From an optimization exercise on the open Yosys and OpenROAD flow, aimed at small area and a short achievable clock period; shortcuts taken in it are not production practice.
At most, simulation tests tie the RTL to the original design; equivalence was not proved.
The series may have gaps, and a smaller design here may also do less where the tests do not look.
Function not checked in runs 2, 3 and 10: the RTL went through the layout flow alone.

$ cat flow/constraint.sdc
create_clock -name core_clock -period 10.5 [get_ports {CLK}]
set_input_delay 2.1000 -clock core_clock [delete_from_list [all_inputs] [get_ports {CLK}]]
set_output_delay 2.1000 -clock core_clock [all_outputs]
set_load 0.01 [all_outputs]
$ cat flow/run.sh
#!/bin/bash
# synth_recipe.tcl (not shown) runs the flow's synth.tcl, then flattens the netlist and writes it again
# the make line also repeats each setting of config.mk as NAME=value (left out here)
make -C /OpenROAD-flow-scripts/flow DESIGN_CONFIG=/design/flow/config.mk WORK_HOME=/design/flow/orfs CLKGATE_MAP_FILE= SYNTH_SCRIPT=/design/flow/synth_recipe.tcl finish
$ cat flow/design.v
module ALU(
    input logic CLK,
    input logic RST,
    input logic ACT,
    input logic[3:0]  OP,
    input logic[1:0]  MOVI,
    input logic[31:0] REG_A,
    input logic[31:0] REG_B,
    input logic[31:0] MEM,
    input logic[31:0] IMM,
    output logic[31:0] DATA,
    output logic       RDY,
    output logic       VLD
);
    typedef enum logic [1:0] {
        INIT,
        FIRST_STAGE,
        MUL_FIRST_STAGE,
        MUL_SECOND_STAGE
    } state_type;
    state_type state_curr;
    state_type state_next;
    logic[31:0] operand_A;
    logic[31:0] operand_B;
    logic[31:0] norm_res;
    logic[31:0] norm_reg;
    logic[63:0] mult_res;
    logic       mult_req;
    always_comb begin
        case (state_curr)
            INIT:
                if (ACT) begin
                    if (mult_req)
                        state_next = MUL_FIRST_STAGE;
                    else
                        state_next = FIRST_STAGE;
                end else
                     state_next = INIT;
            FIRST_STAGE:      state_next = INIT;
            MUL_FIRST_STAGE:  state_next = MUL_SECOND_STAGE;
            MUL_SECOND_STAGE: state_next = INIT;
        endcase
    end
    always_ff @(posedge CLK) begin
        if (RST) begin
            state_curr  <= INIT;
        end else begin
            state_curr <= state_next;
            if (state_next == MUL_FIRST_STAGE)
                mult_res <= operand_A * operand_B;
            if (state_next == FIRST_STAGE)
                norm_reg <= norm_res;
        end
    end
    always_comb begin
        case (state_curr)
            INIT:             DATA = 32'b0;
            FIRST_STAGE:      DATA = norm_reg;
            MUL_FIRST_STAGE:  DATA = mult_res[31:0];
            MUL_SECOND_STAGE: DATA = mult_res[63:32];
        endcase
    end
    assign operand_A = REG_A;
    assign VLD = (state_curr != INIT) & ~RST;
    assign RDY = state_curr == INIT;
    always_comb begin
        case (MOVI)
            2'b00:   operand_B = REG_B;
            2'b01:   operand_B = MEM;
            2'b10:   operand_B = IMM;
            default: operand_B = '0;
        endcase
    end
    always_comb begin
        norm_res = 32'b0;
        mult_req = 0;
        if (RDY) begin
            case (OP)
                4'b0000: norm_res = operand_A + operand_B;             
                4'b0001: norm_res = operand_A - operand_B;             
                4'b0010: mult_req = 1;                                 
                4'b0011: norm_res = {1'b0, operand_B[31:1]};           
                4'b0100: norm_res = {operand_B[30:0], 1'b0};           
                4'b0101: norm_res = {operand_B[0], operand_B[31:1]};   
                4'b0110: norm_res = {operand_B[30:0], operand_B[31]};  
                4'b0111: norm_res = ~operand_B;                        
                4'b1000: norm_res = operand_A & operand_B;             
                4'b1001: norm_res = operand_A | operand_B;             
                4'b1010: norm_res = operand_A ^ operand_B;             
                4'b1011: norm_res = ~(operand_A & operand_B);          
                4'b1100: norm_res = ~(operand_A | operand_B);          
                4'b1101: norm_res = ~(operand_A ^ operand_B);          
                4'b1110: norm_res = operand_B + 1;                     
                4'b1111: norm_res = operand_B - 1;                     
            endcase
        end
    end
endmodule
$ cat flow/config.mk
export PLATFORM = sky130hd
export DESIGN_NAME = ALU
export DESIGN_NICKNAME = ALU
export VERILOG_FILES = /design/flow/design.v
export SDC_FILE = /design/flow/constraint.sdc
export NUM_CORES = 4
export LEC_CHECK = 0
export CAP_MARGIN = 20
export CORE_MARGIN = 2
export CORE_UTILIZATION = 40
export SLEW_MARGIN = 20
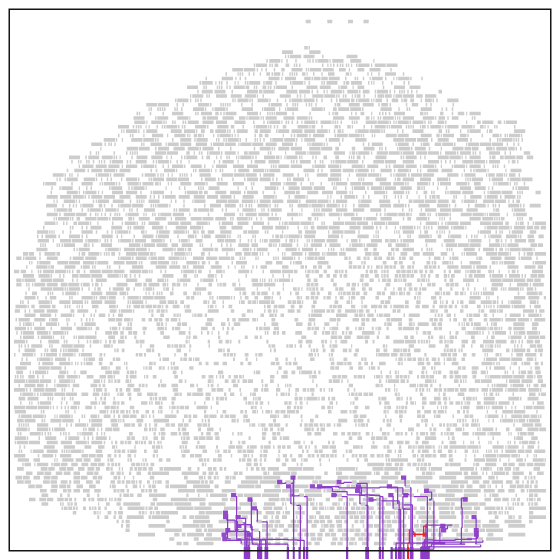
*Port wiring, run 1*
DATA: marked purple, bits 32, direction output, edge bottom, end cells 32, wire 1400 microns. RST: marked red, bits 1, direction input, edge bottom, end cells 3, wire 29.6 microns.
count of buffers from port buffering: 170
Top-Level Pins: 171

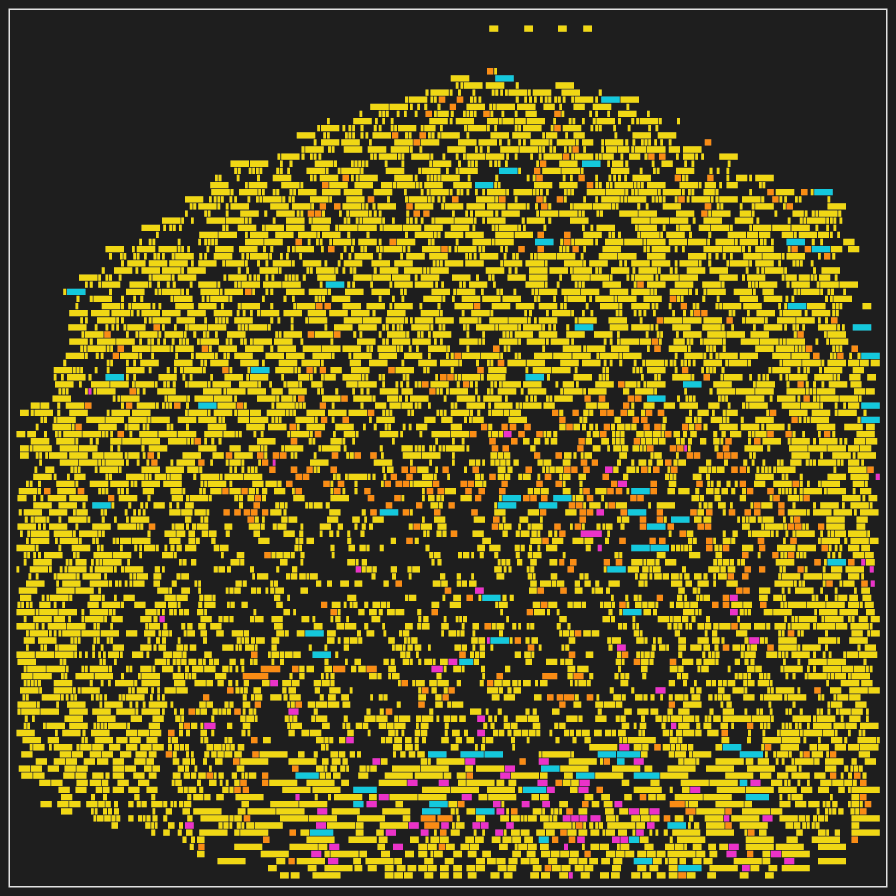
*Cells by drive strength, run 1*
_3 and _4 cells: marked orange, cells 461, share 8.3%. _6 and larger: marked cyan, cells 69, share 1.2%. _0 and _1 cells: marked yellow, cells 4913, share 89%. _2 cells: marked magenta, cells 90, share 1.6%.

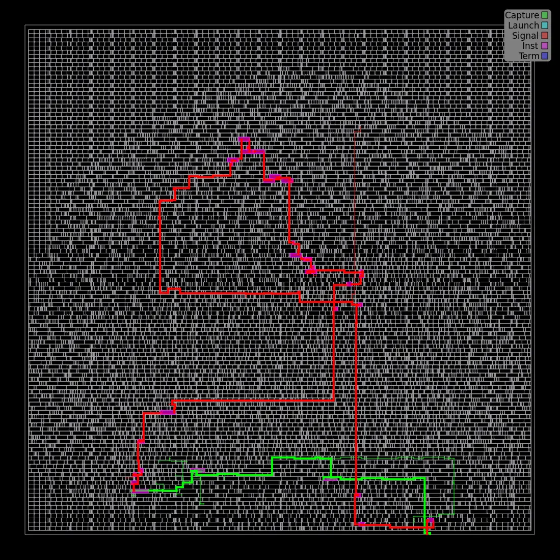
*Path with the least slack, run 1*
worst path setup slack after routing: 303.3 ps
non-filler cells in the finished layout: 6951
Tmin final: 10200 ps

==> qor.yml, run 1 <==
global_route:
  grt_util_all_layers: 0.3269
  pin_count_of_the_biggest_net_entering_global_routing: 61
  met2_usage: 0.5144
  first_global_vias: 40177
min_path:
  worstHoldPathType: "flop to flop"
  hold_path_end: "state_curr[0]"
  hold_path_startpoint: "state_curr[1]"
synth:
  yosys.area_share.simple: 0.1392
  syn_avg_cell_area_sq_um: 8.484
  synthesized_area_fraction_occupied_by_adder_cells: 0.5221
  synth-compound-area-share: 0.1108
  yosysSeqAreaShare: 0.06675
  synth-edff-count: 96
  synth.largest_area_cell: "sky130_fd_sc_hd__fa_1"
  post_synthesis_cell_area_sq_um: 43780
die:
  die_w_microns: 334.9
  nWellTaps: 1414
  dieHeight_microns: 334.9
layout:
  nonClkBufAreaFrac: 0.1204
  finalInstanceArea_sq_um: 50960
  area_growth_from_synthesis_to_layout_pct: 16.39
  clk_share: 0.005475
  layout_fillers: 10671
  multiInputGateArea_sq_um: 36160
  leading_cell_type_in_the_layout_fill_and_taps_excluded: "sky130_fd_sc_hd__inv_1"
  utilization: 0.4688
  flops_and_latches: 98
clock_tree:
  cts_root_buf: "sky130_fd_sc_hd__clkbuf_16"
  clk_pin_slew_ps: 70
  clkSinkCount: 98
  post_cts_hold_buffer_count: 0
  h_tree_level_count: 3
  worstSkewPairLatency_ps: 360
routing:
  routed_wl_mm: 182.4
  top_signal_layer_used: "met5"
  met2_wirelength_mm: 81.26
worst_setup_path:
  worst_path_max_delay_cell: "sky130_fd_sc_hd__fa_1"
  worstPathRequired_ps: 10620
  critPathMaxFanout: 10
  rr_startpoint: "state_curr[1]"
place:
  dp_cells: 6927
timing:
  worst_slew_margin_rel: 0.2711
  max_clock_freq_mhz: 98.07
  worstMarginPinSlew_ps: 1089
  final.setup_skew_ps: 4.806
  setup-violations-final: 0
outcome:
  run_status: "timing/DRC/antenna clean"
==> run 1: through the flow <==
step | setup TNS [ps]
after floorplan | 0
after global placement | -231.1
after detailed placement | -408.1
after CTS | 0
after global routing | 0
final | 0
==> run 1: critical path: cells and delay by family <==
| kind | cells | cell delay (ps) |
|---|---|---|
| AOI/OAI and AO/OA | 10 | 2020 |
| adders and majority gates | 9 | 4270 |
| buffers and inverters | 8 | 1600 |
| muxes | 1 | 120 |
| and+or+nand+nor | 2 | 160 |
==> run 1: logic make-up after synthesis <==
group,Yosys count
AOI/OAI and AO/OA,747
xor gates and xnor gates,141
adders and majority gates,1289
buffers and inverters,1294
DFF,98
muxes,90
and+or+nand+nor,1502
==> run 2: a larger rewrite; changed files in full <==
==> flow/design.v <==
module ALU(
    input logic CLK,
    input logic RST,
    input logic ACT,
    input logic[3:0]  OP,
    input logic[1:0]  MOVI,
    input logic[31:0] REG_A,
    input logic[31:0] REG_B,
    input logic[31:0] MEM,
    input logic[31:0] IMM,
    output logic[31:0] DATA,
    output logic       RDY,
    output logic       VLD
);
    logic        st_first, st_mul1, st_mul2;
    logic [31:0] operand_B;
    assign RDY = ~(st_first | st_mul1 | st_mul2);
    assign VLD = ~RDY & ~RST;
    always_comb begin
        case (MOVI)
            2'b00:   operand_B = REG_B;
            2'b01:   operand_B = MEM;
            2'b10:   operand_B = IMM;
            default: operand_B = '0;
        endcase
    end
    wire is_mul = OP == 4'b0010;
    wire addsub = (OP == 4'b0000) | (OP == 4'b0001);
    wire is_dec = OP == 4'b1111;
    logic [31:0] e1;
    logic        c0;
    always_comb begin
        c0 = 1'b0;
        case (OP)
            4'b0000: e1 = operand_B;                                    
            4'b0001: begin e1 = ~operand_B; c0 = 1'b1; end              
            4'b0010: e1 = 32'b0;                                        
            4'b0011: e1 = {1'b0, operand_B[31:1]};                      
            4'b0100: e1 = {operand_B[30:0], 1'b0};                      
            4'b0101: e1 = {operand_B[0], operand_B[31:1]};              
            4'b0110: e1 = {operand_B[30:0], operand_B[31]};             
            4'b0111: e1 = ~operand_B;                                   
            4'b1000: e1 = REG_A & operand_B;
            4'b1001: e1 = REG_A | operand_B;
            4'b1010: e1 = REG_A ^ operand_B;
            4'b1011: e1 = ~(REG_A & operand_B);
            4'b1100: e1 = ~(REG_A | operand_B);
            4'b1101: e1 = ~(REG_A ^ operand_B);
            4'b1110: begin e1 = operand_B; c0 = 1'b1; end               
            default: e1 = operand_B;                                    
        endcase
    end
    wire [15:0] d_lo = is_mul ? operand_B[15:0] : {15'b0, addsub};
    function automatic logic [15:0] negs(input logic [15:0] c);
        for (int i = 0; i < 8; i++) begin
            negs[2*i]   = c[2*i+1];
            negs[2*i+1] = 1'b0;
        end
    endfunction
    function automatic logic [23:0] benc(input logic [16:0] w);
        logic [7:0] one, two, neg;
        for (int i = 0; i < 8; i++) begin
            one[i] = w[2*i+1] ^ w[2*i];
            two[i] = (w[2*i+2] & ~w[2*i+1] & ~w[2*i]) | (~w[2*i+2] & w[2*i+1] & w[2*i]);
            neg[i] = w[2*i+2];
        end
        benc = {one, two, neg};
    endfunction
    wire [23:0] enc_lo = benc({d_lo, 1'b0});
    wire [23:0] enc_hi = benc(operand_B[31:15]);
    wire [7:0] dh_one_w = enc_hi[23:16], dh_two_w = enc_hi[15:8], dh_neg_w = enc_hi[7:0];
    wire [15:0] qa1 = REG_A[15:0];
    wire [15:0] qa2 = {REG_A[14:0], 1'b0};
    wire [15:0] qx [0:7];
    genvar qi, qj;
    generate
        for (qi = 0; qi < 8; qi = qi + 1) begin : g_qsel
            for (qj = 0; qj < 16 - 2*qi; qj = qj + 1) begin : g_qb
                alu_bsel u_qsel (.a1(qa1[qj]), .a2(qa2[qj]), .one(dh_one_w[qi]), .two(dh_two_w[qi]), .neg(dh_neg_w[qi]), .x(qx[qi][qj]));
            end
        end
    endgenerate
    function automatic logic [15:0] negs8(input logic [7:0] n);
        for (int i = 0; i < 8; i++) begin
            negs8[2*i]   = n[i];
            negs8[2*i+1] = 1'b0;
        end
    endfunction
    logic [31:0] a_reg;
    logic [7:0]  dg_one, dg_two, dg_neg, dh_one, dh_two, dh_neg;
    logic [31:0] xa;
    logic [15:0] zh;
    logic        cb0, b31_q;
    wire [32:0] bx [0:7];
    wire [7:0]  bneg;
    wire [32:0] a2 = {a_reg, 1'b0};
    wire [32:0] a1 = {1'b0, a_reg};
    genvar gi, gj;
    generate
        for (gi = 0; gi < 8; gi = gi + 1) begin : g_booth
            wire one = dg_one[gi];
            wire two = dg_two[gi];
            assign bneg[gi] = dg_neg[gi];
            for (gj = 0; gj < 33; gj = gj + 1) begin : g_sel
                alu_bsel u_sel (.a1(a1[gj]), .a2(a2[gj]), .one(one), .two(two), .neg(bneg[gi]), .x(bx[gi][gj]));
            end
        end
    endgenerate
    wire [31:0] zr = ({32{b31_q}} & a_reg) | {16'b0, zh};
    wire s1, c2;
    alu_ha u_s1 (.a(bx[0][10]), .b(bx[1][8]), .s(s1), .co(c2));
    wire s3, c4;
    alu_fa u_s3 (.a(bx[0][11]), .b(bx[1][9]), .c(bx[2][7]), .s(s3), .co(c4));
    wire s5, c6;
    alu_fa u_s5 (.a(bx[0][12]), .b(bx[1][10]), .c(bx[2][8]), .s(s5), .co(c6));
    wire s7, c8;
    alu_ha u_s7 (.a(bx[3][6]), .b(bx[4][4]), .s(s7), .co(c8));
    wire s9, c10;
    alu_fa u_s9 (.a(bx[0][13]), .b(bx[1][11]), .c(bx[2][9]), .s(s9), .co(c10));
    wire s11, c12;
    alu_fa u_s11 (.a(bx[3][7]), .b(bx[4][5]), .c(bx[5][3]), .s(s11), .co(c12));
    wire s13, c14;
    alu_fa u_s13 (.a(bx[0][14]), .b(bx[1][12]), .c(bx[2][10]), .s(s13), .co(c14));
    wire s15, c16;
    alu_fa u_s15 (.a(bx[3][8]), .b(bx[4][6]), .c(bx[5][4]), .s(s15), .co(c16));
    wire s17, c18;
    alu_ha u_s17 (.a(bx[6][2]), .b(bx[7][0]), .s(s17), .co(c18));
    wire s19, c20;
    alu_fa u_s19 (.a(bx[0][15]), .b(bx[1][13]), .c(bx[2][11]), .s(s19), .co(c20));
    wire s21, c22;
    alu_fa u_s21 (.a(bx[3][9]), .b(bx[4][7]), .c(bx[5][5]), .s(s21), .co(c22));
    wire s23, c24;
    alu_fa u_s23 (.a(bx[6][3]), .b(bx[7][1]), .c(xa[15]), .s(s23), .co(c24));
    wire s25, c26;
    alu_fa u_s25 (.a(bx[0][16]), .b(bx[1][14]), .c(bx[2][12]), .s(s25), .co(c26));
    wire s27, c28;
    alu_fa u_s27 (.a(bx[3][10]), .b(bx[4][8]), .c(bx[5][6]), .s(s27), .co(c28));
    wire s29, c30;
    alu_fa u_s29 (.a(bx[6][4]), .b(bx[7][2]), .c(xa[16]), .s(s29), .co(c30));
    wire s31, c32;
    alu_fa u_s31 (.a(bx[0][17]), .b(bx[1][15]), .c(bx[2][13]), .s(s31), .co(c32));
    wire s33, c34;
    alu_fa u_s33 (.a(bx[3][11]), .b(bx[4][9]), .c(bx[5][7]), .s(s33), .co(c34));
    wire s35, c36;
    alu_fa u_s35 (.a(bx[6][5]), .b(bx[7][3]), .c(xa[17]), .s(s35), .co(c36));
    wire s37, c38;
    alu_fa u_s37 (.a(bx[0][18]), .b(bx[1][16]), .c(bx[2][14]), .s(s37), .co(c38));
    wire s39, c40;
    alu_fa u_s39 (.a(bx[3][12]), .b(bx[4][10]), .c(bx[5][8]), .s(s39), .co(c40));
    wire s41, c42;
    alu_fa u_s41 (.a(bx[6][6]), .b(bx[7][4]), .c(xa[18]), .s(s41), .co(c42));
    wire s43, c44;
    alu_fa u_s43 (.a(bx[0][19]), .b(bx[1][17]), .c(bx[2][15]), .s(s43), .co(c44));
    wire s45, c46;
    alu_fa u_s45 (.a(bx[3][13]), .b(bx[4][11]), .c(bx[5][9]), .s(s45), .co(c46));
    wire s47, c48;
    alu_fa u_s47 (.a(bx[6][7]), .b(bx[7][5]), .c(xa[19]), .s(s47), .co(c48));
    wire s49, c50;
    alu_fa u_s49 (.a(bx[0][20]), .b(bx[1][18]), .c(bx[2][16]), .s(s49), .co(c50));
    wire s51, c52;
    alu_fa u_s51 (.a(bx[3][14]), .b(bx[4][12]), .c(bx[5][10]), .s(s51), .co(c52));
    wire s53, c54;
    alu_fa u_s53 (.a(bx[6][8]), .b(bx[7][6]), .c(xa[20]), .s(s53), .co(c54));
    wire s55, c56;
    alu_fa u_s55 (.a(bx[0][21]), .b(bx[1][19]), .c(bx[2][17]), .s(s55), .co(c56));
    wire s57, c58;
    alu_fa u_s57 (.a(bx[3][15]), .b(bx[4][13]), .c(bx[5][11]), .s(s57), .co(c58));
    wire s59, c60;
    alu_fa u_s59 (.a(bx[6][9]), .b(bx[7][7]), .c(xa[21]), .s(s59), .co(c60));
    wire s61, c62;
    alu_fa u_s61 (.a(bx[0][22]), .b(bx[1][20]), .c(bx[2][18]), .s(s61), .co(c62));
    wire s63, c64;
    alu_fa u_s63 (.a(bx[3][16]), .b(bx[4][14]), .c(bx[5][12]), .s(s63), .co(c64));
    wire s65, c66;
    alu_fa u_s65 (.a(bx[6][10]), .b(bx[7][8]), .c(xa[22]), .s(s65), .co(c66));
    wire s67, c68;
    alu_fa u_s67 (.a(bx[0][23]), .b(bx[1][21]), .c(bx[2][19]), .s(s67), .co(c68));
    wire s69, c70;
    alu_fa u_s69 (.a(bx[3][17]), .b(bx[4][15]), .c(bx[5][13]), .s(s69), .co(c70));
    wire s71, c72;
    alu_fa u_s71 (.a(bx[6][11]), .b(bx[7][9]), .c(xa[23]), .s(s71), .co(c72));
    wire s73, c74;
    alu_fa u_s73 (.a(bx[0][24]), .b(bx[1][22]), .c(bx[2][20]), .s(s73), .co(c74));
    wire s75, c76;
    alu_fa u_s75 (.a(bx[3][18]), .b(bx[4][16]), .c(bx[5][14]), .s(s75), .co(c76));
    wire s77, c78;
    alu_fa u_s77 (.a(bx[6][12]), .b(bx[7][10]), .c(xa[24]), .s(s77), .co(c78));
    wire s79, c80;
    alu_fa u_s79 (.a(bx[0][25]), .b(bx[1][23]), .c(bx[2][21]), .s(s79), .co(c80));
    wire s81, c82;
    alu_fa u_s81 (.a(bx[3][19]), .b(bx[4][17]), .c(bx[5][15]), .s(s81), .co(c82));
    wire s83, c84;
    alu_fa u_s83 (.a(bx[6][13]), .b(bx[7][11]), .c(xa[25]), .s(s83), .co(c84));
    wire s85, c86;
    alu_fa u_s85 (.a(bx[0][26]), .b(bx[1][24]), .c(bx[2][22]), .s(s85), .co(c86));
    wire s87, c88;
    alu_fa u_s87 (.a(bx[3][20]), .b(bx[4][18]), .c(bx[5][16]), .s(s87), .co(c88));
    wire s89, c90;
    alu_fa u_s89 (.a(bx[6][14]), .b(bx[7][12]), .c(xa[26]), .s(s89), .co(c90));
    wire s91, c92;
    alu_fa u_s91 (.a(bx[0][27]), .b(bx[1][25]), .c(bx[2][23]), .s(s91), .co(c92));
    wire s93, c94;
    alu_fa u_s93 (.a(bx[3][21]), .b(bx[4][19]), .c(bx[5][17]), .s(s93), .co(c94));
    wire s95, c96;
    alu_fa u_s95 (.a(bx[6][15]), .b(bx[7][13]), .c(xa[27]), .s(s95), .co(c96));
    wire s97, c98;
    alu_fa u_s97 (.a(bx[0][28]), .b(bx[1][26]), .c(bx[2][24]), .s(s97), .co(c98));
    wire s99, c100;
    alu_fa u_s99 (.a(bx[3][22]), .b(bx[4][20]), .c(bx[5][18]), .s(s99), .co(c100));
    wire s101, c102;
    alu_fa u_s101 (.a(bx[6][16]), .b(bx[7][14]), .c(xa[28]), .s(s101), .co(c102));
    wire s103, c104;
    alu_fa u_s103 (.a(bx[0][29]), .b(bx[1][27]), .c(bx[2][25]), .s(s103), .co(c104));
    wire s105, c106;
    alu_fa u_s105 (.a(bx[3][23]), .b(bx[4][21]), .c(bx[5][19]), .s(s105), .co(c106));
    wire s107, c108;
    alu_fa u_s107 (.a(bx[6][17]), .b(bx[7][15]), .c(xa[29]), .s(s107), .co(c108));
    wire s109, c110;
    alu_fa u_s109 (.a(bx[0][30]), .b(bx[1][28]), .c(bx[2][26]), .s(s109), .co(c110));
    wire s111, c112;
    alu_fa u_s111 (.a(bx[3][24]), .b(bx[4][22]), .c(bx[5][20]), .s(s111), .co(c112));
    wire s113, c114;
    alu_fa u_s113 (.a(bx[6][18]), .b(bx[7][16]), .c(xa[30]), .s(s113), .co(c114));
    wire s115, c116;
    alu_fa u_s115 (.a(bx[0][31]), .b(bx[1][29]), .c(bx[2][27]), .s(s115), .co(c116));
    wire s117, c118;
    alu_fa u_s117 (.a(bx[3][25]), .b(bx[4][23]), .c(bx[5][21]), .s(s117), .co(c118));
    wire s119, c120;
    alu_fa u_s119 (.a(bx[6][19]), .b(bx[7][17]), .c(xa[31]), .s(s119), .co(c120));
    wire s121, c122;
    alu_fa u_s121 (.a(bx[0][32]), .b(bx[1][30]), .c(bx[2][28]), .s(s121), .co(c122));
    wire s123, c124;
    alu_fa u_s123 (.a(bx[3][26]), .b(bx[4][24]), .c(bx[5][22]), .s(s123), .co(c124));
    wire s125, c126;
    alu_fa u_s125 (.a(bx[6][20]), .b(bx[7][18]), .c(zr[0]), .s(s125), .co(c126));
    wire s127, c128;
    alu_fa u_s127 (.a(bx[1][31]), .b(bx[2][29]), .c(bx[3][27]), .s(s127), .co(c128));
    wire s129, c130;
    alu_fa u_s129 (.a(bx[4][25]), .b(bx[5][23]), .c(bx[6][21]), .s(s129), .co(c130));
    wire s131, c132;
    alu_fa u_s131 (.a(bx[7][19]), .b(zr[1]), .c(bneg[0]), .s(s131), .co(c132));
    wire s133, c134;
    alu_fa u_s133 (.a(bx[1][32]), .b(bx[2][30]), .c(bx[3][28]), .s(s133), .co(c134));
    wire s135, c136;
    alu_fa u_s135 (.a(bx[4][26]), .b(bx[5][24]), .c(bx[6][22]), .s(s135), .co(c136));
    wire s137, c138;
    alu_fa u_s137 (.a(bx[7][20]), .b(zr[2]), .c(bneg[0]), .s(s137), .co(c138));
    wire s139, c140;
    alu_fa u_s139 (.a(~bneg[1]), .b(bx[2][31]), .c(bx[3][29]), .s(s139), .co(c140));
    wire s141, c142;
    alu_fa u_s141 (.a(bx[4][27]), .b(bx[5][25]), .c(bx[6][23]), .s(s141), .co(c142));
    wire s143, c144;
    alu_fa u_s143 (.a(bx[7][21]), .b(zr[3]), .c(~bneg[0]), .s(s143), .co(c144));
    wire s145 = ~(bx[2][32] ^ bx[3][30]);
    wire c146 = bx[2][32] | bx[3][30];
    wire s147, c148;
    alu_fa u_s147 (.a(bx[4][28]), .b(bx[5][26]), .c(bx[6][24]), .s(s147), .co(c148));
    wire s149, c150;
    alu_ha u_s149 (.a(bx[7][22]), .b(zr[4]), .s(s149), .co(c150));
    wire s151, c152;
    alu_fa u_s151 (.a(~bneg[2]), .b(bx[3][31]), .c(bx[4][29]), .s(s151), .co(c152));
    wire s153, c154;
    alu_fa u_s153 (.a(bx[5][27]), .b(bx[6][25]), .c(bx[7][23]), .s(s153), .co(c154));
    wire s155 = ~(bx[3][32] ^ bx[4][30]);
    wire c156 = bx[3][32] | bx[4][30];
    wire s157, c158;
    alu_ha u_s157 (.a(bx[5][28]), .b(bx[6][26]), .s(s157), .co(c158));
    wire s159, c160;
    alu_fa u_s159 (.a(~bneg[3]), .b(bx[4][31]), .c(bx[5][29]), .s(s159), .co(c160));
    wire s161 = ~bx[4][32];
    wire c162 = bx[4][32];
    wire s163, c164;
    alu_ha u_s163 (.a(bx[0][6]), .b(bx[1][4]), .s(s163), .co(c164));
    wire s165, c166;
    alu_fa u_s165 (.a(bx[0][7]), .b(bx[1][5]), .c(bx[2][3]), .s(s165), .co(c166));
    wire s167, c168;
    alu_fa u_s167 (.a(bx[0][8]), .b(bx[1][6]), .c(bx[2][4]), .s(s167), .co(c168));
    wire s169, c170;
    alu_ha u_s169 (.a(bx[3][2]), .b(bx[4][0]), .s(s169), .co(c170));
    wire s171, c172;
    alu_fa u_s171 (.a(bx[0][9]), .b(bx[1][7]), .c(bx[2][5]), .s(s171), .co(c172));
    wire s173, c174;
    alu_fa u_s173 (.a(bx[3][3]), .b(bx[4][1]), .c(xa[9]), .s(s173), .co(c174));
    wire s175, c176;
    alu_fa u_s175 (.a(bx[2][6]), .b(bx[3][4]), .c(bx[4][2]), .s(s175), .co(c176));
    wire s177, c178;
    alu_fa u_s177 (.a(bx[5][0]), .b(xa[10]), .c(s1), .s(s177), .co(c178));
    wire s179, c180;
    alu_fa u_s179 (.a(bx[3][5]), .b(bx[4][3]), .c(bx[5][1]), .s(s179), .co(c180));
    wire s181, c182;
    alu_fa u_s181 (.a(xa[11]), .b(s3), .c(c2), .s(s181), .co(c182));
    wire s183, c184;
    alu_fa u_s183 (.a(bx[5][2]), .b(bx[6][0]), .c(xa[12]), .s(s183), .co(c184));
    wire s185, c186;
    alu_fa u_s185 (.a(s5), .b(s7), .c(c4), .s(s185), .co(c186));
    wire s187, c188;
    alu_fa u_s187 (.a(bx[6][1]), .b(xa[13]), .c(s9), .s(s187), .co(c188));
    wire s189, c190;
    alu_fa u_s189 (.a(s11), .b(c6), .c(c8), .s(s189), .co(c190));
    wire s191, c192;
    alu_fa u_s191 (.a(xa[14]), .b(s13), .c(s15), .s(s191), .co(c192));
    wire s193, c194;
    alu_fa u_s193 (.a(s17), .b(c10), .c(c12), .s(s193), .co(c194));
    wire s195, c196;
    alu_fa u_s195 (.a(s19), .b(s21), .c(s23), .s(s195), .co(c196));
    wire s197, c198;
    alu_fa u_s197 (.a(c14), .b(c16), .c(c18), .s(s197), .co(c198));
    wire s199, c200;
    alu_fa u_s199 (.a(s25), .b(s27), .c(s29), .s(s199), .co(c200));
    wire s201, c202;
    alu_fa u_s201 (.a(c20), .b(c22), .c(c24), .s(s201), .co(c202));
    wire s203, c204;
    alu_fa u_s203 (.a(s31), .b(s33), .c(s35), .s(s203), .co(c204));
    wire s205, c206;
    alu_fa u_s205 (.a(c26), .b(c28), .c(c30), .s(s205), .co(c206));
    wire s207, c208;
    alu_fa u_s207 (.a(s37), .b(s39), .c(s41), .s(s207), .co(c208));
    wire s209, c210;
    alu_fa u_s209 (.a(c32), .b(c34), .c(c36), .s(s209), .co(c210));
    wire s211, c212;
    alu_fa u_s211 (.a(s43), .b(s45), .c(s47), .s(s211), .co(c212));
    wire s213, c214;
    alu_fa u_s213 (.a(c38), .b(c40), .c(c42), .s(s213), .co(c214));
    wire s215, c216;
    alu_fa u_s215 (.a(s49), .b(s51), .c(s53), .s(s215), .co(c216));
    wire s217, c218;
    alu_fa u_s217 (.a(c44), .b(c46), .c(c48), .s(s217), .co(c218));
    wire s219, c220;
    alu_fa u_s219 (.a(s55), .b(s57), .c(s59), .s(s219), .co(c220));
    wire s221, c222;
    alu_fa u_s221 (.a(c50), .b(c52), .c(c54), .s(s221), .co(c222));
    wire s223, c224;
    alu_fa u_s223 (.a(s61), .b(s63), .c(s65), .s(s223), .co(c224));
    wire s225, c226;
    alu_fa u_s225 (.a(c56), .b(c58), .c(c60), .s(s225), .co(c226));
    wire s227, c228;
    alu_fa u_s227 (.a(s67), .b(s69), .c(s71), .s(s227), .co(c228));
    wire s229, c230;
    alu_fa u_s229 (.a(c62), .b(c64), .c(c66), .s(s229), .co(c230));
    wire s231, c232;
    alu_fa u_s231 (.a(s73), .b(s75), .c(s77), .s(s231), .co(c232));
    wire s233, c234;
    alu_fa u_s233 (.a(c68), .b(c70), .c(c72), .s(s233), .co(c234));
    wire s235, c236;
    alu_fa u_s235 (.a(s79), .b(s81), .c(s83), .s(s235), .co(c236));
    wire s237, c238;
    alu_fa u_s237 (.a(c74), .b(c76), .c(c78), .s(s237), .co(c238));
    wire s239, c240;
    alu_fa u_s239 (.a(s85), .b(s87), .c(s89), .s(s239), .co(c240));
    wire s241, c242;
    alu_fa u_s241 (.a(c80), .b(c82), .c(c84), .s(s241), .co(c242));
    wire s243, c244;
    alu_fa u_s243 (.a(s91), .b(s93), .c(s95), .s(s243), .co(c244));
    wire s245, c246;
    alu_fa u_s245 (.a(c86), .b(c88), .c(c90), .s(s245), .co(c246));
    wire s247, c248;
    alu_fa u_s247 (.a(s97), .b(s99), .c(s101), .s(s247), .co(c248));
    wire s249, c250;
    alu_fa u_s249 (.a(c92), .b(c94), .c(c96), .s(s249), .co(c250));
    wire s251, c252;
    alu_fa u_s251 (.a(s103), .b(s105), .c(s107), .s(s251), .co(c252));
    wire s253, c254;
    alu_fa u_s253 (.a(c98), .b(c100), .c(c102), .s(s253), .co(c254));
    wire s255, c256;
    alu_fa u_s255 (.a(s109), .b(s111), .c(s113), .s(s255), .co(c256));
    wire s257, c258;
    alu_fa u_s257 (.a(c104), .b(c106), .c(c108), .s(s257), .co(c258));
    wire s259, c260;
    alu_fa u_s259 (.a(s115), .b(s117), .c(s119), .s(s259), .co(c260));
    wire s261, c262;
    alu_fa u_s261 (.a(c110), .b(c112), .c(c114), .s(s261), .co(c262));
    wire s263, c264;
    alu_fa u_s263 (.a(s121), .b(s123), .c(s125), .s(s263), .co(c264));
    wire s265, c266;
    alu_fa u_s265 (.a(c116), .b(c118), .c(c120), .s(s265), .co(c266));
    wire s267, c268;
    alu_fa u_s267 (.a(s127), .b(s129), .c(s131), .s(s267), .co(c268));
    wire s269, c270;
    alu_fa u_s269 (.a(c122), .b(c124), .c(c126), .s(s269), .co(c270));
    wire s271, c272;
    alu_fa u_s271 (.a(s133), .b(s135), .c(s137), .s(s271), .co(c272));
    wire s273, c274;
    alu_fa u_s273 (.a(c128), .b(c130), .c(c132), .s(s273), .co(c274));
    wire s275, c276;
    alu_fa u_s275 (.a(s139), .b(s141), .c(s143), .s(s275), .co(c276));
    wire s277, c278;
    alu_fa u_s277 (.a(c134), .b(c136), .c(c138), .s(s277), .co(c278));
    wire s279, c280;
    alu_fa u_s279 (.a(s145), .b(s147), .c(s149), .s(s279), .co(c280));
    wire s281, c282;
    alu_fa u_s281 (.a(c140), .b(c142), .c(c144), .s(s281), .co(c282));
    wire s283, c284;
    alu_fa u_s283 (.a(zr[5]), .b(s151), .c(s153), .s(s283), .co(c284));
    wire s285, c286;
    alu_fa u_s285 (.a(c146), .b(c148), .c(c150), .s(s285), .co(c286));
    wire s287, c288;
    alu_fa u_s287 (.a(bx[7][24]), .b(zr[6]), .c(s155), .s(s287), .co(c288));
    wire s289, c290;
    alu_fa u_s289 (.a(s157), .b(c152), .c(c154), .s(s289), .co(c290));
    wire s291, c292;
    alu_fa u_s291 (.a(bx[6][27]), .b(bx[7][25]), .c(zr[7]), .s(s291), .co(c292));
    wire s293, c294;
    alu_fa u_s293 (.a(s159), .b(c156), .c(c158), .s(s293), .co(c294));
    wire s295, c296;
    alu_fa u_s295 (.a(bx[5][30]), .b(bx[6][28]), .c(bx[7][26]), .s(s295), .co(c296));
    wire s297, c298;
    alu_fa u_s297 (.a(zr[8]), .b(s161), .c(c160), .s(s297), .co(c298));
    wire s299, c300;
    alu_fa u_s299 (.a(~bneg[4]), .b(bx[5][31]), .c(bx[6][29]), .s(s299), .co(c300));
    wire s301, c302;
    alu_fa u_s301 (.a(bx[7][27]), .b(zr[9]), .c(c162), .s(s301), .co(c302));
    wire s303 = ~(bx[5][32] ^ bx[6][30]);
    wire c304 = bx[5][32] | bx[6][30];
    wire s305, c306;
    alu_ha u_s305 (.a(bx[7][28]), .b(zr[10]), .s(s305), .co(c306));
    wire s307, c308;
    alu_fa u_s307 (.a(~bneg[5]), .b(bx[6][31]), .c(bx[7][29]), .s(s307), .co(c308));
    wire s309 = ~bx[6][32];
    wire c310 = bx[6][32];
    wire s311, c312;
    alu_ha u_s311 (.a(bx[0][4]), .b(bx[1][2]), .s(s311), .co(c312));
    wire s313, c314;
    alu_fa u_s313 (.a(bx[0][5]), .b(bx[1][3]), .c(bx[2][1]), .s(s313), .co(c314));
    wire s315, c316;
    alu_fa u_s315 (.a(bx[2][2]), .b(bx[3][0]), .c(xa[6]), .s(s315), .co(c316));
    wire s317, c318;
    alu_fa u_s317 (.a(bx[3][1]), .b(xa[7]), .c(s165), .s(s317), .co(c318));
    wire s319, c320;
    alu_fa u_s319 (.a(xa[8]), .b(s167), .c(s169), .s(s319), .co(c320));
    wire s321, c322;
    alu_fa u_s321 (.a(s171), .b(s173), .c(c168), .s(s321), .co(c322));
    wire s323, c324;
    alu_fa u_s323 (.a(s175), .b(s177), .c(c172), .s(s323), .co(c324));
    wire s325, c326;
    alu_fa u_s325 (.a(s179), .b(s181), .c(c176), .s(s325), .co(c326));
    wire s327, c328;
    alu_fa u_s327 (.a(s183), .b(s185), .c(c180), .s(s327), .co(c328));
    wire s329, c330;
    alu_fa u_s329 (.a(s187), .b(s189), .c(c184), .s(s329), .co(c330));
    wire s331, c332;
    alu_fa u_s331 (.a(s191), .b(s193), .c(c188), .s(s331), .co(c332));
    wire s333, c334;
    alu_fa u_s333 (.a(s195), .b(s197), .c(c192), .s(s333), .co(c334));
    wire s335, c336;
    alu_fa u_s335 (.a(s199), .b(s201), .c(c196), .s(s335), .co(c336));
    wire s337, c338;
    alu_fa u_s337 (.a(s203), .b(s205), .c(c200), .s(s337), .co(c338));
    wire s339, c340;
    alu_fa u_s339 (.a(s207), .b(s209), .c(c204), .s(s339), .co(c340));
    wire s341, c342;
    alu_fa u_s341 (.a(s211), .b(s213), .c(c208), .s(s341), .co(c342));
    wire s343, c344;
    alu_fa u_s343 (.a(s215), .b(s217), .c(c212), .s(s343), .co(c344));
    wire s345, c346;
    alu_fa u_s345 (.a(s219), .b(s221), .c(c216), .s(s345), .co(c346));
    wire s347, c348;
    alu_fa u_s347 (.a(s223), .b(s225), .c(c220), .s(s347), .co(c348));
    wire s349, c350;
    alu_fa u_s349 (.a(s227), .b(s229), .c(c224), .s(s349), .co(c350));
    wire s351, c352;
    alu_fa u_s351 (.a(s231), .b(s233), .c(c228), .s(s351), .co(c352));
    wire s353, c354;
    alu_fa u_s353 (.a(s235), .b(s237), .c(c232), .s(s353), .co(c354));
    wire s355, c356;
    alu_fa u_s355 (.a(s239), .b(s241), .c(c236), .s(s355), .co(c356));
    wire s357, c358;
    alu_fa u_s357 (.a(s243), .b(s245), .c(c240), .s(s357), .co(c358));
    wire s359, c360;
    alu_fa u_s359 (.a(s247), .b(s249), .c(c244), .s(s359), .co(c360));
    wire s361, c362;
    alu_fa u_s361 (.a(s251), .b(s253), .c(c248), .s(s361), .co(c362));
    wire s363, c364;
    alu_fa u_s363 (.a(s255), .b(s257), .c(c252), .s(s363), .co(c364));
    wire s365, c366;
    alu_fa u_s365 (.a(s259), .b(s261), .c(c256), .s(s365), .co(c366));
    wire s367, c368;
    alu_fa u_s367 (.a(s263), .b(s265), .c(c260), .s(s367), .co(c368));
    wire s369, c370;
    alu_fa u_s369 (.a(s267), .b(s269), .c(c264), .s(s369), .co(c370));
    wire s371, c372;
    alu_fa u_s371 (.a(s271), .b(s273), .c(c268), .s(s371), .co(c372));
    wire s373, c374;
    alu_fa u_s373 (.a(s275), .b(s277), .c(c272), .s(s373), .co(c374));
    wire s375, c376;
    alu_fa u_s375 (.a(s279), .b(s281), .c(c276), .s(s375), .co(c376));
    wire s377, c378;
    alu_fa u_s377 (.a(s283), .b(s285), .c(c280), .s(s377), .co(c378));
    wire s379, c380;
    alu_fa u_s379 (.a(s287), .b(s289), .c(c284), .s(s379), .co(c380));
    wire s381, c382;
    alu_fa u_s381 (.a(s291), .b(s293), .c(c288), .s(s381), .co(c382));
    wire s383, c384;
    alu_fa u_s383 (.a(s295), .b(s297), .c(c292), .s(s383), .co(c384));
    wire s385, c386;
    alu_fa u_s385 (.a(s299), .b(s301), .c(c296), .s(s385), .co(c386));
    wire s387, c388;
    alu_fa u_s387 (.a(s303), .b(s305), .c(c300), .s(s387), .co(c388));
    wire s389, c390;
    alu_fa u_s389 (.a(zr[11]), .b(s307), .c(c304), .s(s389), .co(c390));
    wire s391, c392;
    alu_fa u_s391 (.a(bx[7][30]), .b(zr[12]), .c(s309), .s(s391), .co(c392));
    wire s393, c394;
    alu_fa u_s393 (.a(~bneg[6]), .b(bx[7][31]), .c(zr[13]), .s(s393), .co(c394));
    wire s395 = ~bx[7][32];
    wire c396 = bx[7][32];
    wire s397, c398;
    alu_ha u_s397 (.a(bx[0][0]), .b(xa[0]), .s(s397), .co(c398));
    wire s399, c400;
    alu_ha u_s399 (.a(bx[0][1]), .b(xa[1]), .s(s399), .co(c400));
    wire s401, c402;
    alu_fa u_s401 (.a(bx[0][2]), .b(bx[1][0]), .c(xa[2]), .s(s401), .co(c402));
    wire s403, c404;
    alu_fa u_s403 (.a(bx[0][3]), .b(bx[1][1]), .c(xa[3]), .s(s403), .co(c404));
    wire s405, c406;
    alu_fa u_s405 (.a(bx[2][0]), .b(xa[4]), .c(s311), .s(s405), .co(c406));
    wire s407, c408;
    alu_fa u_s407 (.a(xa[5]), .b(s313), .c(c312), .s(s407), .co(c408));
    wire s409, c410;
    alu_fa u_s409 (.a(s163), .b(s315), .c(c314), .s(s409), .co(c410));
    wire s411, c412;
    alu_fa u_s411 (.a(c164), .b(s317), .c(c316), .s(s411), .co(c412));
    wire s413, c414;
    alu_fa u_s413 (.a(c166), .b(s319), .c(c318), .s(s413), .co(c414));
    wire s415, c416;
    alu_fa u_s415 (.a(c170), .b(s321), .c(c320), .s(s415), .co(c416));
    wire s417, c418;
    alu_fa u_s417 (.a(c174), .b(s323), .c(c322), .s(s417), .co(c418));
    wire s419, c420;
    alu_fa u_s419 (.a(c178), .b(s325), .c(c324), .s(s419), .co(c420));
    wire s421, c422;
    alu_fa u_s421 (.a(c182), .b(s327), .c(c326), .s(s421), .co(c422));
    wire s423, c424;
    alu_fa u_s423 (.a(c186), .b(s329), .c(c328), .s(s423), .co(c424));
    wire s425, c426;
    alu_fa u_s425 (.a(c190), .b(s331), .c(c330), .s(s425), .co(c426));
    wire s427, c428;
    alu_fa u_s427 (.a(c194), .b(s333), .c(c332), .s(s427), .co(c428));
    wire s429, c430;
    alu_fa u_s429 (.a(c198), .b(s335), .c(c334), .s(s429), .co(c430));
    wire s431, c432;
    alu_fa u_s431 (.a(c202), .b(s337), .c(c336), .s(s431), .co(c432));
    wire s433, c434;
    alu_fa u_s433 (.a(c206), .b(s339), .c(c338), .s(s433), .co(c434));
    wire s435, c436;
    alu_fa u_s435 (.a(c210), .b(s341), .c(c340), .s(s435), .co(c436));
    wire s437, c438;
    alu_fa u_s437 (.a(c214), .b(s343), .c(c342), .s(s437), .co(c438));
    wire s439, c440;
    alu_fa u_s439 (.a(c218), .b(s345), .c(c344), .s(s439), .co(c440));
    wire s441, c442;
    alu_fa u_s441 (.a(c222), .b(s347), .c(c346), .s(s441), .co(c442));
    wire s443, c444;
    alu_fa u_s443 (.a(c226), .b(s349), .c(c348), .s(s443), .co(c444));
    wire s445, c446;
    alu_fa u_s445 (.a(c230), .b(s351), .c(c350), .s(s445), .co(c446));
    wire s447, c448;
    alu_fa u_s447 (.a(c234), .b(s353), .c(c352), .s(s447), .co(c448));
    wire s449, c450;
    alu_fa u_s449 (.a(c238), .b(s355), .c(c354), .s(s449), .co(c450));
    wire s451, c452;
    alu_fa u_s451 (.a(c242), .b(s357), .c(c356), .s(s451), .co(c452));
    wire s453, c454;
    alu_fa u_s453 (.a(c246), .b(s359), .c(c358), .s(s453), .co(c454));
    wire s455, c456;
    alu_fa u_s455 (.a(c250), .b(s361), .c(c360), .s(s455), .co(c456));
    wire s457, c458;
    alu_fa u_s457 (.a(c254), .b(s363), .c(c362), .s(s457), .co(c458));
    wire s459, c460;
    alu_fa u_s459 (.a(c258), .b(s365), .c(c364), .s(s459), .co(c460));
    wire s461, c462;
    alu_fa u_s461 (.a(c262), .b(s367), .c(c366), .s(s461), .co(c462));
    wire s463, c464;
    alu_fa u_s463 (.a(c266), .b(s369), .c(c368), .s(s463), .co(c464));
    wire s465, c466;
    alu_fa u_s465 (.a(c270), .b(s371), .c(c370), .s(s465), .co(c466));
    wire s467, c468;
    alu_fa u_s467 (.a(c274), .b(s373), .c(c372), .s(s467), .co(c468));
    wire s469, c470;
    alu_fa u_s469 (.a(c278), .b(s375), .c(c374), .s(s469), .co(c470));
    wire s471, c472;
    alu_fa u_s471 (.a(c282), .b(s377), .c(c376), .s(s471), .co(c472));
    wire s473, c474;
    alu_fa u_s473 (.a(c286), .b(s379), .c(c378), .s(s473), .co(c474));
    wire s475, c476;
    alu_fa u_s475 (.a(c290), .b(s381), .c(c380), .s(s475), .co(c476));
    wire s477, c478;
    alu_fa u_s477 (.a(c294), .b(s383), .c(c382), .s(s477), .co(c478));
    wire s479, c480;
    alu_fa u_s479 (.a(c298), .b(s385), .c(c384), .s(s479), .co(c480));
    wire s481, c482;
    alu_fa u_s481 (.a(c302), .b(s387), .c(c386), .s(s481), .co(c482));
    wire s483, c484;
    alu_fa u_s483 (.a(c306), .b(s389), .c(c388), .s(s483), .co(c484));
    wire s485, c486;
    alu_fa u_s485 (.a(c308), .b(s391), .c(c390), .s(s485), .co(c486));
    wire s487, c488;
    alu_fa u_s487 (.a(c310), .b(s393), .c(c392), .s(s487), .co(c488));
    wire s489, c490;
    alu_fa u_s489 (.a(zr[14]), .b(s395), .c(c394), .s(s489), .co(c490));
    wire s491, c492;
    alu_fa u_s491 (.a(~bneg[7]), .b(zr[15]), .c(c396), .s(s491), .co(c492));
    wire s493 = ~zr[16];
    wire c494 = zr[16];
    wire s495 = ~zr[17];
    wire c496 = zr[17];
    wire s497 = ~zr[18];
    wire c498 = zr[18];
    wire s499 = ~zr[19];
    wire c500 = zr[19];
    wire s501 = ~zr[20];
    wire c502 = zr[20];
    wire s503 = ~zr[21];
    wire c504 = zr[21];
    wire s505 = ~zr[22];
    wire c506 = zr[22];
    wire s507 = ~zr[23];
    wire c508 = zr[23];
    wire s509 = ~zr[24];
    wire c510 = zr[24];
    wire s511 = ~zr[25];
    wire c512 = zr[25];
    wire s513 = ~zr[26];
    wire c514 = zr[26];
    wire s515 = ~zr[27];
    wire c516 = zr[27];
    wire s517 = ~zr[28];
    wire c518 = zr[28];
    wire s519 = ~zr[29];
    wire c520 = zr[29];
    wire s521 = ~zr[30];
    wire c522 = zr[30];
    wire s523 = ~zr[31];
    wire c524 = zr[31];
    wire s525, c526;
    alu_ha u_s525 (.a(qx[0][10]), .b(qx[1][8]), .s(s525), .co(c526));
    wire s527, c528;
    alu_ha u_s527 (.a(qx[0][11]), .b(qx[1][9]), .s(s527), .co(c528));
    wire s529, c530;
    alu_fa u_s529 (.a(qx[0][12]), .b(qx[1][10]), .c(qx[2][8]), .s(s529), .co(c530));
    wire s531, c532;
    alu_ha u_s531 (.a(qx[3][6]), .b(qx[4][4]), .s(s531), .co(c532));
    wire s533, c534;
    alu_fa u_s533 (.a(qx[0][13]), .b(qx[1][11]), .c(qx[2][9]), .s(s533), .co(c534));
    wire s535, c536;
    alu_ha u_s535 (.a(qx[3][7]), .b(qx[4][5]), .s(s535), .co(c536));
    wire s537, c538;
    alu_fa u_s537 (.a(qx[0][14]), .b(qx[1][12]), .c(qx[2][10]), .s(s537), .co(c538));
    wire s539, c540;
    alu_fa u_s539 (.a(qx[3][8]), .b(qx[4][6]), .c(qx[5][4]), .s(s539), .co(c540));
    wire s541, c542;
    alu_ha u_s541 (.a(qx[6][2]), .b(qx[7][0]), .s(s541), .co(c542));
    wire s543, c544;
    alu_fa u_s543 (.a(qx[0][15]), .b(qx[1][13]), .c(qx[2][11]), .s(s543), .co(c544));
    wire s545, c546;
    alu_fa u_s545 (.a(qx[3][9]), .b(qx[4][7]), .c(qx[5][5]), .s(s545), .co(c546));
    wire s547, c548;
    alu_ha u_s547 (.a(qx[6][3]), .b(qx[7][1]), .s(s547), .co(c548));
    wire s549, c550;
    alu_ha u_s549 (.a(qx[0][6]), .b(qx[1][4]), .s(s549), .co(c550));
    wire s551, c552;
    alu_ha u_s551 (.a(qx[0][7]), .b(qx[1][5]), .s(s551), .co(c552));
    wire s553, c554;
    alu_fa u_s553 (.a(qx[0][8]), .b(qx[1][6]), .c(qx[2][4]), .s(s553), .co(c554));
    wire s555, c556;
    alu_ha u_s555 (.a(qx[3][2]), .b(qx[4][0]), .s(s555), .co(c556));
    wire s557, c558;
    alu_fa u_s557 (.a(qx[0][9]), .b(qx[1][7]), .c(qx[2][5]), .s(s557), .co(c558));
    wire s559, c560;
    alu_ha u_s559 (.a(qx[3][3]), .b(qx[4][1]), .s(s559), .co(c560));
    wire s561, c562;
    alu_fa u_s561 (.a(qx[2][6]), .b(qx[3][4]), .c(qx[4][2]), .s(s561), .co(c562));
    wire s563, c564;
    alu_fa u_s563 (.a(qx[5][0]), .b(dh_neg_w[5]), .c(s525), .s(s563), .co(c564));
    wire s565, c566;
    alu_fa u_s565 (.a(qx[2][7]), .b(qx[3][5]), .c(qx[4][3]), .s(s565), .co(c566));
    wire s567, c568;
    alu_fa u_s567 (.a(qx[5][1]), .b(s527), .c(c526), .s(s567), .co(c568));
    wire s569, c570;
    alu_fa u_s569 (.a(qx[5][2]), .b(qx[6][0]), .c(dh_neg_w[6]), .s(s569), .co(c570));
    wire s571, c572;
    alu_fa u_s571 (.a(s529), .b(s531), .c(c528), .s(s571), .co(c572));
    wire s573, c574;
    alu_fa u_s573 (.a(qx[5][3]), .b(qx[6][1]), .c(s533), .s(s573), .co(c574));
    wire s575, c576;
    alu_fa u_s575 (.a(s535), .b(c530), .c(c532), .s(s575), .co(c576));
    wire s577, c578;
    alu_fa u_s577 (.a(dh_neg_w[7]), .b(s537), .c(s539), .s(s577), .co(c578));
    wire s579, c580;
    alu_fa u_s579 (.a(s541), .b(c534), .c(c536), .s(s579), .co(c580));
    wire s581, c582;
    alu_fa u_s581 (.a(s543), .b(s545), .c(s547), .s(s581), .co(c582));
    wire s583, c584;
    alu_fa u_s583 (.a(c538), .b(c540), .c(c542), .s(s583), .co(c584));
    wire s585, c586;
    alu_ha u_s585 (.a(qx[0][4]), .b(qx[1][2]), .s(s585), .co(c586));
    wire s587, c588;
    alu_ha u_s587 (.a(qx[0][5]), .b(qx[1][3]), .s(s587), .co(c588));
    wire s589, c590;
    alu_fa u_s589 (.a(qx[2][2]), .b(qx[3][0]), .c(dh_neg_w[3]), .s(s589), .co(c590));
    wire s591, c592;
    alu_fa u_s591 (.a(qx[2][3]), .b(qx[3][1]), .c(s551), .s(s591), .co(c592));
    wire s593, c594;
    alu_fa u_s593 (.a(dh_neg_w[4]), .b(s553), .c(s555), .s(s593), .co(c594));
    wire s595, c596;
    alu_fa u_s595 (.a(s557), .b(s559), .c(c554), .s(s595), .co(c596));
    wire s597, c598;
    alu_fa u_s597 (.a(s561), .b(s563), .c(c558), .s(s597), .co(c598));
    wire s599, c600;
    alu_fa u_s599 (.a(s565), .b(s567), .c(c562), .s(s599), .co(c600));
    wire s601, c602;
    alu_fa u_s601 (.a(s569), .b(s571), .c(c566), .s(s601), .co(c602));
    wire s603, c604;
    alu_fa u_s603 (.a(s573), .b(s575), .c(c570), .s(s603), .co(c604));
    wire s605, c606;
    alu_fa u_s605 (.a(s577), .b(s579), .c(c574), .s(s605), .co(c606));
    wire s607, c608;
    alu_fa u_s607 (.a(s581), .b(s583), .c(c578), .s(s607), .co(c608));
    wire s609, c610;
    alu_ha u_s609 (.a(qx[0][2]), .b(qx[1][0]), .s(s609), .co(c610));
    wire s611, c612;
    alu_ha u_s611 (.a(qx[0][3]), .b(qx[1][1]), .s(s611), .co(c612));
    wire s613, c614;
    alu_fa u_s613 (.a(qx[2][0]), .b(dh_neg_w[2]), .c(s585), .s(s613), .co(c614));
    wire s615, c616;
    alu_fa u_s615 (.a(qx[2][1]), .b(s587), .c(c586), .s(s615), .co(c616));
    wire s617, c618;
    alu_fa u_s617 (.a(s549), .b(s589), .c(c588), .s(s617), .co(c618));
    wire s619, c620;
    alu_fa u_s619 (.a(c550), .b(s591), .c(c590), .s(s619), .co(c620));
    wire s621, c622;
    alu_fa u_s621 (.a(c552), .b(s593), .c(c592), .s(s621), .co(c622));
    wire s623, c624;
    alu_fa u_s623 (.a(c556), .b(s595), .c(c594), .s(s623), .co(c624));
    wire s625, c626;
    alu_fa u_s625 (.a(c560), .b(s597), .c(c596), .s(s625), .co(c626));
    wire s627, c628;
    alu_fa u_s627 (.a(c564), .b(s599), .c(c598), .s(s627), .co(c628));
    wire s629, c630;
    alu_fa u_s629 (.a(c568), .b(s601), .c(c600), .s(s629), .co(c630));
    wire s631, c632;
    alu_fa u_s631 (.a(c572), .b(s603), .c(c602), .s(s631), .co(c632));
    wire s633, c634;
    alu_fa u_s633 (.a(c576), .b(s605), .c(c604), .s(s633), .co(c634));
    wire s635, c636;
    alu_fa u_s635 (.a(c580), .b(s607), .c(c606), .s(s635), .co(c636));
    wire [15:0] q = {s635, s633, s631, s629, s627, s625, s623, s621, s619, s617, s615, s613, s611, dh_neg_w[1], qx[0][1], qx[0][0]} + {c634, c632, c630, c628, c626, c624, c622, c620, c618, c616, c614, c612, c610, s609, 1'b0, dh_neg_w[0]};
    wire [63:0] tree_s = {s523, s521, s519, s517, s515, s513, s511, s509, s507, s505, s503, s501, s499, s497, s495, s493, s491, s489, s487, s485, s483, s481, s479, s477, s475, s473, s471, s469, s467, s465, s463, s461, s459, s457, s455, s453, s451, s449, s447, s445, s443, s441, s439, s437, s435, s433, s431, s429, s427, s425, s423, s421, s419, s417, s415, s413, s411, s409, s407, s405, s403, s401, s399, cb0};
    wire [63:0] tree_c = {c522, c520, c518, c516, c514, c512, c510, c508, c506, c504, c502, c500, c498, c496, c494, c492, c490, c488, c486, c484, c482, c480, c478, c476, c474, c472, c470, c468, c466, c464, c462, c460, c458, c456, c454, c452, c450, c448, c446, c444, c442, c440, c438, c436, c434, c432, c430, c428, c426, c424, c422, c420, c418, c416, c414, c412, c410, c408, c406, c404, c402, c400, c398, s397};
    wire [63:0] sum = tree_s + tree_c;
    always_ff @(posedge CLK) begin
        if (RST) begin
            st_first <= 1'b0;
            st_mul1  <= 1'b0;
            st_mul2  <= 1'b0;
        end else begin
            st_first <= RDY & ACT & ~is_mul;
            st_mul1  <= RDY & ACT & is_mul;
            st_mul2  <= st_mul1;
        end
    end
    always_ff @(posedge CLK) begin
        if (RDY)
            a_reg <= REG_A;
        {dh_one, dh_two, dh_neg} <= enc_hi;
        if (RDY)
            {dg_one, dg_two, dg_neg} <= {enc_lo[23:1], enc_lo[0] | is_dec};
        else
            {dg_one, dg_two, dg_neg} <= {dh_one, dh_two, dh_neg};
        b31_q  <= RDY & is_mul & operand_B[31];
        xa     <= RDY ? (e1 | (is_mul ? {q, negs(operand_B[15:0])} : 32'b0))
                      : {sum[47:32], negs8(dh_neg)};
        zh     <= RDY ? 16'b0 : sum[63:48];
        cb0    <= RDY & c0;
    end
    assign DATA = st_mul2 ? sum[47:16] : sum[31:0];
endmodule
module alu_fa(input logic a, input logic b, input logic c, output logic s, output logic co);
    assign s = a ^ b ^ c;
    assign co = (a & b) | (a & c) | (b & c);
endmodule
module alu_bsel(input logic a1, input logic a2, input logic one, input logic two, input logic neg, output logic x);
    assign x = ((one & a1) | (two & a2)) ^ neg;
endmodule
module alu_ha(input logic a, input logic b, output logic s, output logic co);
    assign s = a ^ b;
    assign co = a & b;
endmodule
==> flow/config.mk <==
export PLATFORM = sky130hd
export DESIGN_NAME = ALU
export DESIGN_NICKNAME = ALU
export VERILOG_FILES = /design/flow/design.v
export SDC_FILE = /design/flow/constraint.sdc
export NUM_CORES = 4
export LEC_CHECK = 0
export CAP_MARGIN = 20
export CORE_MARGIN = 2
export CORE_UTILIZATION = 40
export SETUP_SLACK_MARGIN = 1.0
export SLEW_MARGIN = 20
export SYNTH_HIERARCHICAL = 1
export SYNTH_MINIMUM_KEEP_SIZE = 0
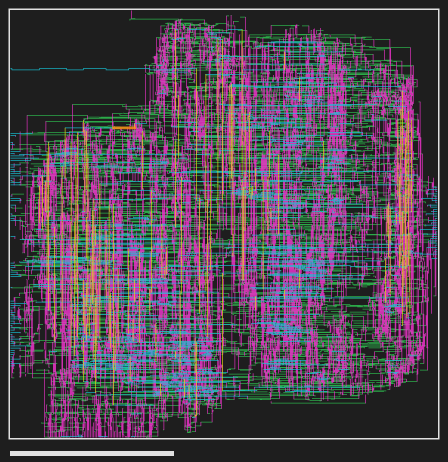
*Routed metal, one colour a layer, run 2*
The bar under the picture is 100 microns long.
metal 4: marked yellow, wire length 5020 microns. metal 2: marked magenta, wire length 46.1 mm. metal 3: marked cyan, wire length 10500 microns. metal 1: marked green, wire length 44.5 mm. metal 5: marked orange, wire length 12.9 microns.

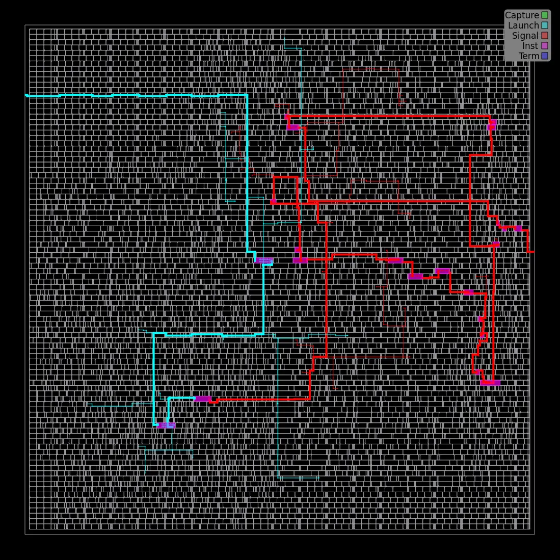
*Path with the least slack, run 2*
utilization of the core after routing: 0.4713
Tmin final: 9469 ps

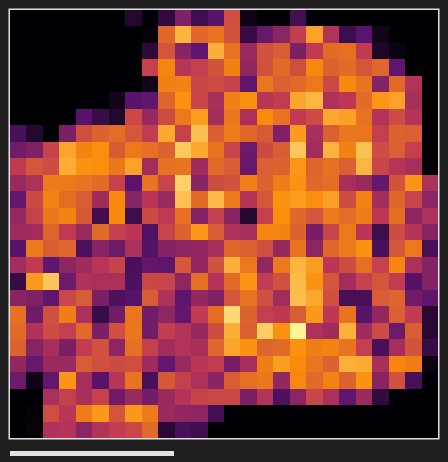
*Placement density heat map, run 2*
The bar under the picture is 100 microns long. 26 x 26 tiles, from black (low) to pale yellow (high), 0 to 100% covered.
9.9% of the tiles are over 75% full. The fullest tile reaches 98%. The mean over all tiles is 44%. The emptiest ninth of the die: top left.
Initial Utilization: 0.4023
core area: 65390 sq um

==> qor.yml, run 2 <==
min_path:
  hold_path_startpoint: "dh_two[0]"  # was state_curr[1]
  hold_path_end: "dg_two[0]"  # was state_curr[0]
synth:
  yosys.area_share.simple: 0.07815  # was 0.1392
  syn_avg_cell_area_sq_um: 9.497  # was 8.484 sq um
  post_synthesis_cell_area_sq_um: 26310  # was 43780 sq um
  synth-compound-area-share: 0.3214  # was 0.1108
  synthesized_area_fraction_occupied_by_adder_cells: 0.2878  # was 0.5221
outcome:
  run_status: "timing/DRC/antenna clean"  # unchanged
timing:
  max_clock_freq_mhz: 105.6  # was 98.07 MHz
  worstMarginPinSlew_ps: 1189  # was 1089 ps
  final.setup_skew_ps: 23.01  # was 4.806 ps
  fin_ws_ps: 1031  # was 303.3 ps
  setup-violations-final: 0  # unchanged
  worst_slew_margin_rel: 0.2009  # was 0.2711
worst_setup_path:
  rr_startpoint: "a_reg[25]"  # was state_curr[1]
  worst_path_max_delay_cell: "sky130_fd_sc_hd__dfxtp_4"  # was sky130_fd_sc_hd__fa_1
  critPathMaxFanout: 18  # was 10
  worstPathRequired_ps: 8400  # was 10620 ps
die:
  nWellTaps: 864  # was 1414
  top_level_pins: 171  # unchanged
  die_w_microns: 260.5  # was 334.9 microns
clock_tree:
  clkSinkCount: 133  # was 98
  clk_pin_slew_ps: 80  # was 70 ps
  post_cts_hold_buffer_count: 0  # unchanged
  worstSkewPairLatency_ps: 480  # was 360 ps
  cts_root_buf: "sky130_fd_sc_hd__clkbuf_16"  # unchanged
global_route:
  pin_count_of_the_biggest_net_entering_global_routing: 60  # was 61
  grt_util_all_layers: 0.3117  # was 0.3269
  first_global_vias: 24292  # was 40.18k
layout:
  clk_share: 0.02010  # was 0.005475
  nonClkBufAreaFrac: 0.09740  # was 0.1204
  finalInstanceArea_sq_um: 30820  # was 50960 sq um
  leading_cell_type_in_the_layout_fill_and_taps_excluded: "sky130_fd_sc_hd__xnor2_1"  # was sky130_fd_sc_hd__inv_1
  flops_and_latches: 133  # was 98
routing:
  routed_wl_mm: 106.2  # was 182.4 mm
## run 2: cell count changes after synthesis, moves of 26 or more
cell                       delta
sky130_fd_sc_hd__nand2_1    -392
sky130_fd_sc_hd__mux2_2      -26
sky130_fd_sc_hd__nor2_1     -584
sky130_fd_sc_hd__o21ai_0     -27
sky130_fd_sc_hd__dfxtp_1     +99
sky130_fd_sc_hd__clkbuf_1   -193
sky130_fd_sc_hd__buf_1       -26
sky130_fd_sc_hd__ha_1       -222
sky130_fd_sc_hd__inv_1      -829
sky130_fd_sc_hd__fa_1       -625
sky130_fd_sc_hd__edfxtp_1    -64
sky130_fd_sc_hd__a22oi_2    +336
sky130_fd_sc_hd__xnor2_1    +278
sky130_fd_sc_hd__a22o_1      -27
## run 2: metal layers
layer  vias to the layer above  track usage  wire length (microns)
li1                      10630            -                      -
met2                      1468       0.4775                  46120
met1                     12097       0.4226                  44550
met4                         2       0.1370                   5015
met3                       255      0.06624                  10490
met5                         -            0                     12
## run 2: modules after synthesis, one instance, submodules excluded
module	flip-flops and latches	cells	cell area (sq um)	times used
alu_ha	0	1	12.51	25
ALU	133	1802	13420	1
alu_bsel	0	2	21.27	336
alu_fa	0	1	20.02	271
==> run 2 -> run 3 <==
--- a/flow/config.mk
+++ b/flow/config.mk
@@ -9,6 +9,5 @@
 export CORE_MARGIN = 2
 export CORE_UTILIZATION = 40
-export SETUP_SLACK_MARGIN = 1.0
 export SLEW_MARGIN = 20
 export SYNTH_HIERARCHICAL = 1
-export SYNTH_MINIMUM_KEEP_SIZE = 0
+export SYNTH_MINIMUM_KEEP_SIZE = 5
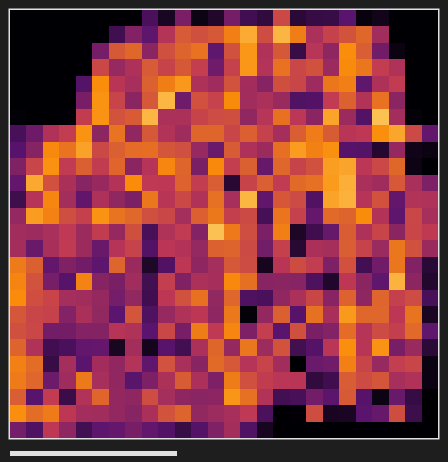
*Placement density heat map, run 3*
The bar under the picture is 100 microns long. 26 x 26 tiles, from black (low) to pale yellow (high), 0 to 100% covered.
The mean over all tiles is 42%. The fullest tile reaches 87%. 5.8% of the tiles are over 75% full. The emptiest ninth of the die: top left. 10% of the tiles are nearly empty.

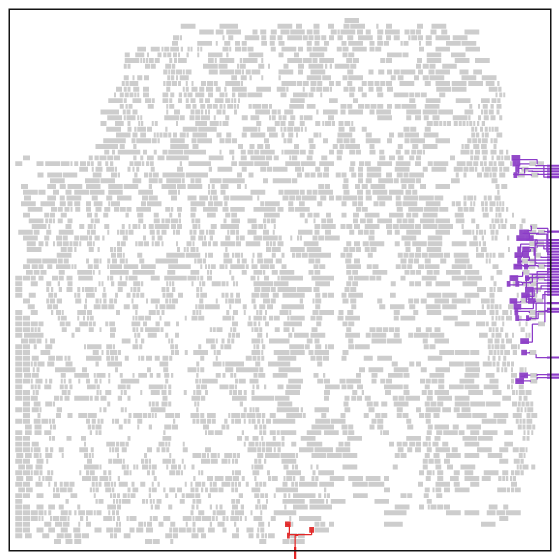
*Port wiring, run 3*
DATA: marked purple, bits 32, direction output, edge right, end cells 32, wire 508 microns. RST: marked red, bits 1, direction input, edge bottom, end cells 3, wire 27.8 microns.

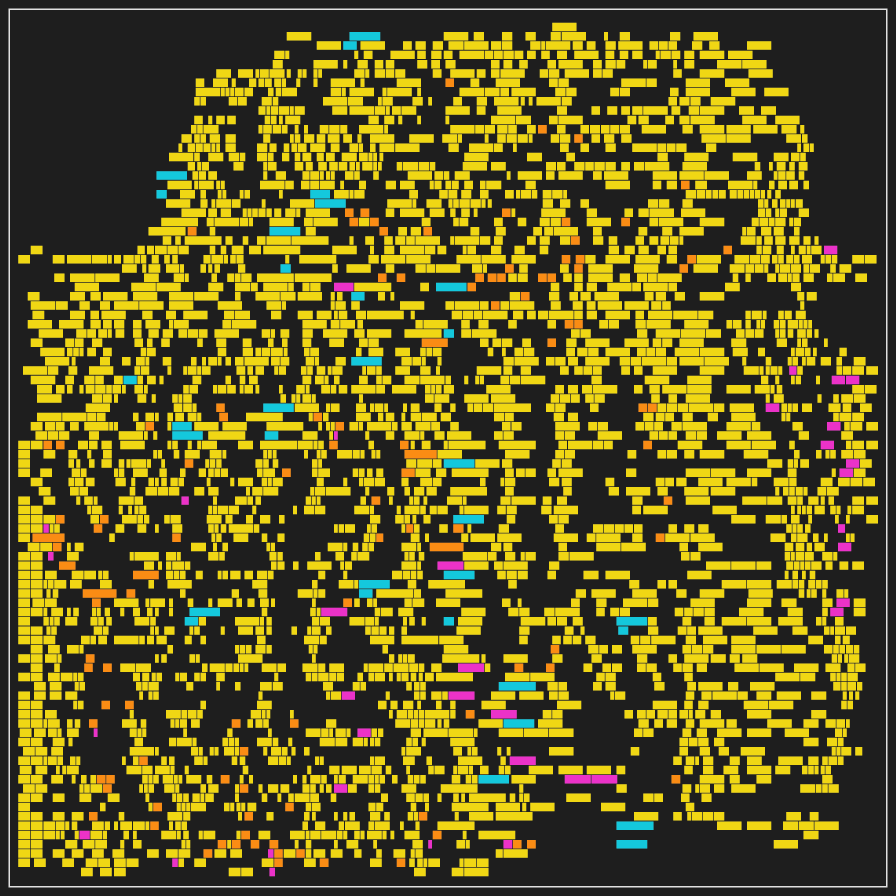
*Cells by drive strength, run 3*
_3 and _4 cells: marked orange, cells 111, share 3.6%. _6 and larger: marked cyan, cells 32, share 1.1%. _2 cells: marked magenta, cells 36, share 1.2%. _0 and _1 cells: marked yellow, cells 2868, share 94%.

==> qor.yml, run 3 <==
place:
  port_buffers: 170  # unchanged
die:
  top_level_pins: 171  # unchanged
  nWellTaps: 846  # was 864
  floorplan.core_area_sq_um: 63080  # was 65390 sq um
clock_tree:
  post_cts_hold_buffer_count: 0  # unchanged
  clkSinkCount: 133  # unchanged
layout:
  leading_cell_type_in_the_layout_fill_and_taps_excluded: "sky130_fd_sc_hd__xnor2_1"  # unchanged
  layout_fillers: 6232  # was 6294
  utilization: 0.4529  # was 0.4713
min_path:
  hold_path_startpoint: "dh_two[0]"  # unchanged
global_route:
  first_global_vias: 24405  # was 24.29k
  pin_count_of_the_biggest_net_entering_global_routing: 63  # was 60
synth:
  synth-compound-area-share: 0.2740  # was 0.3214
timing:
  final_period_minus_worst_setup_slack_ps: 10150  # was 9469 ps
  max_clock_freq_mhz: 98.56  # was 105.6 MHz
  setup-violations-final: 0  # unchanged
  worst_slew_margin_rel: 0.2532  # was 0.2009
  setup_tns_ps: 0  # unchanged
outcome:
  run_status: "timing/DRC/antenna clean"  # unchanged
worst_setup_path:
  rr_startpoint: "dg_two[2]"  # was a_reg[25]
  worst_path_max_delay_cell: "sky130_fd_sc_hd__dfxtp_1"  # was sky130_fd_sc_hd__dfxtp_4
run 3: cell types whose count changed in the layout (fill, tap and decap cells not counted), sizes merged, moves of 12 or more:
cell and change:
a211oi +34, a21o +17, a21oi -21, a221oi -12, a22oi -32, a31oi +17
buf -54, conb -24, nand2 +44, nor2 +21, o21ai +52, xnor2 -33
run 3: critical path: cells and delay by family, from the launching register on:
family                     cells  cell delay [ps]
AOI/OAI and AO/OA              9             2220
xor gates and xnor gates       2              480
adders and majority gates      5             2420
buffers and inverters          4             1100
DFF                            1             1040
muxes                          1              260
run 3: how the worst min path moves through the flow:
stage                      to  slack, ps  depth (start not counted)
floorplan           dg_two[0]        390                          2
global placement    dg_two[1]        440                          1
detailed placement  dg_one[0]        440                          2
CTS                 dg_one[0]        460                          2
global route        dg_one[0]        480                          2
finish              dg_two[0]        450                          2
run 3: Yosys stat by module (local to each module, per instance):
module	cells inside	flip-flops and latches	area [sq um]
ALU	2762	133	20090
alu_fa	1	0	20.02
run 3: per-layer routing:
metal	vias up	share of wire	GRT usage
met4	4	0.054	0.1591
met5	-	0.0015	0.01608
met3	257	0.10	0.07187
met1	12037	0.42	0.4413
met2	1557	0.42	0.4764
li1	10799	-	-
## Run 4: large edit since run 3, in outline
flow/design.v: 787 -> 1291 lines; modules unchanged: 0
  ALU: edited, 776 -> 1291 lines
  removed: alu_fa, alu_bsel, alu_ha
--- a/flow/config.mk
+++ b/flow/config.mk
@@ -9,5 +9,4 @@
 export CORE_MARGIN = 2
 export CORE_UTILIZATION = 40
+export SETUP_SLACK_MARGIN = 2.5
 export SLEW_MARGIN = 20
-export SYNTH_HIERARCHICAL = 1
-export SYNTH_MINIMUM_KEEP_SIZE = 5
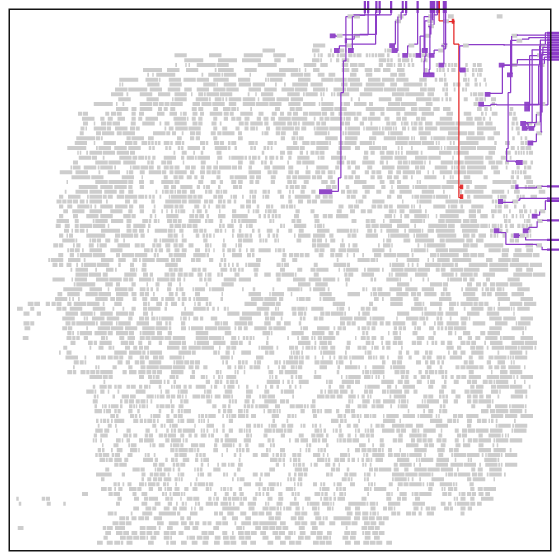
*Port wiring, run 4*
DATA: marked purple, bits 32, direction output, edge 18 right, 14 top, end cells 32, wire 1270 microns. RST: marked red, bits 1, direction input, edge top, end cells 3, wire 115 microns.

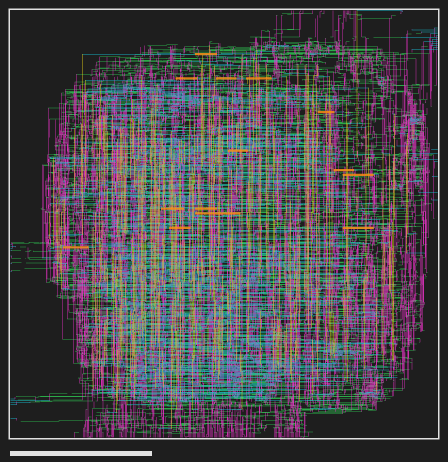
*Routed metal, one colour a layer, run 4*
The bar under the picture is 100 microns long.
metal 4: marked yellow, wire length 15100 microns. metal 5: marked orange, wire length 223 microns. metal 2: marked magenta, wire length 66.6 mm. metal 3: marked cyan, wire length 26.0 mm. metal 1: marked green, wire length 61.9 mm.

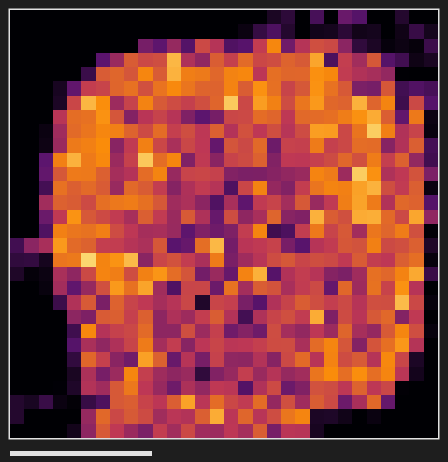
*Placement density heat map, run 4*
The bar under the picture is 100 microns long. 30 x 30 tiles, from black (low) to pale yellow (high), 0 to 100% covered.
17% of the tiles are nearly empty. 5.6% of the tiles are over 75% full. The emptiest ninth of the die: top left.

==> qor.yml, run 4 <==
outcome:
  run_status: "timing/DRC/antenna clean"  # unchanged
timing:
  worst_slew_margin_rel: 0.2375  # was 0.2532
  setup_tns_ps: 0  # unchanged
  max_clock_freq_mhz: 125.7  # was 98.56 MHz
  fin_ws_ps: 2543  # was 353.5 ps
  final.setup_skew_ps: 22.64  # was 18.10 ps
  final_period_minus_worst_setup_slack_ps: 7957  # was 10150 ps
global_route:
  pin_count_of_the_biggest_net_entering_global_routing: 85  # was 63
  grt_use_met3: 0.1479  # was 0.07187
  global_route_wire_length_before_repair_mm: 239.9  # was 159.9 mm
  first_global_vias: 32564  # was 24.41k
  busiest_layer: "met2"  # unchanged
  met2_usage: 0.5072  # was 0.4764
  grt_util_met1: 0.4740  # was 0.4413
  grt_util_all_layers: 0.3704  # was 0.3224
synth:
  synth-compound-area-share: 0.2187  # was 0.2740
  yosys.area_share.simple: 0.07343  # was 0.09320
  synth.largest_area_cell: "sky130_fd_sc_hd__fa_1"  # unchanged
  syn_avg_cell_area_sq_um: 8.899  # was 8.414 sq um
  post_synthesis_cell_area_sq_um: 35370  # was 25520 sq um
  synth-edff-count: 64  # was 32
  asyncSetResetFlopFracSynth: 0  # unchanged
  synthesized_area_fraction_occupied_by_adder_cells: 0.3512  # was 0.2962
  yosysSeqAreaShare: 0.09225  # was 0.1169
  synthFlopType: "sky130_fd_sc_hd__dfxtp_1"  # unchanged
clock_tree:
  clkSinkCount: 131  # was 133
  clk_pin_slew_ps: 90  # was 70 ps
  worstSkewPairLatency_ps: 470  # was 490 ps
  post_cts_hold_buffer_count: 0  # unchanged
  cts_root_buf: "sky130_fd_sc_hd__clkbuf_16"  # unchanged
  h_tree_level_count: 4  # unchanged
die:
  nWellTaps: 1165  # was 846
  dieHeight_microns: 301.4  # was 256.6 microns
  die_w_microns: 301.4  # was 256.6 microns
  initial_utilization: 0.4021  # was 0.4046
  area_of_the_die_sq_um: 90830  # was 65840 sq um
  floorplan.core_area_sq_um: 87970  # was 63080 sq um
layout:
  finish.cell_count_without_fillers: 5120  # was 3893
  leading_cell_type_in_the_layout_fill_and_taps_excluded: "sky130_fd_sc_hd__fa_1"  # was sky130_fd_sc_hd__xnor2_1
  area_growth_from_synthesis_to_layout_pct: 9.631  # was 11.94%
  seq_share: 0.08414  # was 0.1048
  nonClkBufAreaFrac: 0.07740  # was 0.08536
  clk_share: 0.01558  # was 0.02194
  multiInputGateArea_sq_um: 28580  # was 20970 sq um
routing:
  met2_wirelength_mm: 66.65  # was 45.28 mm
  dr_wl_met3_mm: 26.05  # was 11.00 mm
  postRouteAntennaNets: 0  # unchanged
  wirelength_met1_mm: 61.89  # was 45.45 mm
  routed_wl_mm: 169.9  # was 107.7 mm
  drt_pre_antenna_iters: 9  # was 6
  drt_first_iter_violations: 5840  # was 3287
run:
  max_cap_violations: 0  # unchanged
worst_setup_path:
  worstPathRequired_ps: 10720  # was 8400 ps
  critical-path-top-delay-family: "adder cells"  # unchanged
  critPathMaxFanout: 32  # was 24
  timing.critical_path.buf_inv: 7  # was 4
  worst_path_max_delay_cell: "sky130_fd_sc_hd__fa_1"  # was sky130_fd_sc_hd__dfxtp_1
min_path:
  worstHoldPathType: "flop to flop"  # unchanged
place:
  port_buffers: 170  # unchanged
## run 4: through the flow
stage | instance area, sq um | hold WS [ps] | util
floorplan | 35370 | 459.1 | -
global placement | 37660 | 559.3 | 0.4281
detailed placement | 37670 | 566.1 | 0.4283
CTS | 38400 | 578.2 | 0.4365
global route | 38760 | 613.1 | 0.4407
finish | 38780 | 578.6 | 0.4409
## run 4: path summary, 6_finish.rpt
check,start,end,slack (ps),depth (start not counted)
max,MOVI[0],s_hi[0],2540,17
min,state_curr[0],state_curr[0],580,1
max reg2reg,state_curr[0],cy,6150,11
min reg2reg,state_curr[0],state_curr[0],580,1
## run 4: timing repair
action / CTS / global route
gates resized for setup: 14 / 25
pin swaps: 2 / 6
endpoints found under the setup margin: 52 / 64
cloned: 1 / 3
buffers inserted: 5 / 22
==> run 4 -> run 5 <==
--- a/flow/config.mk
+++ b/flow/config.mk
@@ -9,4 +9,3 @@
 export CORE_MARGIN = 2
 export CORE_UTILIZATION = 40
-export SETUP_SLACK_MARGIN = 2.5
 export SLEW_MARGIN = 20
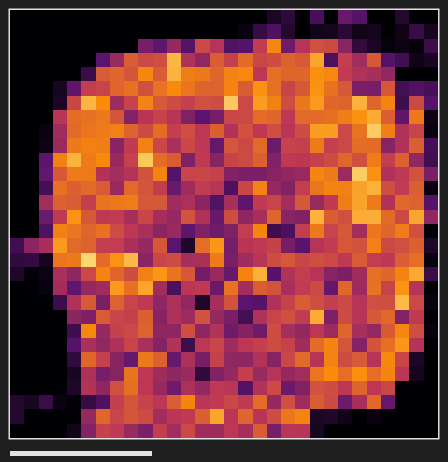
*Placement density heat map, run 5*
The bar under the picture is 100 microns long. 30 x 30 tiles, from black (low) to pale yellow (high), 0 to 100% covered.
The mean over all tiles is 41%. The fullest tile reaches 91%. 5.0% of the tiles are over 75% full. The densest ninth of the die: right middle.
core area: 87970 sq um
Initial Utilization: 0.4021

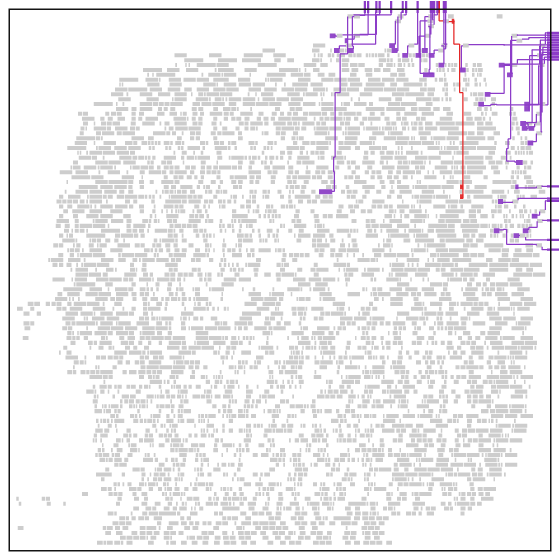
*Port wiring, run 5*
DATA: marked purple, bits 32, direction output, edge 18 right, 14 top, end cells 32, wire 1270 microns. RST: marked red, bits 1, direction input, edge top, end cells 3, wire 117 microns.

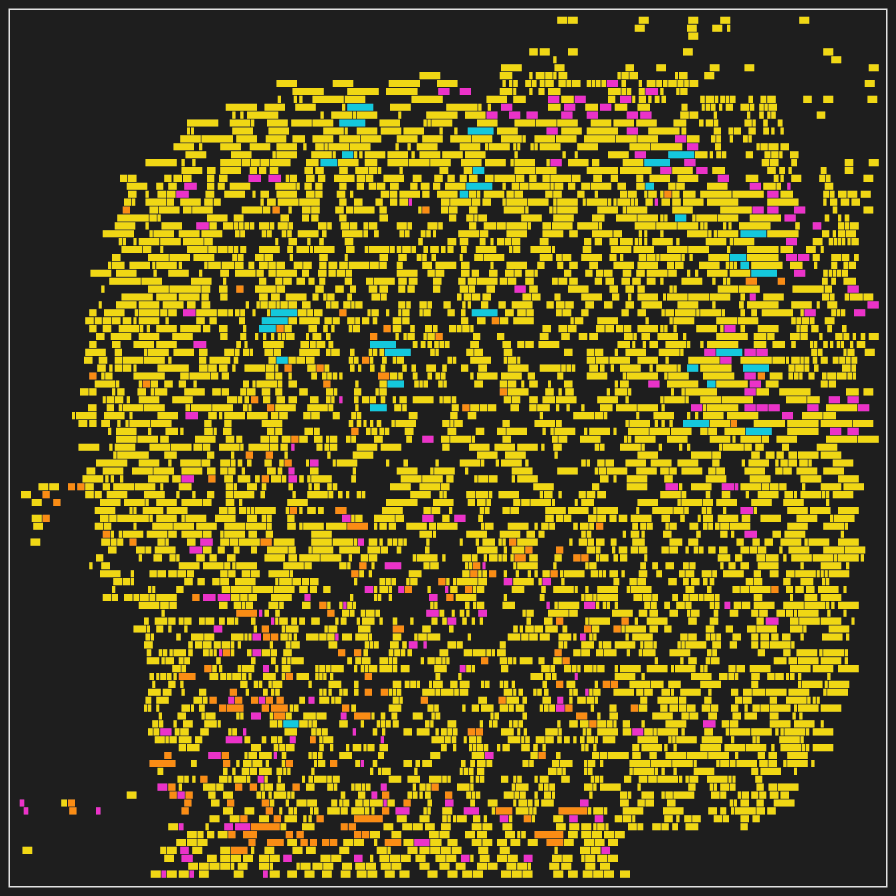
*Cells by drive strength, run 5*
_0 and _1 cells: marked yellow, cells 3544, share 91%. _6 and larger: marked cyan, cells 32, share 0.82%. _2 cells: marked magenta, cells 175, share 4.5%. _3 and _4 cells: marked orange, cells 163, share 4.2%.

==> qor.yml, run 5 <==
min_path:
  worstHoldPathType: "flop to flop"  # unchanged
layout:
  layout_fillers: 8624  # was 8609
  nonClkBufAreaFrac: 0.07055  # was 0.07740
  clk_share: 0.01578  # was 0.01558
synth:
  syn_avg_cell_area_sq_um: 8.899  # unchanged
  yosysSeqAreaShare: 0.09225  # unchanged
  synth.largest_area_cell: "sky130_fd_sc_hd__fa_1"  # unchanged
  synth-edff-count: 64  # unchanged
worst_setup_path:
  worst_path_max_delay_cell: "sky130_fd_sc_hd__nand2_1"  # was sky130_fd_sc_hd__fa_1
  timing.critical_path.buf_inv: 4  # was 7
  rr_endpoint: "cy"  # unchanged
  critPathMaxFanout: 42  # was 32
  r2r_slack_ps: 6180  # was 6150 ps
  critical-path-top-delay-family: "adder cells"  # unchanged
routing:
  wirelength_met1_mm: 62.44  # was 61.89 mm
  postRouteAntennaNets: 0  # unchanged
  routed_wl_mm: 168.3  # was 169.9 mm
  drt_first_iter_violations: 5547  # was 5840
  drt_pre_antenna_iters: 10  # was 9
  top_signal_layer_used: "met5"  # unchanged
timing:
  max_clock_freq_mhz: 116.4  # was 125.7 MHz
  worstMarginPinSlew_ps: 1299  # was 1141 ps
  fin_hold_ws_ps: 577.4  # was 578.6 ps
  worst_slew_margin_rel: 0.1337  # was 0.2375
  final.setup_skew_ps: 23.08  # was 22.64 ps
outcome:
  run_status: "timing/DRC/antenna clean"  # unchanged
clock_tree:
  clkSinkCount: 131  # unchanged
  clk_pin_slew_ps: 90  # about the same
  cts_root_buf: "sky130_fd_sc_hd__clkbuf_16"  # unchanged
  worstSkewPairLatency_ps: 480  # was 470 ps
die:
  top_level_pins: 171  # unchanged
  dieHeight_microns: 301.4  # unchanged
global_route:
  grt_use_met3: 0.1465  # was 0.1479
run 5: cell types whose count changed in the layout (fill, tap and decap cells not counted), sizes merged:
cell and change:
clkinvlp -1, diode -3, clkbuf -2, inv +1, o21ai -2, a21oi -1
buf -25, o22ai -1
run 5: worst max-delay path by stage:
stage,startpoint,end,slack [ps]
after floorplan,MOVI[0],s_hi[0],3120
after global placement,MOVI[0],s_hi[3],1670
after detailed placement,MOVI[0],s_hi[0],1630
after CTS,MOVI[0],s_hi[0],2140
after global routing,MOVI[0],s_hi[0],1810
final,OP[3],s_hi[0],1910
run 5: logic make-up after synthesis:
logic type,count (synthesis),share of synthesized area
buffers and inverters,890,0.1084
XOR/XNOR,489,0.1213
flip-flops,131,0.09225
AND/OR/NAND/NOR,590,0.07343
multiplexers,114,0.03480
adder cells (fa/ha/maj),676,0.3512
AO/OA/AOI/OAI,1085,0.2187
run 5: metrics by stage:
step / instance area (sq um) / utilization
2_1_floorplan: 35370 / -
3_3_place_gp: 37660 / 0.4281
3_5_place_dp: 37670 / 0.4283
4_1_cts: 38280 / 0.4351
5_1_grt: 38300 / 0.4354
6_report: 38310 / 0.4355
==> run 6: too many edits to list; what changed since run 5 <==
flow/design.v: 1291 -> 1238 lines; modules unchanged: 0
  ALU: edited, 1291 -> 1238 lines
--- a/flow/config.mk
+++ b/flow/config.mk
@@ -9,3 +9,4 @@
 export CORE_MARGIN = 2
 export CORE_UTILIZATION = 40
+export SETUP_SLACK_MARGIN = 4
 export SLEW_MARGIN = 20
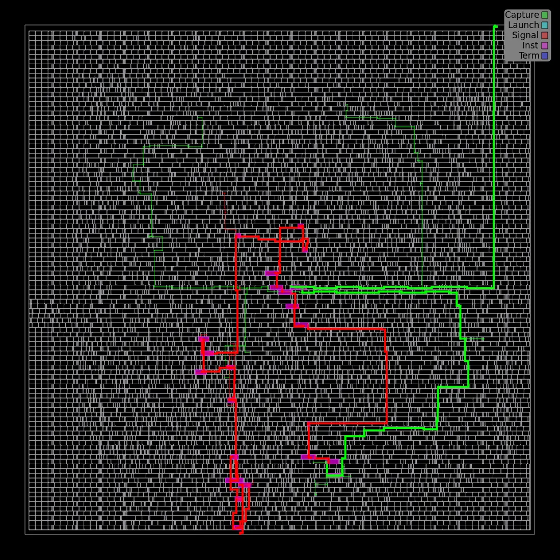
*Path with the least slack, run 6*
worst path setup slack after routing: 3582 ps
utilization of the core after routing: 0.5198
Tmin final: 6918 ps
final sum of negative setup slack: 0 ps
non-filler cells in the finished layout: 5060

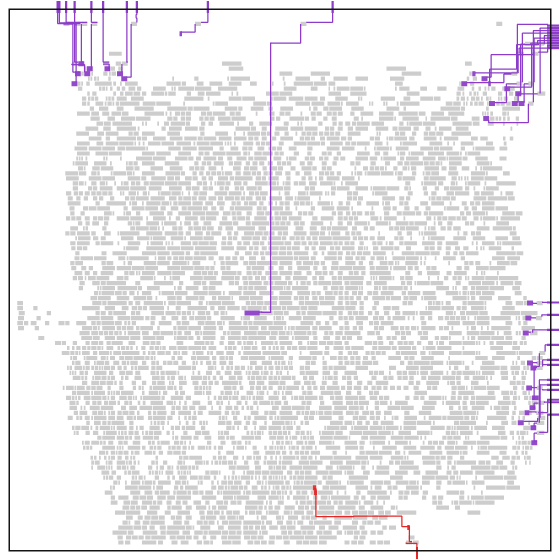
*Port wiring, run 6*
DATA: marked purple, bits 32, direction output, edge 22 right, 10 top, end cells 32, wire 1300 microns. RST: marked red, bits 1, direction input, edge bottom, end cells 3, wire 93.0 microns.

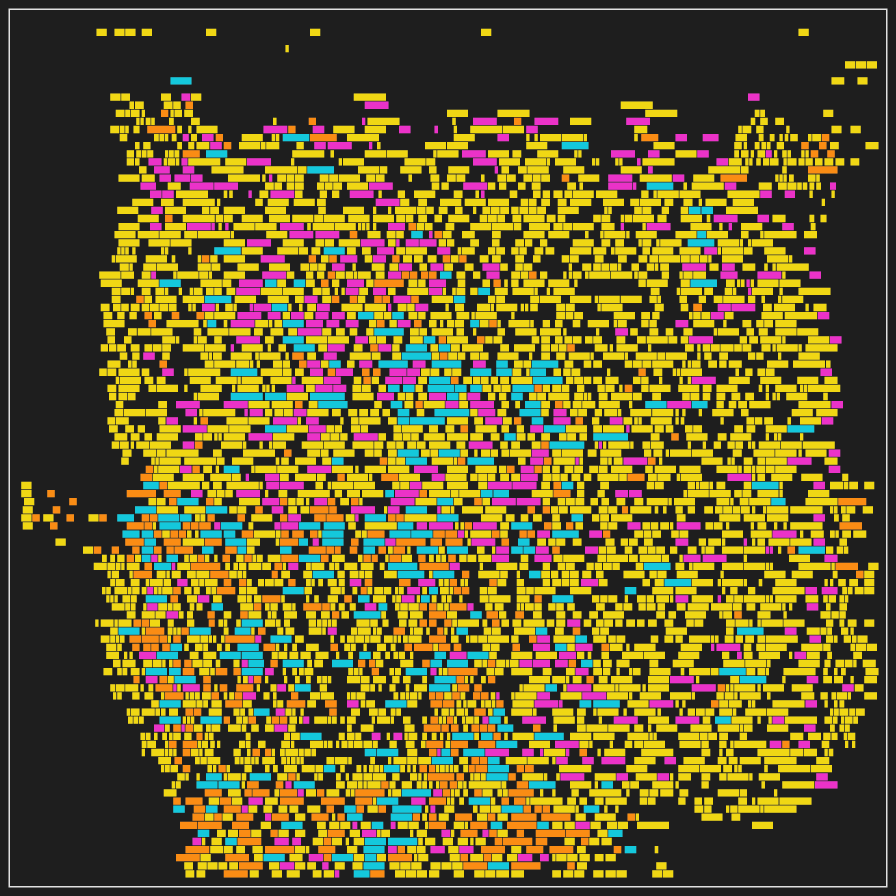
*Cells by drive strength, run 6*
_6 and larger: marked cyan, cells 245, share 6.2%. _2 cells: marked magenta, cells 379, share 9.5%. _3 and _4 cells: marked orange, cells 431, share 11%. _0 and _1 cells: marked yellow, cells 2920, share 73%.
area growth from synthesis to layout: 28.66%
final std cell area, no fill: 43430 sq um
nonclk buf count: 644

==> qor.yml, run 6 <==
die:
  floorplan.core_area_sq_um: 83560  # was 87970 sq um
  top_level_pins: 171  # unchanged
  dieHeight_microns: 294.5  # was 301.4 microns
  area_of_the_die_sq_um: 86730  # was 90830 sq um
  initial_utilization: 0.4040  # was 0.4021
worst_setup_path:
  cp_endpoint: "s_lo[30]"  # was s_hi[0]
  worst_path_max_delay_cell: "sky130_fd_sc_hd__fa_2"  # was sky130_fd_sc_hd__nand2_1
  timing.critical_path.buf_inv: 8  # was 4
  critPathMaxFanout: 5  # was 42
  path_depth: 20  # was 15
  critical-path-top-delay-family: "adder cells"  # unchanged
  worstPathRequired_ps: 10940  # was 10730 ps
  worst_setup_path_startpoint: "MOVI[0]"  # was OP[3]
clock_tree:
  worstSkewPairLatency_ps: 530  # was 480 ps
  clkSinkCount: 131  # unchanged
  clk_pin_slew_ps: 60  # was 90 ps
  cts_root_buf: "sky130_fd_sc_hd__clkbuf_16"  # unchanged
outcome:
  run_status: "timing/DRC/antenna clean"  # unchanged
timing:
  worst_slew_margin_rel: 0.1050  # was 0.1337
  worstMarginPinSlew_ps: 1340  # was 1299 ps
  setup-violations-final: 0  # unchanged
  final.setup_skew_ps: 26.80  # was 23.08 ps
  max_clock_freq_mhz: 144.6  # was 116.4 MHz
min_path:
  worstHoldPathCells: 2  # was 1
place:
  dp_cells: 4670  # was 5047
routing:
  dr_wl_met3_mm: 21.66  # was 25.14 mm
  drt_first_iter_violations: 5159  # was 5547
  wirelength_met1_mm: 54.30  # was 62.44 mm
  met2_wirelength_mm: 63.50  # was 66.41 mm
layout:
  leading_cell_type_in_the_layout_fill_and_taps_excluded: "sky130_fd_sc_hd__a22oi_1"  # was sky130_fd_sc_hd__fa_1
  layout_fillers: 7371  # was 8624
synth:
  synth.largest_area_cell: "sky130_fd_sc_hd__fa_1"  # unchanged
  post_synthesis_cell_area_sq_um: 33750  # was 35370 sq um
  synth_xor_xnor_area_share: 0.1426  # was 0.1213
  yosys.area_share.simple: 0.05312  # was 0.07343
  synth-edff-count: 64  # unchanged
  synthesized_area_fraction_occupied_by_adder_cells: 0.3482  # was 0.3512
  yosysSeqAreaShare: 0.09667  # was 0.09225
run:
  max_cap_violations: 0  # unchanged
global_route:
  global_route_wire_length_before_repair_mm: 220.1  # was 239.2 mm
  pin_count_of_the_biggest_net_entering_global_routing: 51  # was 85
==> run 6: final cells by class <==
type	instances	share of cell area
clock buffers	19	0.01069
diodes	5	0.0002881
inverters	462	0.04284
repair buffers	644	0.1657
clock inverters	13	0.002823
multi-input cells	2706	0.6712
flip-flops and latches	131	0.07534
well taps	1080	0.03111
==> run 6: repair_timing <==
item                                    CTS  global route
cloned                                   19             8
setup buffers                           273            52
endpoints found under the setup margin  131            99
hold buffers                              0             0
resized for setup                       466           213
pin swaps                               212           131
==> run 6: metal layers <==
metal / global-route usage / vias up
li1: - / 13107
met1: 0.4179 / 15963
met2: 0.5087 / 2694
met3: 0.1444 / 766
met4: 0.2347 / 4
met5: 0.002269 / -
==> run 6: through the flow <==
stage | instance area (sq um) | setup slack, ps
finish | 43430 | 3582
global route | 43420 | 3525
CTS | 41970 | 3745
detailed placement | 36390 | 1968
global placement | 36390 | 1897
floorplan | 34510 | 3631
==> run 6 -> run 7 <==
--- a/flow/config.mk
+++ b/flow/config.mk
@@ -9,4 +9,4 @@
 export CORE_MARGIN = 2
 export CORE_UTILIZATION = 40
-export SETUP_SLACK_MARGIN = 4
+export SETUP_SLACK_MARGIN = 2.5
 export SLEW_MARGIN = 20
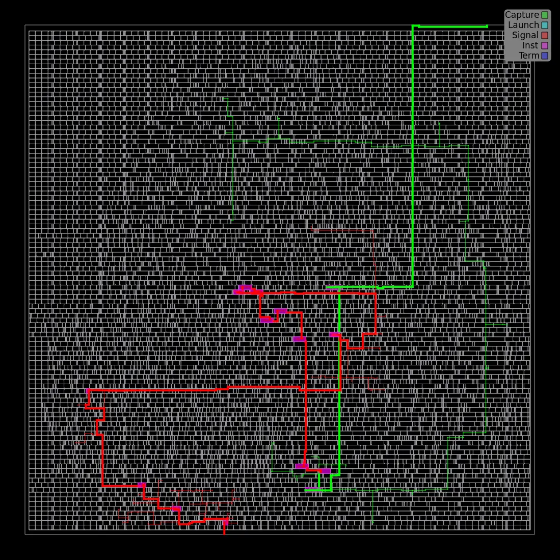
*Path with the least slack, run 7*
utilization of the core after routing: 0.4399
Tmin final: 7867 ps
non-filler cells in the finished layout: 4716

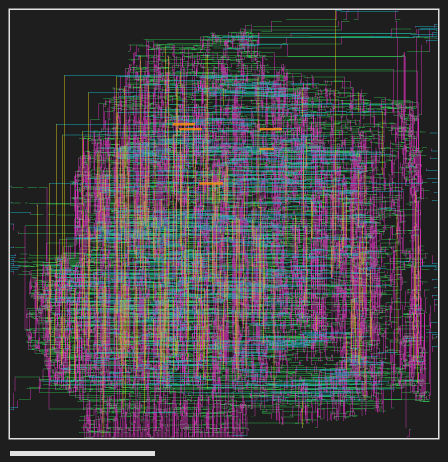
*Routed metal, one colour a layer, run 7*
The bar under the picture is 100 microns long.
metal 3: marked cyan, wire length 17200 microns. metal 5: marked orange, wire length 64.4 microns. metal 4: marked yellow, wire length 9960 microns. metal 1: marked green, wire length 53.3 mm. metal 2: marked magenta, wire length 58.9 mm.
global-route total usage across every layer: 0.3212
total via count in the routed design: 29.68k
average detailed-routed wire length per instance: 29.56 microns
final wirelength: 139.4 mm

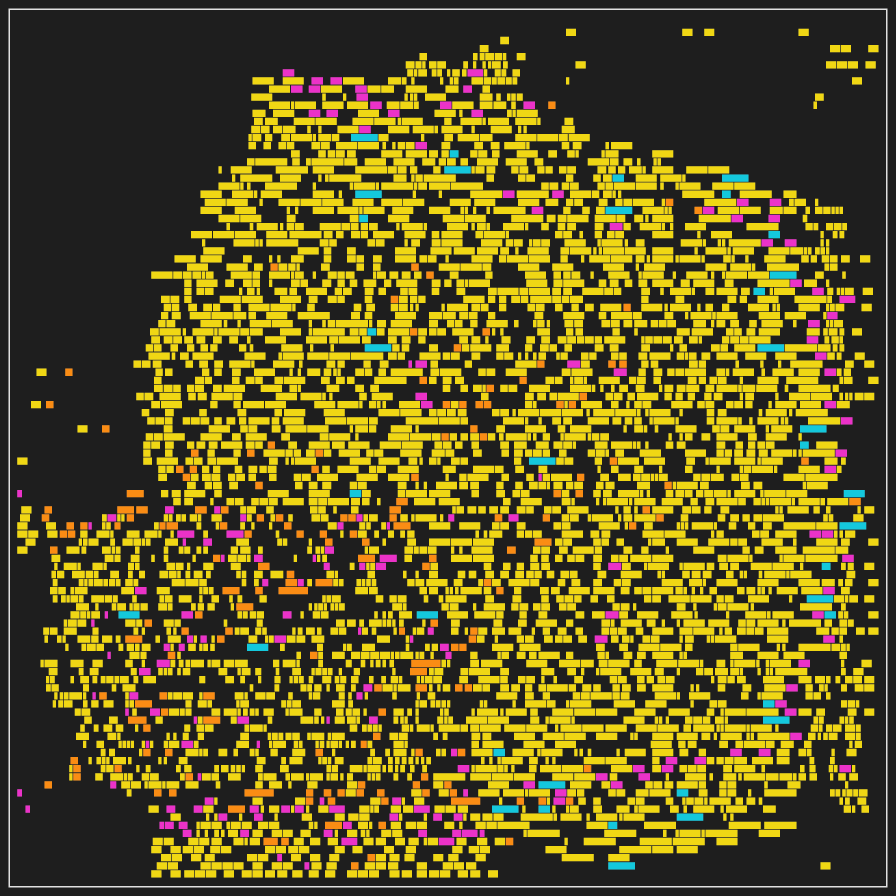
*Cells by drive strength, run 7*
_3 and _4 cells: marked orange, cells 172, share 4.7%. _0 and _1 cells: marked yellow, cells 3258, share 90%. _2 cells: marked magenta, cells 168, share 4.6%. _6 and larger: marked cyan, cells 37, share 1.0%.

==> qor.yml, run 7 <==
synth:
  syn_avg_cell_area_sq_um: 9.145  # unchanged
  post_synthesis_cell_area_sq_um: 33750  # unchanged
  synth.largest_area_cell: "sky130_fd_sc_hd__fa_1"  # unchanged
  asyncSetResetFlopFracSynth: 0  # unchanged
  yosysSeqAreaShare: 0.09667  # unchanged
  synthFlopType: "sky130_fd_sc_hd__dfxtp_1"  # unchanged
global_route:
  grt_util_met1: 0.4160  # was 0.4179
  met2_usage: 0.4765  # was 0.5087
  first_global_vias: 30025  # was 32.68k
  grt_use_met3: 0.08597  # was 0.1444
  global_route_wire_length_before_repair_mm: 202.8  # was 220.1 mm
  busiest_layer: "met2"  # unchanged
routing:
  met2_wirelength_mm: 58.87  # was 63.50 mm
  drt_first_iter_violations: 3938  # was 5159
  wirelength_met1_mm: 53.32  # was 54.30 mm
  top_signal_layer_used: "met5"  # unchanged
  drt_pre_antenna_iters: 7  # unchanged
  postRouteAntennaNets: 0  # unchanged
  dr_wl_met3_mm: 17.22  # was 21.66 mm
die:
  top_level_pins: 171  # unchanged
  area_of_the_die_sq_um: 86730  # unchanged
timing:
  worstMarginPinSlew_ps: 1324  # was 1340 ps
  setup-violations-final: 0  # unchanged
  fin_hold_ws_ps: 658.8  # was 647.9 ps
worst_setup_path:
  rr_endpoint: "cy"  # unchanged
  r2r_slack_ps: 5810  # was 7050 ps
  path_depth: 15  # was 20
  worst_r2r_path_depth: 12  # was 15
  critical-path-top-delay-family: "adder cells"  # unchanged
  worst_setup_path_startpoint: "MOVI[0]"  # unchanged
  rr_startpoint: "state_curr[0]"  # unchanged
  timing.critical_path.buf_inv: 2  # was 8
clock_tree:
  cts_root_buf: "sky130_fd_sc_hd__clkbuf_16"  # unchanged
  clkSinkCount: 131  # unchanged
  h_tree_level_count: 4  # unchanged
  post_cts_hold_buffer_count: 0  # unchanged
run:
  max_cap_violations: 0  # unchanged
layout:
  leading_cell_type_in_the_layout_fill_and_taps_excluded: "sky130_fd_sc_hd__a22oi_1"  # unchanged
  finalInstanceArea_sq_um: 36760  # was 43430 sq um
  area_growth_from_synthesis_to_layout_pct: 8.892  # was 28.66%
min_path:
  hold_path_startpoint: "state_curr[1]"  # was state_curr[0]
  hold_path_end: "state_curr[0]"  # unchanged
outcome:
  run_status: "timing/DRC/antenna clean"  # unchanged
place:
  detailed_place.area_sq_um: 35950  # was 36390 sq um
-- run 7: cell counts after synthesis --
Identical to the previous run, type by type.
-- run 7: area by class of cell --
type	instances	area [sq um]
multi-input cells	2702	27080
inverters	462	1753
repair buffers	308	2729
diodes	1	2.502
well taps	1080	1351
fillers	8209	46800
flip-flops and latches	131	3263
clock inverters	15	151.4
clock buffers	17	425.4
-- run 7: metrics by stage --
stage	setup WS (ps)	utilization	instances
4_1_cts	2493	0.4373	4704
6_report	2633	0.4399	4716
5_1_grt	2500	0.4399	4716
2_1_floorplan	3423	-	3691
3_5_place_dp	1917	0.4303	4672
3_3_place_gp	1969	0.4303	4672
-- run 7: timing repair --
action                     4_1_cts  5_1_grt
resized for setup                2       14
pin swaps                        0        4
buffers inserted                 0        6
setup endpoints to repair        7       46
gates cloned                     0        3
-- run 7: kinds of logic after synthesis --
logic type | synth area share
mux | 0.03521
compound gates | 0.2151
flops | 0.09667
buf+inv | 0.1091
fa+ha+maj | 0.3482
xor+xnor | 0.1426
simple gates | 0.05312
==> run 7 -> run 8 <==
--- a/flow/design.v
+++ b/flow/design.v
@@ -13,10 +13,8 @@
     output logic       VLD
 );
-    localparam logic [1:0] INIT = 2'd0, FIRST_STAGE = 2'd1,
-                           MUL_FIRST_STAGE = 2'd2, MUL_SECOND_STAGE = 2'd3;
-    logic [1:0]  state_curr;
+    logic        st_first, st_mul1, st_mul2;
     logic [31:0] operand_B;
-    assign RDY = state_curr == INIT;
-    assign VLD = (state_curr != INIT) & ~RST;
+    assign RDY = ~(st_first | st_mul1 | st_mul2);
+    assign VLD = ~RDY & ~RST;
     always_comb begin
         case (MOVI)
@@ -28,8 +26,10 @@
     end
     wire is_mul = OP == 4'b0010;
-    wire [31:0] a = REG_A;
-    wire [31:0] bm = is_mul ? operand_B : 32'b0;
-    wire addsub = (OP == 4'b0000) | (OP == 4'b0001);
+    wire is_add = OP == 4'b0000;
+    wire is_sub = OP == 4'b0001;
+    wire is_inc = OP == 4'b1110;
     wire is_dec = OP == 4'b1111;
+    wire [31:0] a = REG_A;
+    wire [31:0] b = operand_B;
     logic [31:0] e1;
     logic        c0;
@@ -37,55 +37,55 @@
         c0 = 1'b0;
         case (OP)
-            4'b0000: e1 = operand_B;                                    
-            4'b0001: begin e1 = ~operand_B; c0 = 1'b1; end              
+            4'b0000: e1 = a;                                            
+            4'b0001: e1 = a;                                            
             4'b0010: e1 = 32'b0;                                        
-            4'b0011: e1 = {1'b0, operand_B[31:1]};                      
-            4'b0100: e1 = {operand_B[30:0], 1'b0};                      
-            4'b0101: e1 = {operand_B[0], operand_B[31:1]};              
-            4'b0110: e1 = {operand_B[30:0], operand_B[31]};             
-            4'b0111: e1 = ~operand_B;                                   
-            4'b1000: e1 = a & operand_B;
-            4'b1001: e1 = a | operand_B;
-            4'b1010: e1 = a ^ operand_B;
-            4'b1011: e1 = ~(a & operand_B);
-            4'b1100: e1 = ~(a | operand_B);
-            4'b1101: e1 = ~(a ^ operand_B);
-            4'b1110: begin e1 = operand_B; c0 = 1'b1; end               
-            default: e1 = operand_B;                                    
+            4'b0011: e1 = {1'b0, b[31:1]};                              
+            4'b0100: e1 = {b[30:0], 1'b0};                              
+            4'b0101: e1 = {b[0], b[31:1]};                              
+            4'b0110: e1 = {b[30:0], b[31]};                             
+            4'b0111: e1 = ~b;                                           
+            4'b1000: e1 = a & b;
+            4'b1001: e1 = a | b;
+            4'b1010: e1 = a ^ b;
+            4'b1011: e1 = ~(a & b);
+            4'b1100: e1 = ~(a | b);
+            4'b1101: e1 = ~(a ^ b);
+            4'b1110: begin e1 = 32'b0; c0 = 1'b1; end                   
+            default: e1 = 32'hFFFF_FFFF;                                
         endcase
     end
-    wire [33:0] bext = {2'b00, bm};
+    wire [33:0] aext = {2'b00, a};
     wire [32:0] bx [0:15];
     wire [15:0] bneg;
-    wire [32:0] a2 = {a, 1'b0};
-    wire [32:0] a1 = {1'b0, a};
+    wire [32:0] m2 = {b, 1'b0};
+    wire [32:0] m1 = {1'b0, b};
     genvar gi, gj;
     generate
         for (gi = 0; gi < 16; gi = gi + 1) begin : g_booth
-            wire b_hi = bext[2*gi+1];
-            wire b_md = bext[2*gi];
+            wire b_hi = aext[2*gi+1];
+            wire b_md = aext[2*gi];
             wire b_lo;
             if (gi == 0) begin : g_lo0
                 assign b_lo = 1'b0;
             end else begin : g_lon
-                assign b_lo = bext[2*gi-1];
+                assign b_lo = aext[2*gi-1];
             end
             wire one, two;
             if (gi == 0) begin : g_d0
-                assign one = b_md | addsub;
-                assign two = b_hi & ~b_md;
-                assign bneg[gi] = b_hi | is_dec;
+                assign one = is_mul ? b_md : (is_add | is_sub | is_inc | is_dec);
+                assign two = is_mul & b_hi & ~b_md;
+                assign bneg[gi] = is_mul ? b_hi : is_sub;
             end else begin : g_dn
-                assign one = b_md ^ b_lo;
-                assign two = (b_hi & ~b_md & ~b_lo) | (~b_hi & b_md & b_lo);
-                assign bneg[gi] = b_hi;
+                assign one = is_mul & (b_md ^ b_lo);
+                assign two = is_mul & ((b_hi & ~b_md & ~b_lo) | (~b_hi & b_md & b_lo));
+                assign bneg[gi] = is_mul & b_hi;
             end
             for (gj = 0; gj < 33; gj = gj + 1) begin : g_sel
-                assign bx[gi][gj] = ((one & a1[gj]) | (two & a2[gj])) ^ bneg[gi];
+                assign bx[gi][gj] = ((one & m1[gj]) | (two & m2[gj])) ^ bneg[gi];
             end
         end
     endgenerate
-    wire [31:0] bh16 = {32{bm[31]}} & a;
-    wire negbit0 = bm[1];
+    wire [31:0] bh16 = {32{is_mul & a[31]}} & b;
+    wire negbit0 = bneg[0];
     wire s1 = bx[0][22] ^ bx[1][20];
     wire c2 = bx[0][22] & bx[1][20];
@@ -1213,16 +1213,15 @@
     logic        cy;
     always_ff @(posedge CLK) begin
-        if (RST)
-            state_curr <= INIT;
-        else begin
-            case (state_curr)
-                INIT:             if (ACT) state_curr <= is_mul ? MUL_FIRST_STAGE : FIRST_STAGE;
-                FIRST_STAGE:      state_curr <= INIT;
-                MUL_FIRST_STAGE:  state_curr <= MUL_SECOND_STAGE;
-                default:          state_curr <= INIT;
-            endcase
+        if (RST) begin
+            st_first <= 1'b0;
+            st_mul1  <= 1'b0;
+            st_mul2  <= 1'b0;
+        end else begin
+            st_first <= RDY & ACT & ~is_mul;
+            st_mul1  <= RDY & ACT & is_mul;
+            st_mul2  <= st_mul1;
         end
     end
-    wire sel_hi = state_curr == MUL_SECOND_STAGE;
+    wire sel_hi = st_mul2;
     wire [32:0] osum = {1'b0, sel_hi ? s_hi : s_lo} + {1'b0, sel_hi ? c_hi : c_lo} + {32'b0, sel_hi & cy};
     always_ff @(posedge CLK) begin
==> flow/flow/run.sh (new file) <==
#!/bin/bash
# The standard layout, with plain buffers (not delay cells) on the ports.
export BUFFER_PORTS_ARGS="-buffer_cell sky130_fd_sc_hd__buf_2"
bash standard.sh > standard.log 2>&1
==> flow/standard.sh (new file) <==
#!/bin/bash
# synth_recipe.tcl (not shown) runs the flow's synth.tcl, then flattens the netlist and writes it again
# the make line also repeats each setting of config.mk as NAME=value (left out here)
make -C /OpenROAD-flow-scripts/flow DESIGN_CONFIG=/design/flow/config.mk WORK_HOME=/design/flow/orfs CLKGATE_MAP_FILE= SYNTH_SCRIPT=/design/flow/synth_recipe.tcl "${@:-finish}"
removed: flow/run.sh
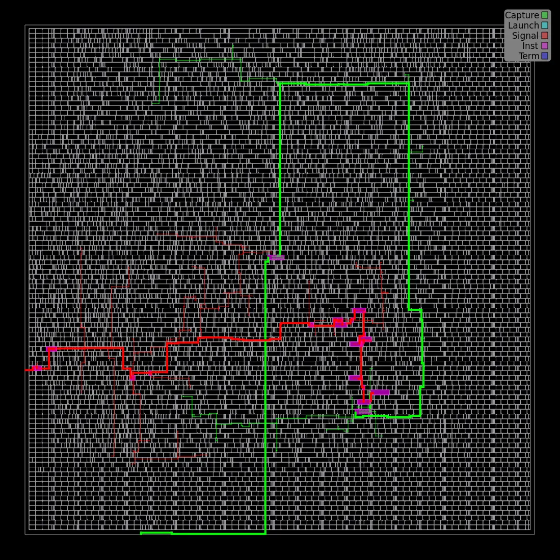
*Path with the least slack, run 8*
Tmin final: 7913 ps
utilization of the core after routing: 0.4293

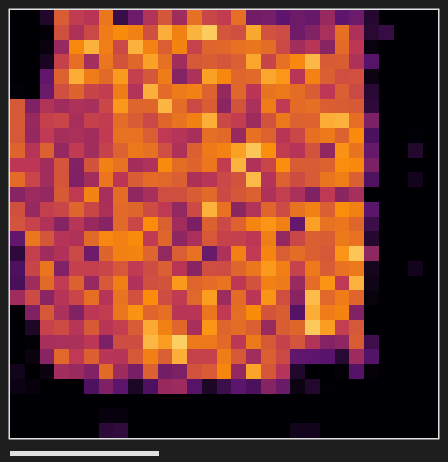
*Placement density heat map, run 8*
The bar under the picture is 100 microns long. 29 x 29 tiles, from black (low) to pale yellow (high), 0 to 100% covered.
26% of the tiles are nearly empty. The mean over all tiles is 40%. 6.2% of the tiles are over 75% full. The fullest tile reaches 90%. The emptiest ninth of the die: bottom right.
Initial Utilization: 0.4020
core area: 80030 sq um

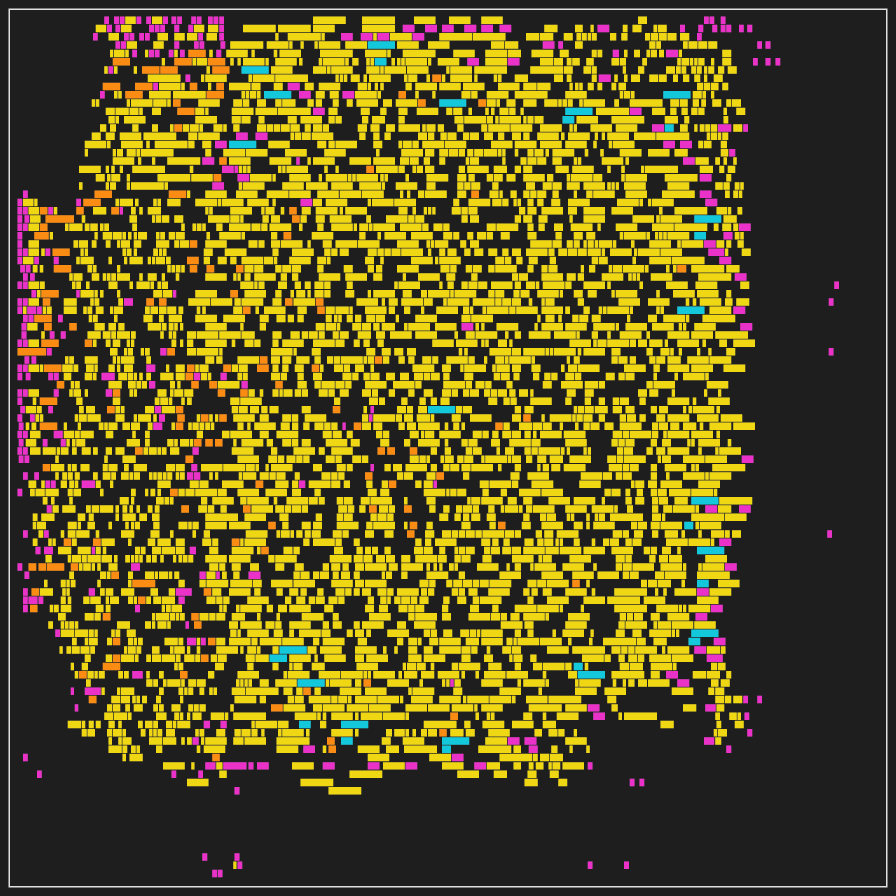
*Cells by drive strength, run 8*
_6 and larger: marked cyan, cells 30, share 0.85%. _0 and _1 cells: marked yellow, cells 3058, share 87%. _3 and _4 cells: marked orange, cells 143, share 4.1%. _2 cells: marked magenta, cells 298, share 8.4%.

==> qor.yml, run 8 <==
synth:
  synth-edff-count: 64  # unchanged
  synth-compound-area-share: 0.1773  # was 0.2151
  synth_xor_xnor_area_share: 0.1524  # was 0.1426
  syn_avg_cell_area_sq_um: 8.949  # was 9.145 sq um
  dominant_combinational_cell_family_by_area_after_synthesis: "adder cells"  # unchanged
worst_setup_path:
  critPathMaxFanout: 20  # was 23
  rr_startpoint: "st_mul2"  # was state_curr[0]
  timing.critical_path.buf_inv: 6  # was 2
  cp_endpoint: "s_hi[7]"  # was s_lo[29]
  worst_path_max_delay_cell: "sky130_fd_sc_hd__nand2_1"  # was sky130_fd_sc_hd__a21oi_4
clock_tree:
  cts_root_buf: "sky130_fd_sc_hd__clkbuf_16"  # unchanged
  clkSinkCount: 132  # was 131
  clk_pin_slew_ps: 70  # about the same
  worstSkewPairLatency_ps: 500  # was 510 ps
  h_tree_level_count: 4  # unchanged
min_path:
  worstHoldPathType: "flop to flop"  # unchanged
  hold_path_startpoint: "st_mul1"  # was state_curr[1]
  worstHoldPathCells: 1  # was 2
timing:
  fin_hold_ws_ps: 476.6  # was 658.8 ps
  final.setup_skew_ps: 22.41  # was 20.66 ps
  worst_slew_margin_rel: 0.1844  # was 0.1146
  setup-violations-final: 0  # unchanged
  max_clock_freq_mhz: 126.4  # was 127.1 MHz
run:
  max_cap_violations: 0  # unchanged
routing:
  met2_wirelength_mm: 53.86  # was 58.87 mm
  drt_first_iter_violations: 3651  # was 3938
  routed_wl_mm: 130.2  # was 139.4 mm
  drt_pre_antenna_iters: 7  # unchanged
  wirelength_met1_mm: 48.45  # was 53.32 mm
  route.vias.total: 28630  # was 29.68k
global_route:
  met2_usage: 0.4532  # was 0.4765
  first_global_vias: 29073  # was 30.03k
  global_route_wire_length_before_repair_mm: 190.8  # was 202.8 mm
  grt_use_met3: 0.1254  # was 0.08597
outcome:
  run_status: "timing/DRC/antenna clean"  # unchanged
die:
  dieHeight_microns: 287.6  # was 294.5 microns
  die_w_microns: 287.6  # was 294.5 microns
place:
  port_buffers: 170  # unchanged
-- run 8: cell count changes in the layout (fill, tap and decap cells not counted), sizes merged, moves of 17 or more --
| cell | change |
|---|---|
| o2bb2ai | -17 |
| clkdlybuf4s50 | -159 |
| a22oi | -512 |
| a21oi | -32 |
| inv | +20 |
| o22ai | +475 |
| nor2 | +40 |
| buf | +131 |
-- run 8: repair_timing --
| item | 4_1_cts | 5_1_grt |
|---|---|---|
| endpoints found under the setup margin | 1 | 4 |
| buffers inserted | 3 | 0 |
| pin swaps | 0 | 0 |
| resized for setup | 0 | 2 |
-- run 8: area by class of cell --
class	count	area, sq um
fillers	7884	45670
multi-input cells	2607	25670
flip-flops and latches	132	3284
inverters	479	1798
repair buffers	279	1669
well taps	1060	1326
clock buffers	18	450.4
clock inverters	14	147.6
diodes	3	7.507
==> run 8 -> run 9 <==
==> flow/run.sh (new file) <==
#!/bin/bash
# synth_recipe.tcl (not shown) runs the flow's synth.tcl, then flattens the netlist and writes it again
# the make line also repeats each setting of config.mk as NAME=value (left out here)
make -C /OpenROAD-flow-scripts/flow DESIGN_CONFIG=/design/flow/config.mk WORK_HOME=/design/flow/orfs CLKGATE_MAP_FILE= SYNTH_SCRIPT=/design/flow/synth_recipe.tcl finish
removed: flow/flow/run.sh
removed: flow/standard.sh
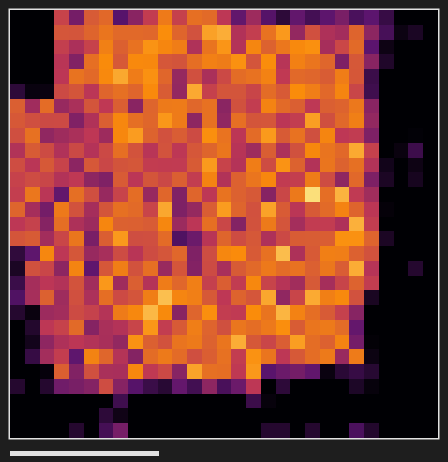
*Placement density heat map, run 9*
The bar under the picture is 100 microns long. 29 x 29 tiles, from black (low) to pale yellow (high), 0 to 100% covered.
23% of the tiles are nearly empty. 5.6% of the tiles are over 75% full. The fullest tile reaches 93%. The mean over all tiles is 41%.
utilization of the core after routing: 0.4400

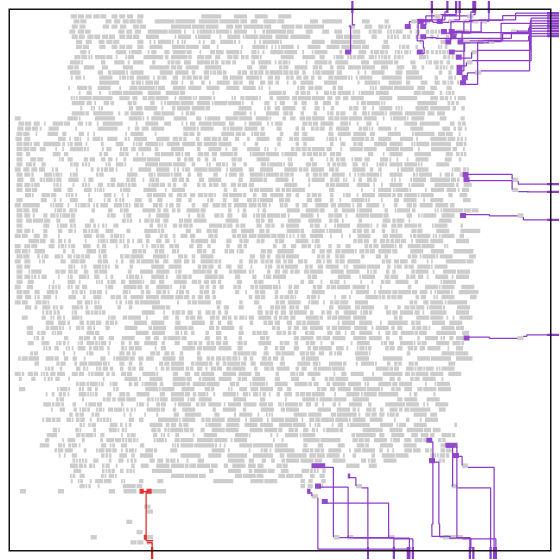
*Port wiring, run 9*
DATA: marked purple, bits 32, direction output, edge 14 right, 10 bottom, 8 top, end cells 32, wire 1680 microns. RST: marked red, bits 1, direction input, edge bottom, end cells 3, wire 39.4 microns.

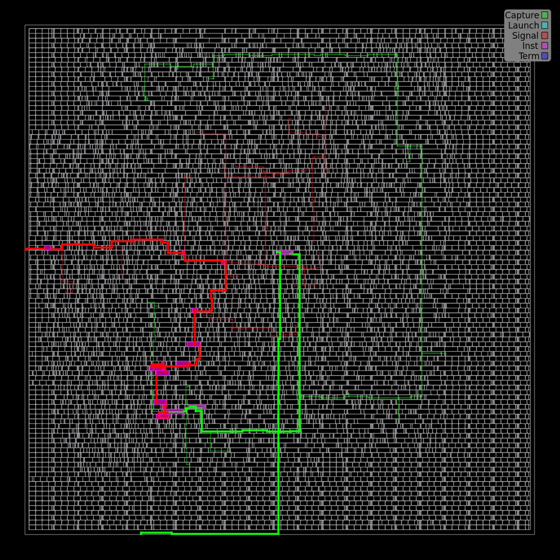
*Path with the least slack, run 9*
non-filler cells in the finished layout: 4596
worst path setup slack after routing: 2629 ps
Tmin final: 7871 ps

==> qor.yml, run 9 <==
outcome:
  run_status: "timing/DRC/antenna clean"  # unchanged
clock_tree:
  post_cts_hold_buffer_count: 0  # unchanged
  cts_root_buf: "sky130_fd_sc_hd__clkbuf_16"  # unchanged
  clk_pin_slew_ps: 70  # about the same
die:
  floorplan.core_area_sq_um: 80030  # unchanged
  nWellTaps: 1060  # unchanged
  top_level_pins: 171  # unchanged
  dieHeight_microns: 287.6  # unchanged
  area_of_the_die_sq_um: 82720  # unchanged
timing:
  setup_tns_ps: 0  # unchanged
  final.setup_skew_ps: 8.508  # was 22.41 ps
  max_clock_freq_mhz: 127.0  # was 126.4 MHz
global_route:
  first_global_vias: 29095  # was 29.07k
  grt_util_met1: 0.3946  # was 0.3905
routing:
  routed_wl_mm: 129.0  # was 130.2 mm
  top_signal_layer_used: "met5"  # unchanged
  drt_pre_antenna_iters: 7  # unchanged
  wirelength_met1_mm: 48.41  # was 48.45 mm
  route.vias.total: 28489  # was 28.63k
min_path:
  hold_path_end: "st_mul2"  # unchanged
layout:
  finalInstanceArea_sq_um: 35210  # was 34350 sq um
  clk_share: 0.01674  # was 0.01741
  layout_fillers: 7850  # was 7884
  comb.multi_input.count: 2608  # was 2607
  nonClockInverterCount: 479  # unchanged
  seq_share: 0.09328  # was 0.09560
  flops_and_latches: 132  # unchanged
  area.sequential_sq_um: 3284  # unchanged
synth:
  synthFlopType: "sky130_fd_sc_hd__dfxtp_1"  # unchanged
  synth_xor_xnor_area_share: 0.1524  # unchanged
  post_synthesis_cell_area_sq_um: 32170  # unchanged
  yosys.area_share.simple: 0.05756  # unchanged
  synth.largest_area_cell: "sky130_fd_sc_hd__fa_1"  # unchanged
place:
  dp_cells: 4557  # was 4552
run 9: cell count changes in the layout (fill, tap and decap cells not counted), sizes merged:
cell	before	now
a21oi	100	101
buf	278	119
clkdlybuf4s50	0	165
clkinvlp	0	5
clkinv	3	7
bufinv	0	3
inv	490	479
diode	3	1
clkbuf	19	17
run 9: repair_timing:
| action | 4_1_cts | 5_1_grt |
|---|---|---|
| cloned | 0 | 1 |
| pin swaps | 0 | 1 |
| setup buffers | 0 | 5 |
| endpoints found under the setup margin | 1 | 17 |
| gates resized for setup | 1 | 1 |
run 9: worst max-delay path: stages:
cell and delay, ps:
sky130_fd_sc_hd__clkdlybuf4s50_1 650, sky130_fd_sc_hd__nand2_1 820, sky130_fd_sc_hd__clkinv_2 830, sky130_fd_sc_hd__xnor2_1 510, sky130_fd_sc_hd__fa_1 490, sky130_fd_sc_hd__fa_1 600
sky130_fd_sc_hd__inv_1 70, sky130_fd_sc_hd__fa_1 520, sky130_fd_sc_hd__inv_1 40, sky130_fd_sc_hd__fa_1 400, sky130_fd_sc_hd__fa_1 550, sky130_fd_sc_hd__inv_1 50
sky130_fd_sc_hd__fa_1 450
--- run 10: outline of the changes from run 9 ---
flow/design.v: 1237 -> 1246 lines; modules unchanged: 0
  ALU: edited, 1237 -> 1235 lines
  alu_fa: new, 4 lines
  alu_bsel: new, 3 lines
  alu_ha: new, 4 lines
==> module alu_fa as of run 10 <==
module alu_fa(input logic a, input logic b, input logic c, output logic s, output logic co);
    assign s = a ^ b ^ c;
    assign co = (a & b) | (a & c) | (b & c);
endmodule
==> module alu_ha as of run 10 <==
module alu_ha(input logic a, input logic b, output logic s, output logic co);
    assign s = a ^ b;
    assign co = a & b;
endmodule
==> module alu_bsel as of run 10 <==
module alu_bsel(input logic a1, input logic a2, input logic one, input logic two, input logic neg, output logic x);
    assign x = ((one & a1) | (two & a2)) ^ neg;
endmodule
--- a/flow/config.mk
+++ b/flow/config.mk
@@ -11,2 +11,4 @@
 export SETUP_SLACK_MARGIN = 2.5
 export SLEW_MARGIN = 20
+export SYNTH_HIERARCHICAL = 1
+export SYNTH_MINIMUM_KEEP_SIZE = 0
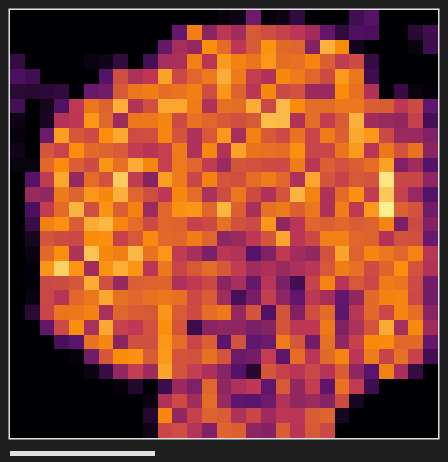
*Placement density heat map, run 10*
The bar under the picture is 100 microns long. 29 x 29 tiles, from black (low) to pale yellow (high), 0 to 100% covered.
The mean over all tiles is 43%. 9.2% of the tiles are over 75% full. 19% of the tiles are nearly empty. The fullest tile reaches 97%.

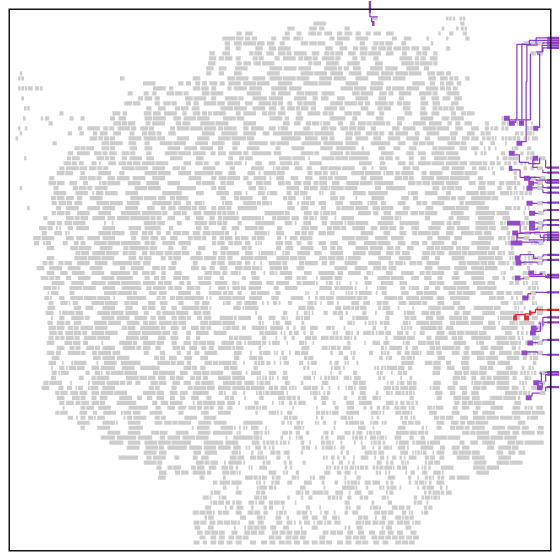
*Port wiring, run 10*
DATA: marked purple, bits 32, direction output, edge 31 right, 1 top, end cells 32, wire 624 microns. RST: marked red, bits 1, direction input, edge right, end cells 3, wire 29.5 microns.

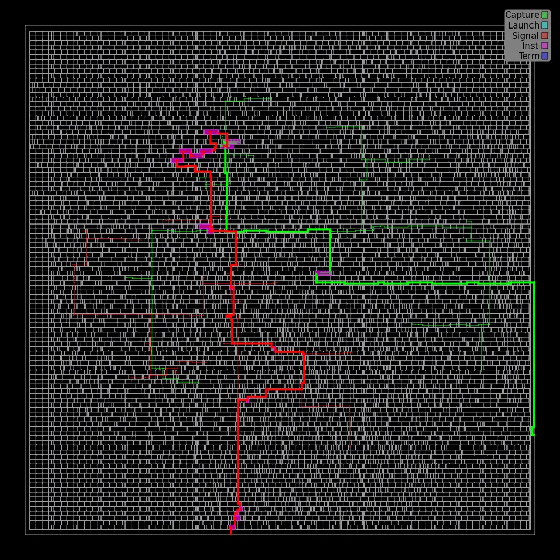
*Path with the least slack, run 10*
Tmin final: 7868 ps
utilization of the core after routing: 0.4661

==> qor.yml, run 10 <==
global_route:
  met2_usage: 0.4966  # was 0.4566
  grt_util_all_layers: 0.3345  # was 0.3118
  grt_use_met3: 0.1026  # was 0.1126
  grt_util_met1: 0.4356  # was 0.3946
  first_global_vias: 28772  # was 29.10k
routing:
  routed_wl_mm: 144.5  # was 129.0 mm
  postRouteAntennaNets: 0  # unchanged
  drt_first_iter_violations: 3428  # was 4014
  dr_wl_met3_mm: 16.92  # was 17.52 mm
  wirelength_met1_mm: 56.50  # was 48.41 mm
  met2_wirelength_mm: 62.11  # was 54.60 mm
  route.vias.total: 28839  # was 28.49k
  top_signal_layer_used: "met5"  # unchanged
clock_tree:
  clk_pin_slew_ps: 60  # was 70 ps
  h_tree_level_count: 4  # unchanged
  cts_root_buf: "sky130_fd_sc_hd__clkbuf_16"  # unchanged
  clkSinkCount: 132  # unchanged
synth:
  synth.mux.area_fraction: 0.04067  # was 0.03426
  syn_avg_cell_area_sq_um: 10.95  # was 8.949 sq um
  yosys.area_share.simple: 0.04628  # was 0.05756
  synth.largest_area_cell: "sky130_fd_sc_hd__fa_1"  # unchanged
  dominant_combinational_cell_family_by_area_after_synthesis: "adder cells"  # unchanged
  synth-edff-count: 64  # unchanged
  post_synthesis_cell_area_sq_um: 33710  # was 32170 sq um
worst_setup_path:
  worst_path_max_delay_cell: "sky130_fd_sc_hd__inv_2"  # was sky130_fd_sc_hd__clkinv_2
  critPathMaxFanout: 22  # was 23
  timing.critical_path.slowest_cell_delay_ps: 760  # was 830 ps
  critical-path-top-delay-family: "adder cells"  # unchanged
  worst_r2r_path_depth: 13  # was 9
  critical_path.most_common_cell: "sky130_fd_sc_hd__fa_1"  # unchanged
  worstPathRequired_ps: 10870  # was 10730 ps
  timing.critical_path.buf_inv: 2  # was 5
timing:
  worst_slew_margin_rel: 0.2435  # was 0.1667
  setup-violations-final: 0  # unchanged
  setup_tns_ps: 0  # unchanged
  final.setup_skew_ps: 9.249  # was 8.508 ps
min_path:
  hold_path_startpoint: "st_mul1"  # unchanged
  hold_path_end: "st_mul2"  # unchanged
  worstHoldPathCells: 1  # unchanged
layout:
  layout_fillers: 7834  # was 7850
  area_growth_from_synthesis_to_layout_pct: 15.52  # was 9.435%
  finalInstanceArea_sq_um: 38950  # was 35210 sq um
  leading_cell_type_in_the_layout_fill_and_taps_excluded: "sky130_fd_sc_hd__xnor2_1"  # was sky130_fd_sc_hd__o22ai_1
  area.sequential_sq_um: 3287  # was 3284 sq um
die:
  dieHeight_microns: 294.3  # was 287.6 microns
  floorplan.core_area_sq_um: 83560  # was 80030 sq um
  top_level_pins: 171  # unchanged
place:
  dp_cells: 4396  # was 4557
  port_buffers: 170  # unchanged
run:
  max_cap_violations: 0  # unchanged
outcome:
  run_status: "timing/DRC/antenna clean"  # unchanged
-- run 10: what timing repair did --
item,in CTS,in global routing
gates cloned,0,0
endpoints found under the setup margin,35,73
setup buffers,12,35
resized for setup,0,13
pin swaps,5,7
-- run 10: per-stage QoR --
stage	setup WS [ps]	hold WS [ps]
after global routing	2514	489.5
after detailed placement	1775	462.9
after global placement	1820	456.9
after floorplan	1989	439.4
after CTS	2512	471.8
final	2632	470.8
-- run 10: layout make-up --
type | count | share of cell area
diodes | 2 | 0.0001285
clock buffers | 19 | 0.01192
clock inverters | 13 | 0.003341
inverters | 142 | 0.01397
multi-input cells | 2714 | 0.7678
flip-flops and latches | 132 | 0.08439
well taps | 1080 | 0.03469
repair buffers | 375 | 0.08375
-- run 10: worst max-delay path by stage --
stage | slack, ps | to | cells after the start | start
2_1_floorplan | 1990 | s_hi[8] | 17 | MOVI[1]
3_3_place_gp | 1820 | c_hi[14] | 16 | MOVI[1]
3_5_place_dp | 1780 | c_hi[15] | 15 | MOVI[1]
4_1_cts | 2510 | s_hi[3] | 16 | MOVI[0]
5_1_grt | 2510 | s_hi[4] | 17 | MOVI[1]
6_report | 2630 | s_lo[30] | 14 | REG_B[19]

==> separate check: timing with driven ports <==
No port has a modelled driver above. Below, the same layouts with a new extraction and two added sets of constraints.
Step 1 sets driving cells, clkbuf_16 on the clock port and buf_2 on the other inputs (assumed; they add their load-dependent delay and slew).
Step 2 times the ports against the registers' clock, not the clock port: input delays grow and output delays shrink by t, the midpoint of the rising clock arrivals with the driver on.
Three values: ideal, step 1, step 2; two values: the first two.
run | shift t [ns] | setup WS [ns] | worst register clock-pin slew, ns | pins driven straight from the clock port
run 1 | 0.408 | 0.303 / 0.321 / -0.087 | 0.07 / 0.07 | 1
run 2 | 0.526 | 1.031 / 0.975 / 1.165 | 0.08 / 0.08 | 1
run 3 | 0.537 | 0.354 / 0.293 / 0.830 | 0.08 / 0.08 | 1
run 4 | 0.522 | 2.543 / 2.584 / 2.062 | 0.09 / 0.09 | 1
run 5 | 0.526 | 1.910 / 1.934 / 1.408 | 0.09 / 0.09 | 1
run 6 | 0.583 | 3.582 / 3.597 / 3.014 | 0.09 / 0.09 | 1
run 7 | 0.554 | 2.633 / 2.674 / 2.120 | 0.07 / 0.07 | 1
run 8 | 0.544 | 2.587 / 2.625 / 2.081 | 0.08 / 0.08 | 1
run 9 | 0.544 | 2.629 / 2.663 / 2.118 | 0.07 / 0.07 | 1
run 10 | 0.552 | 2.632 / 2.668 / 2.117 | 0.07 / 0.07 | 1
With both steps, setup timing fails in run 1, where it was met with ideal ports. The setup slack of run 6, which loses most, moves by +0.015 ns with the drivers and by -0.568 ns with both steps.
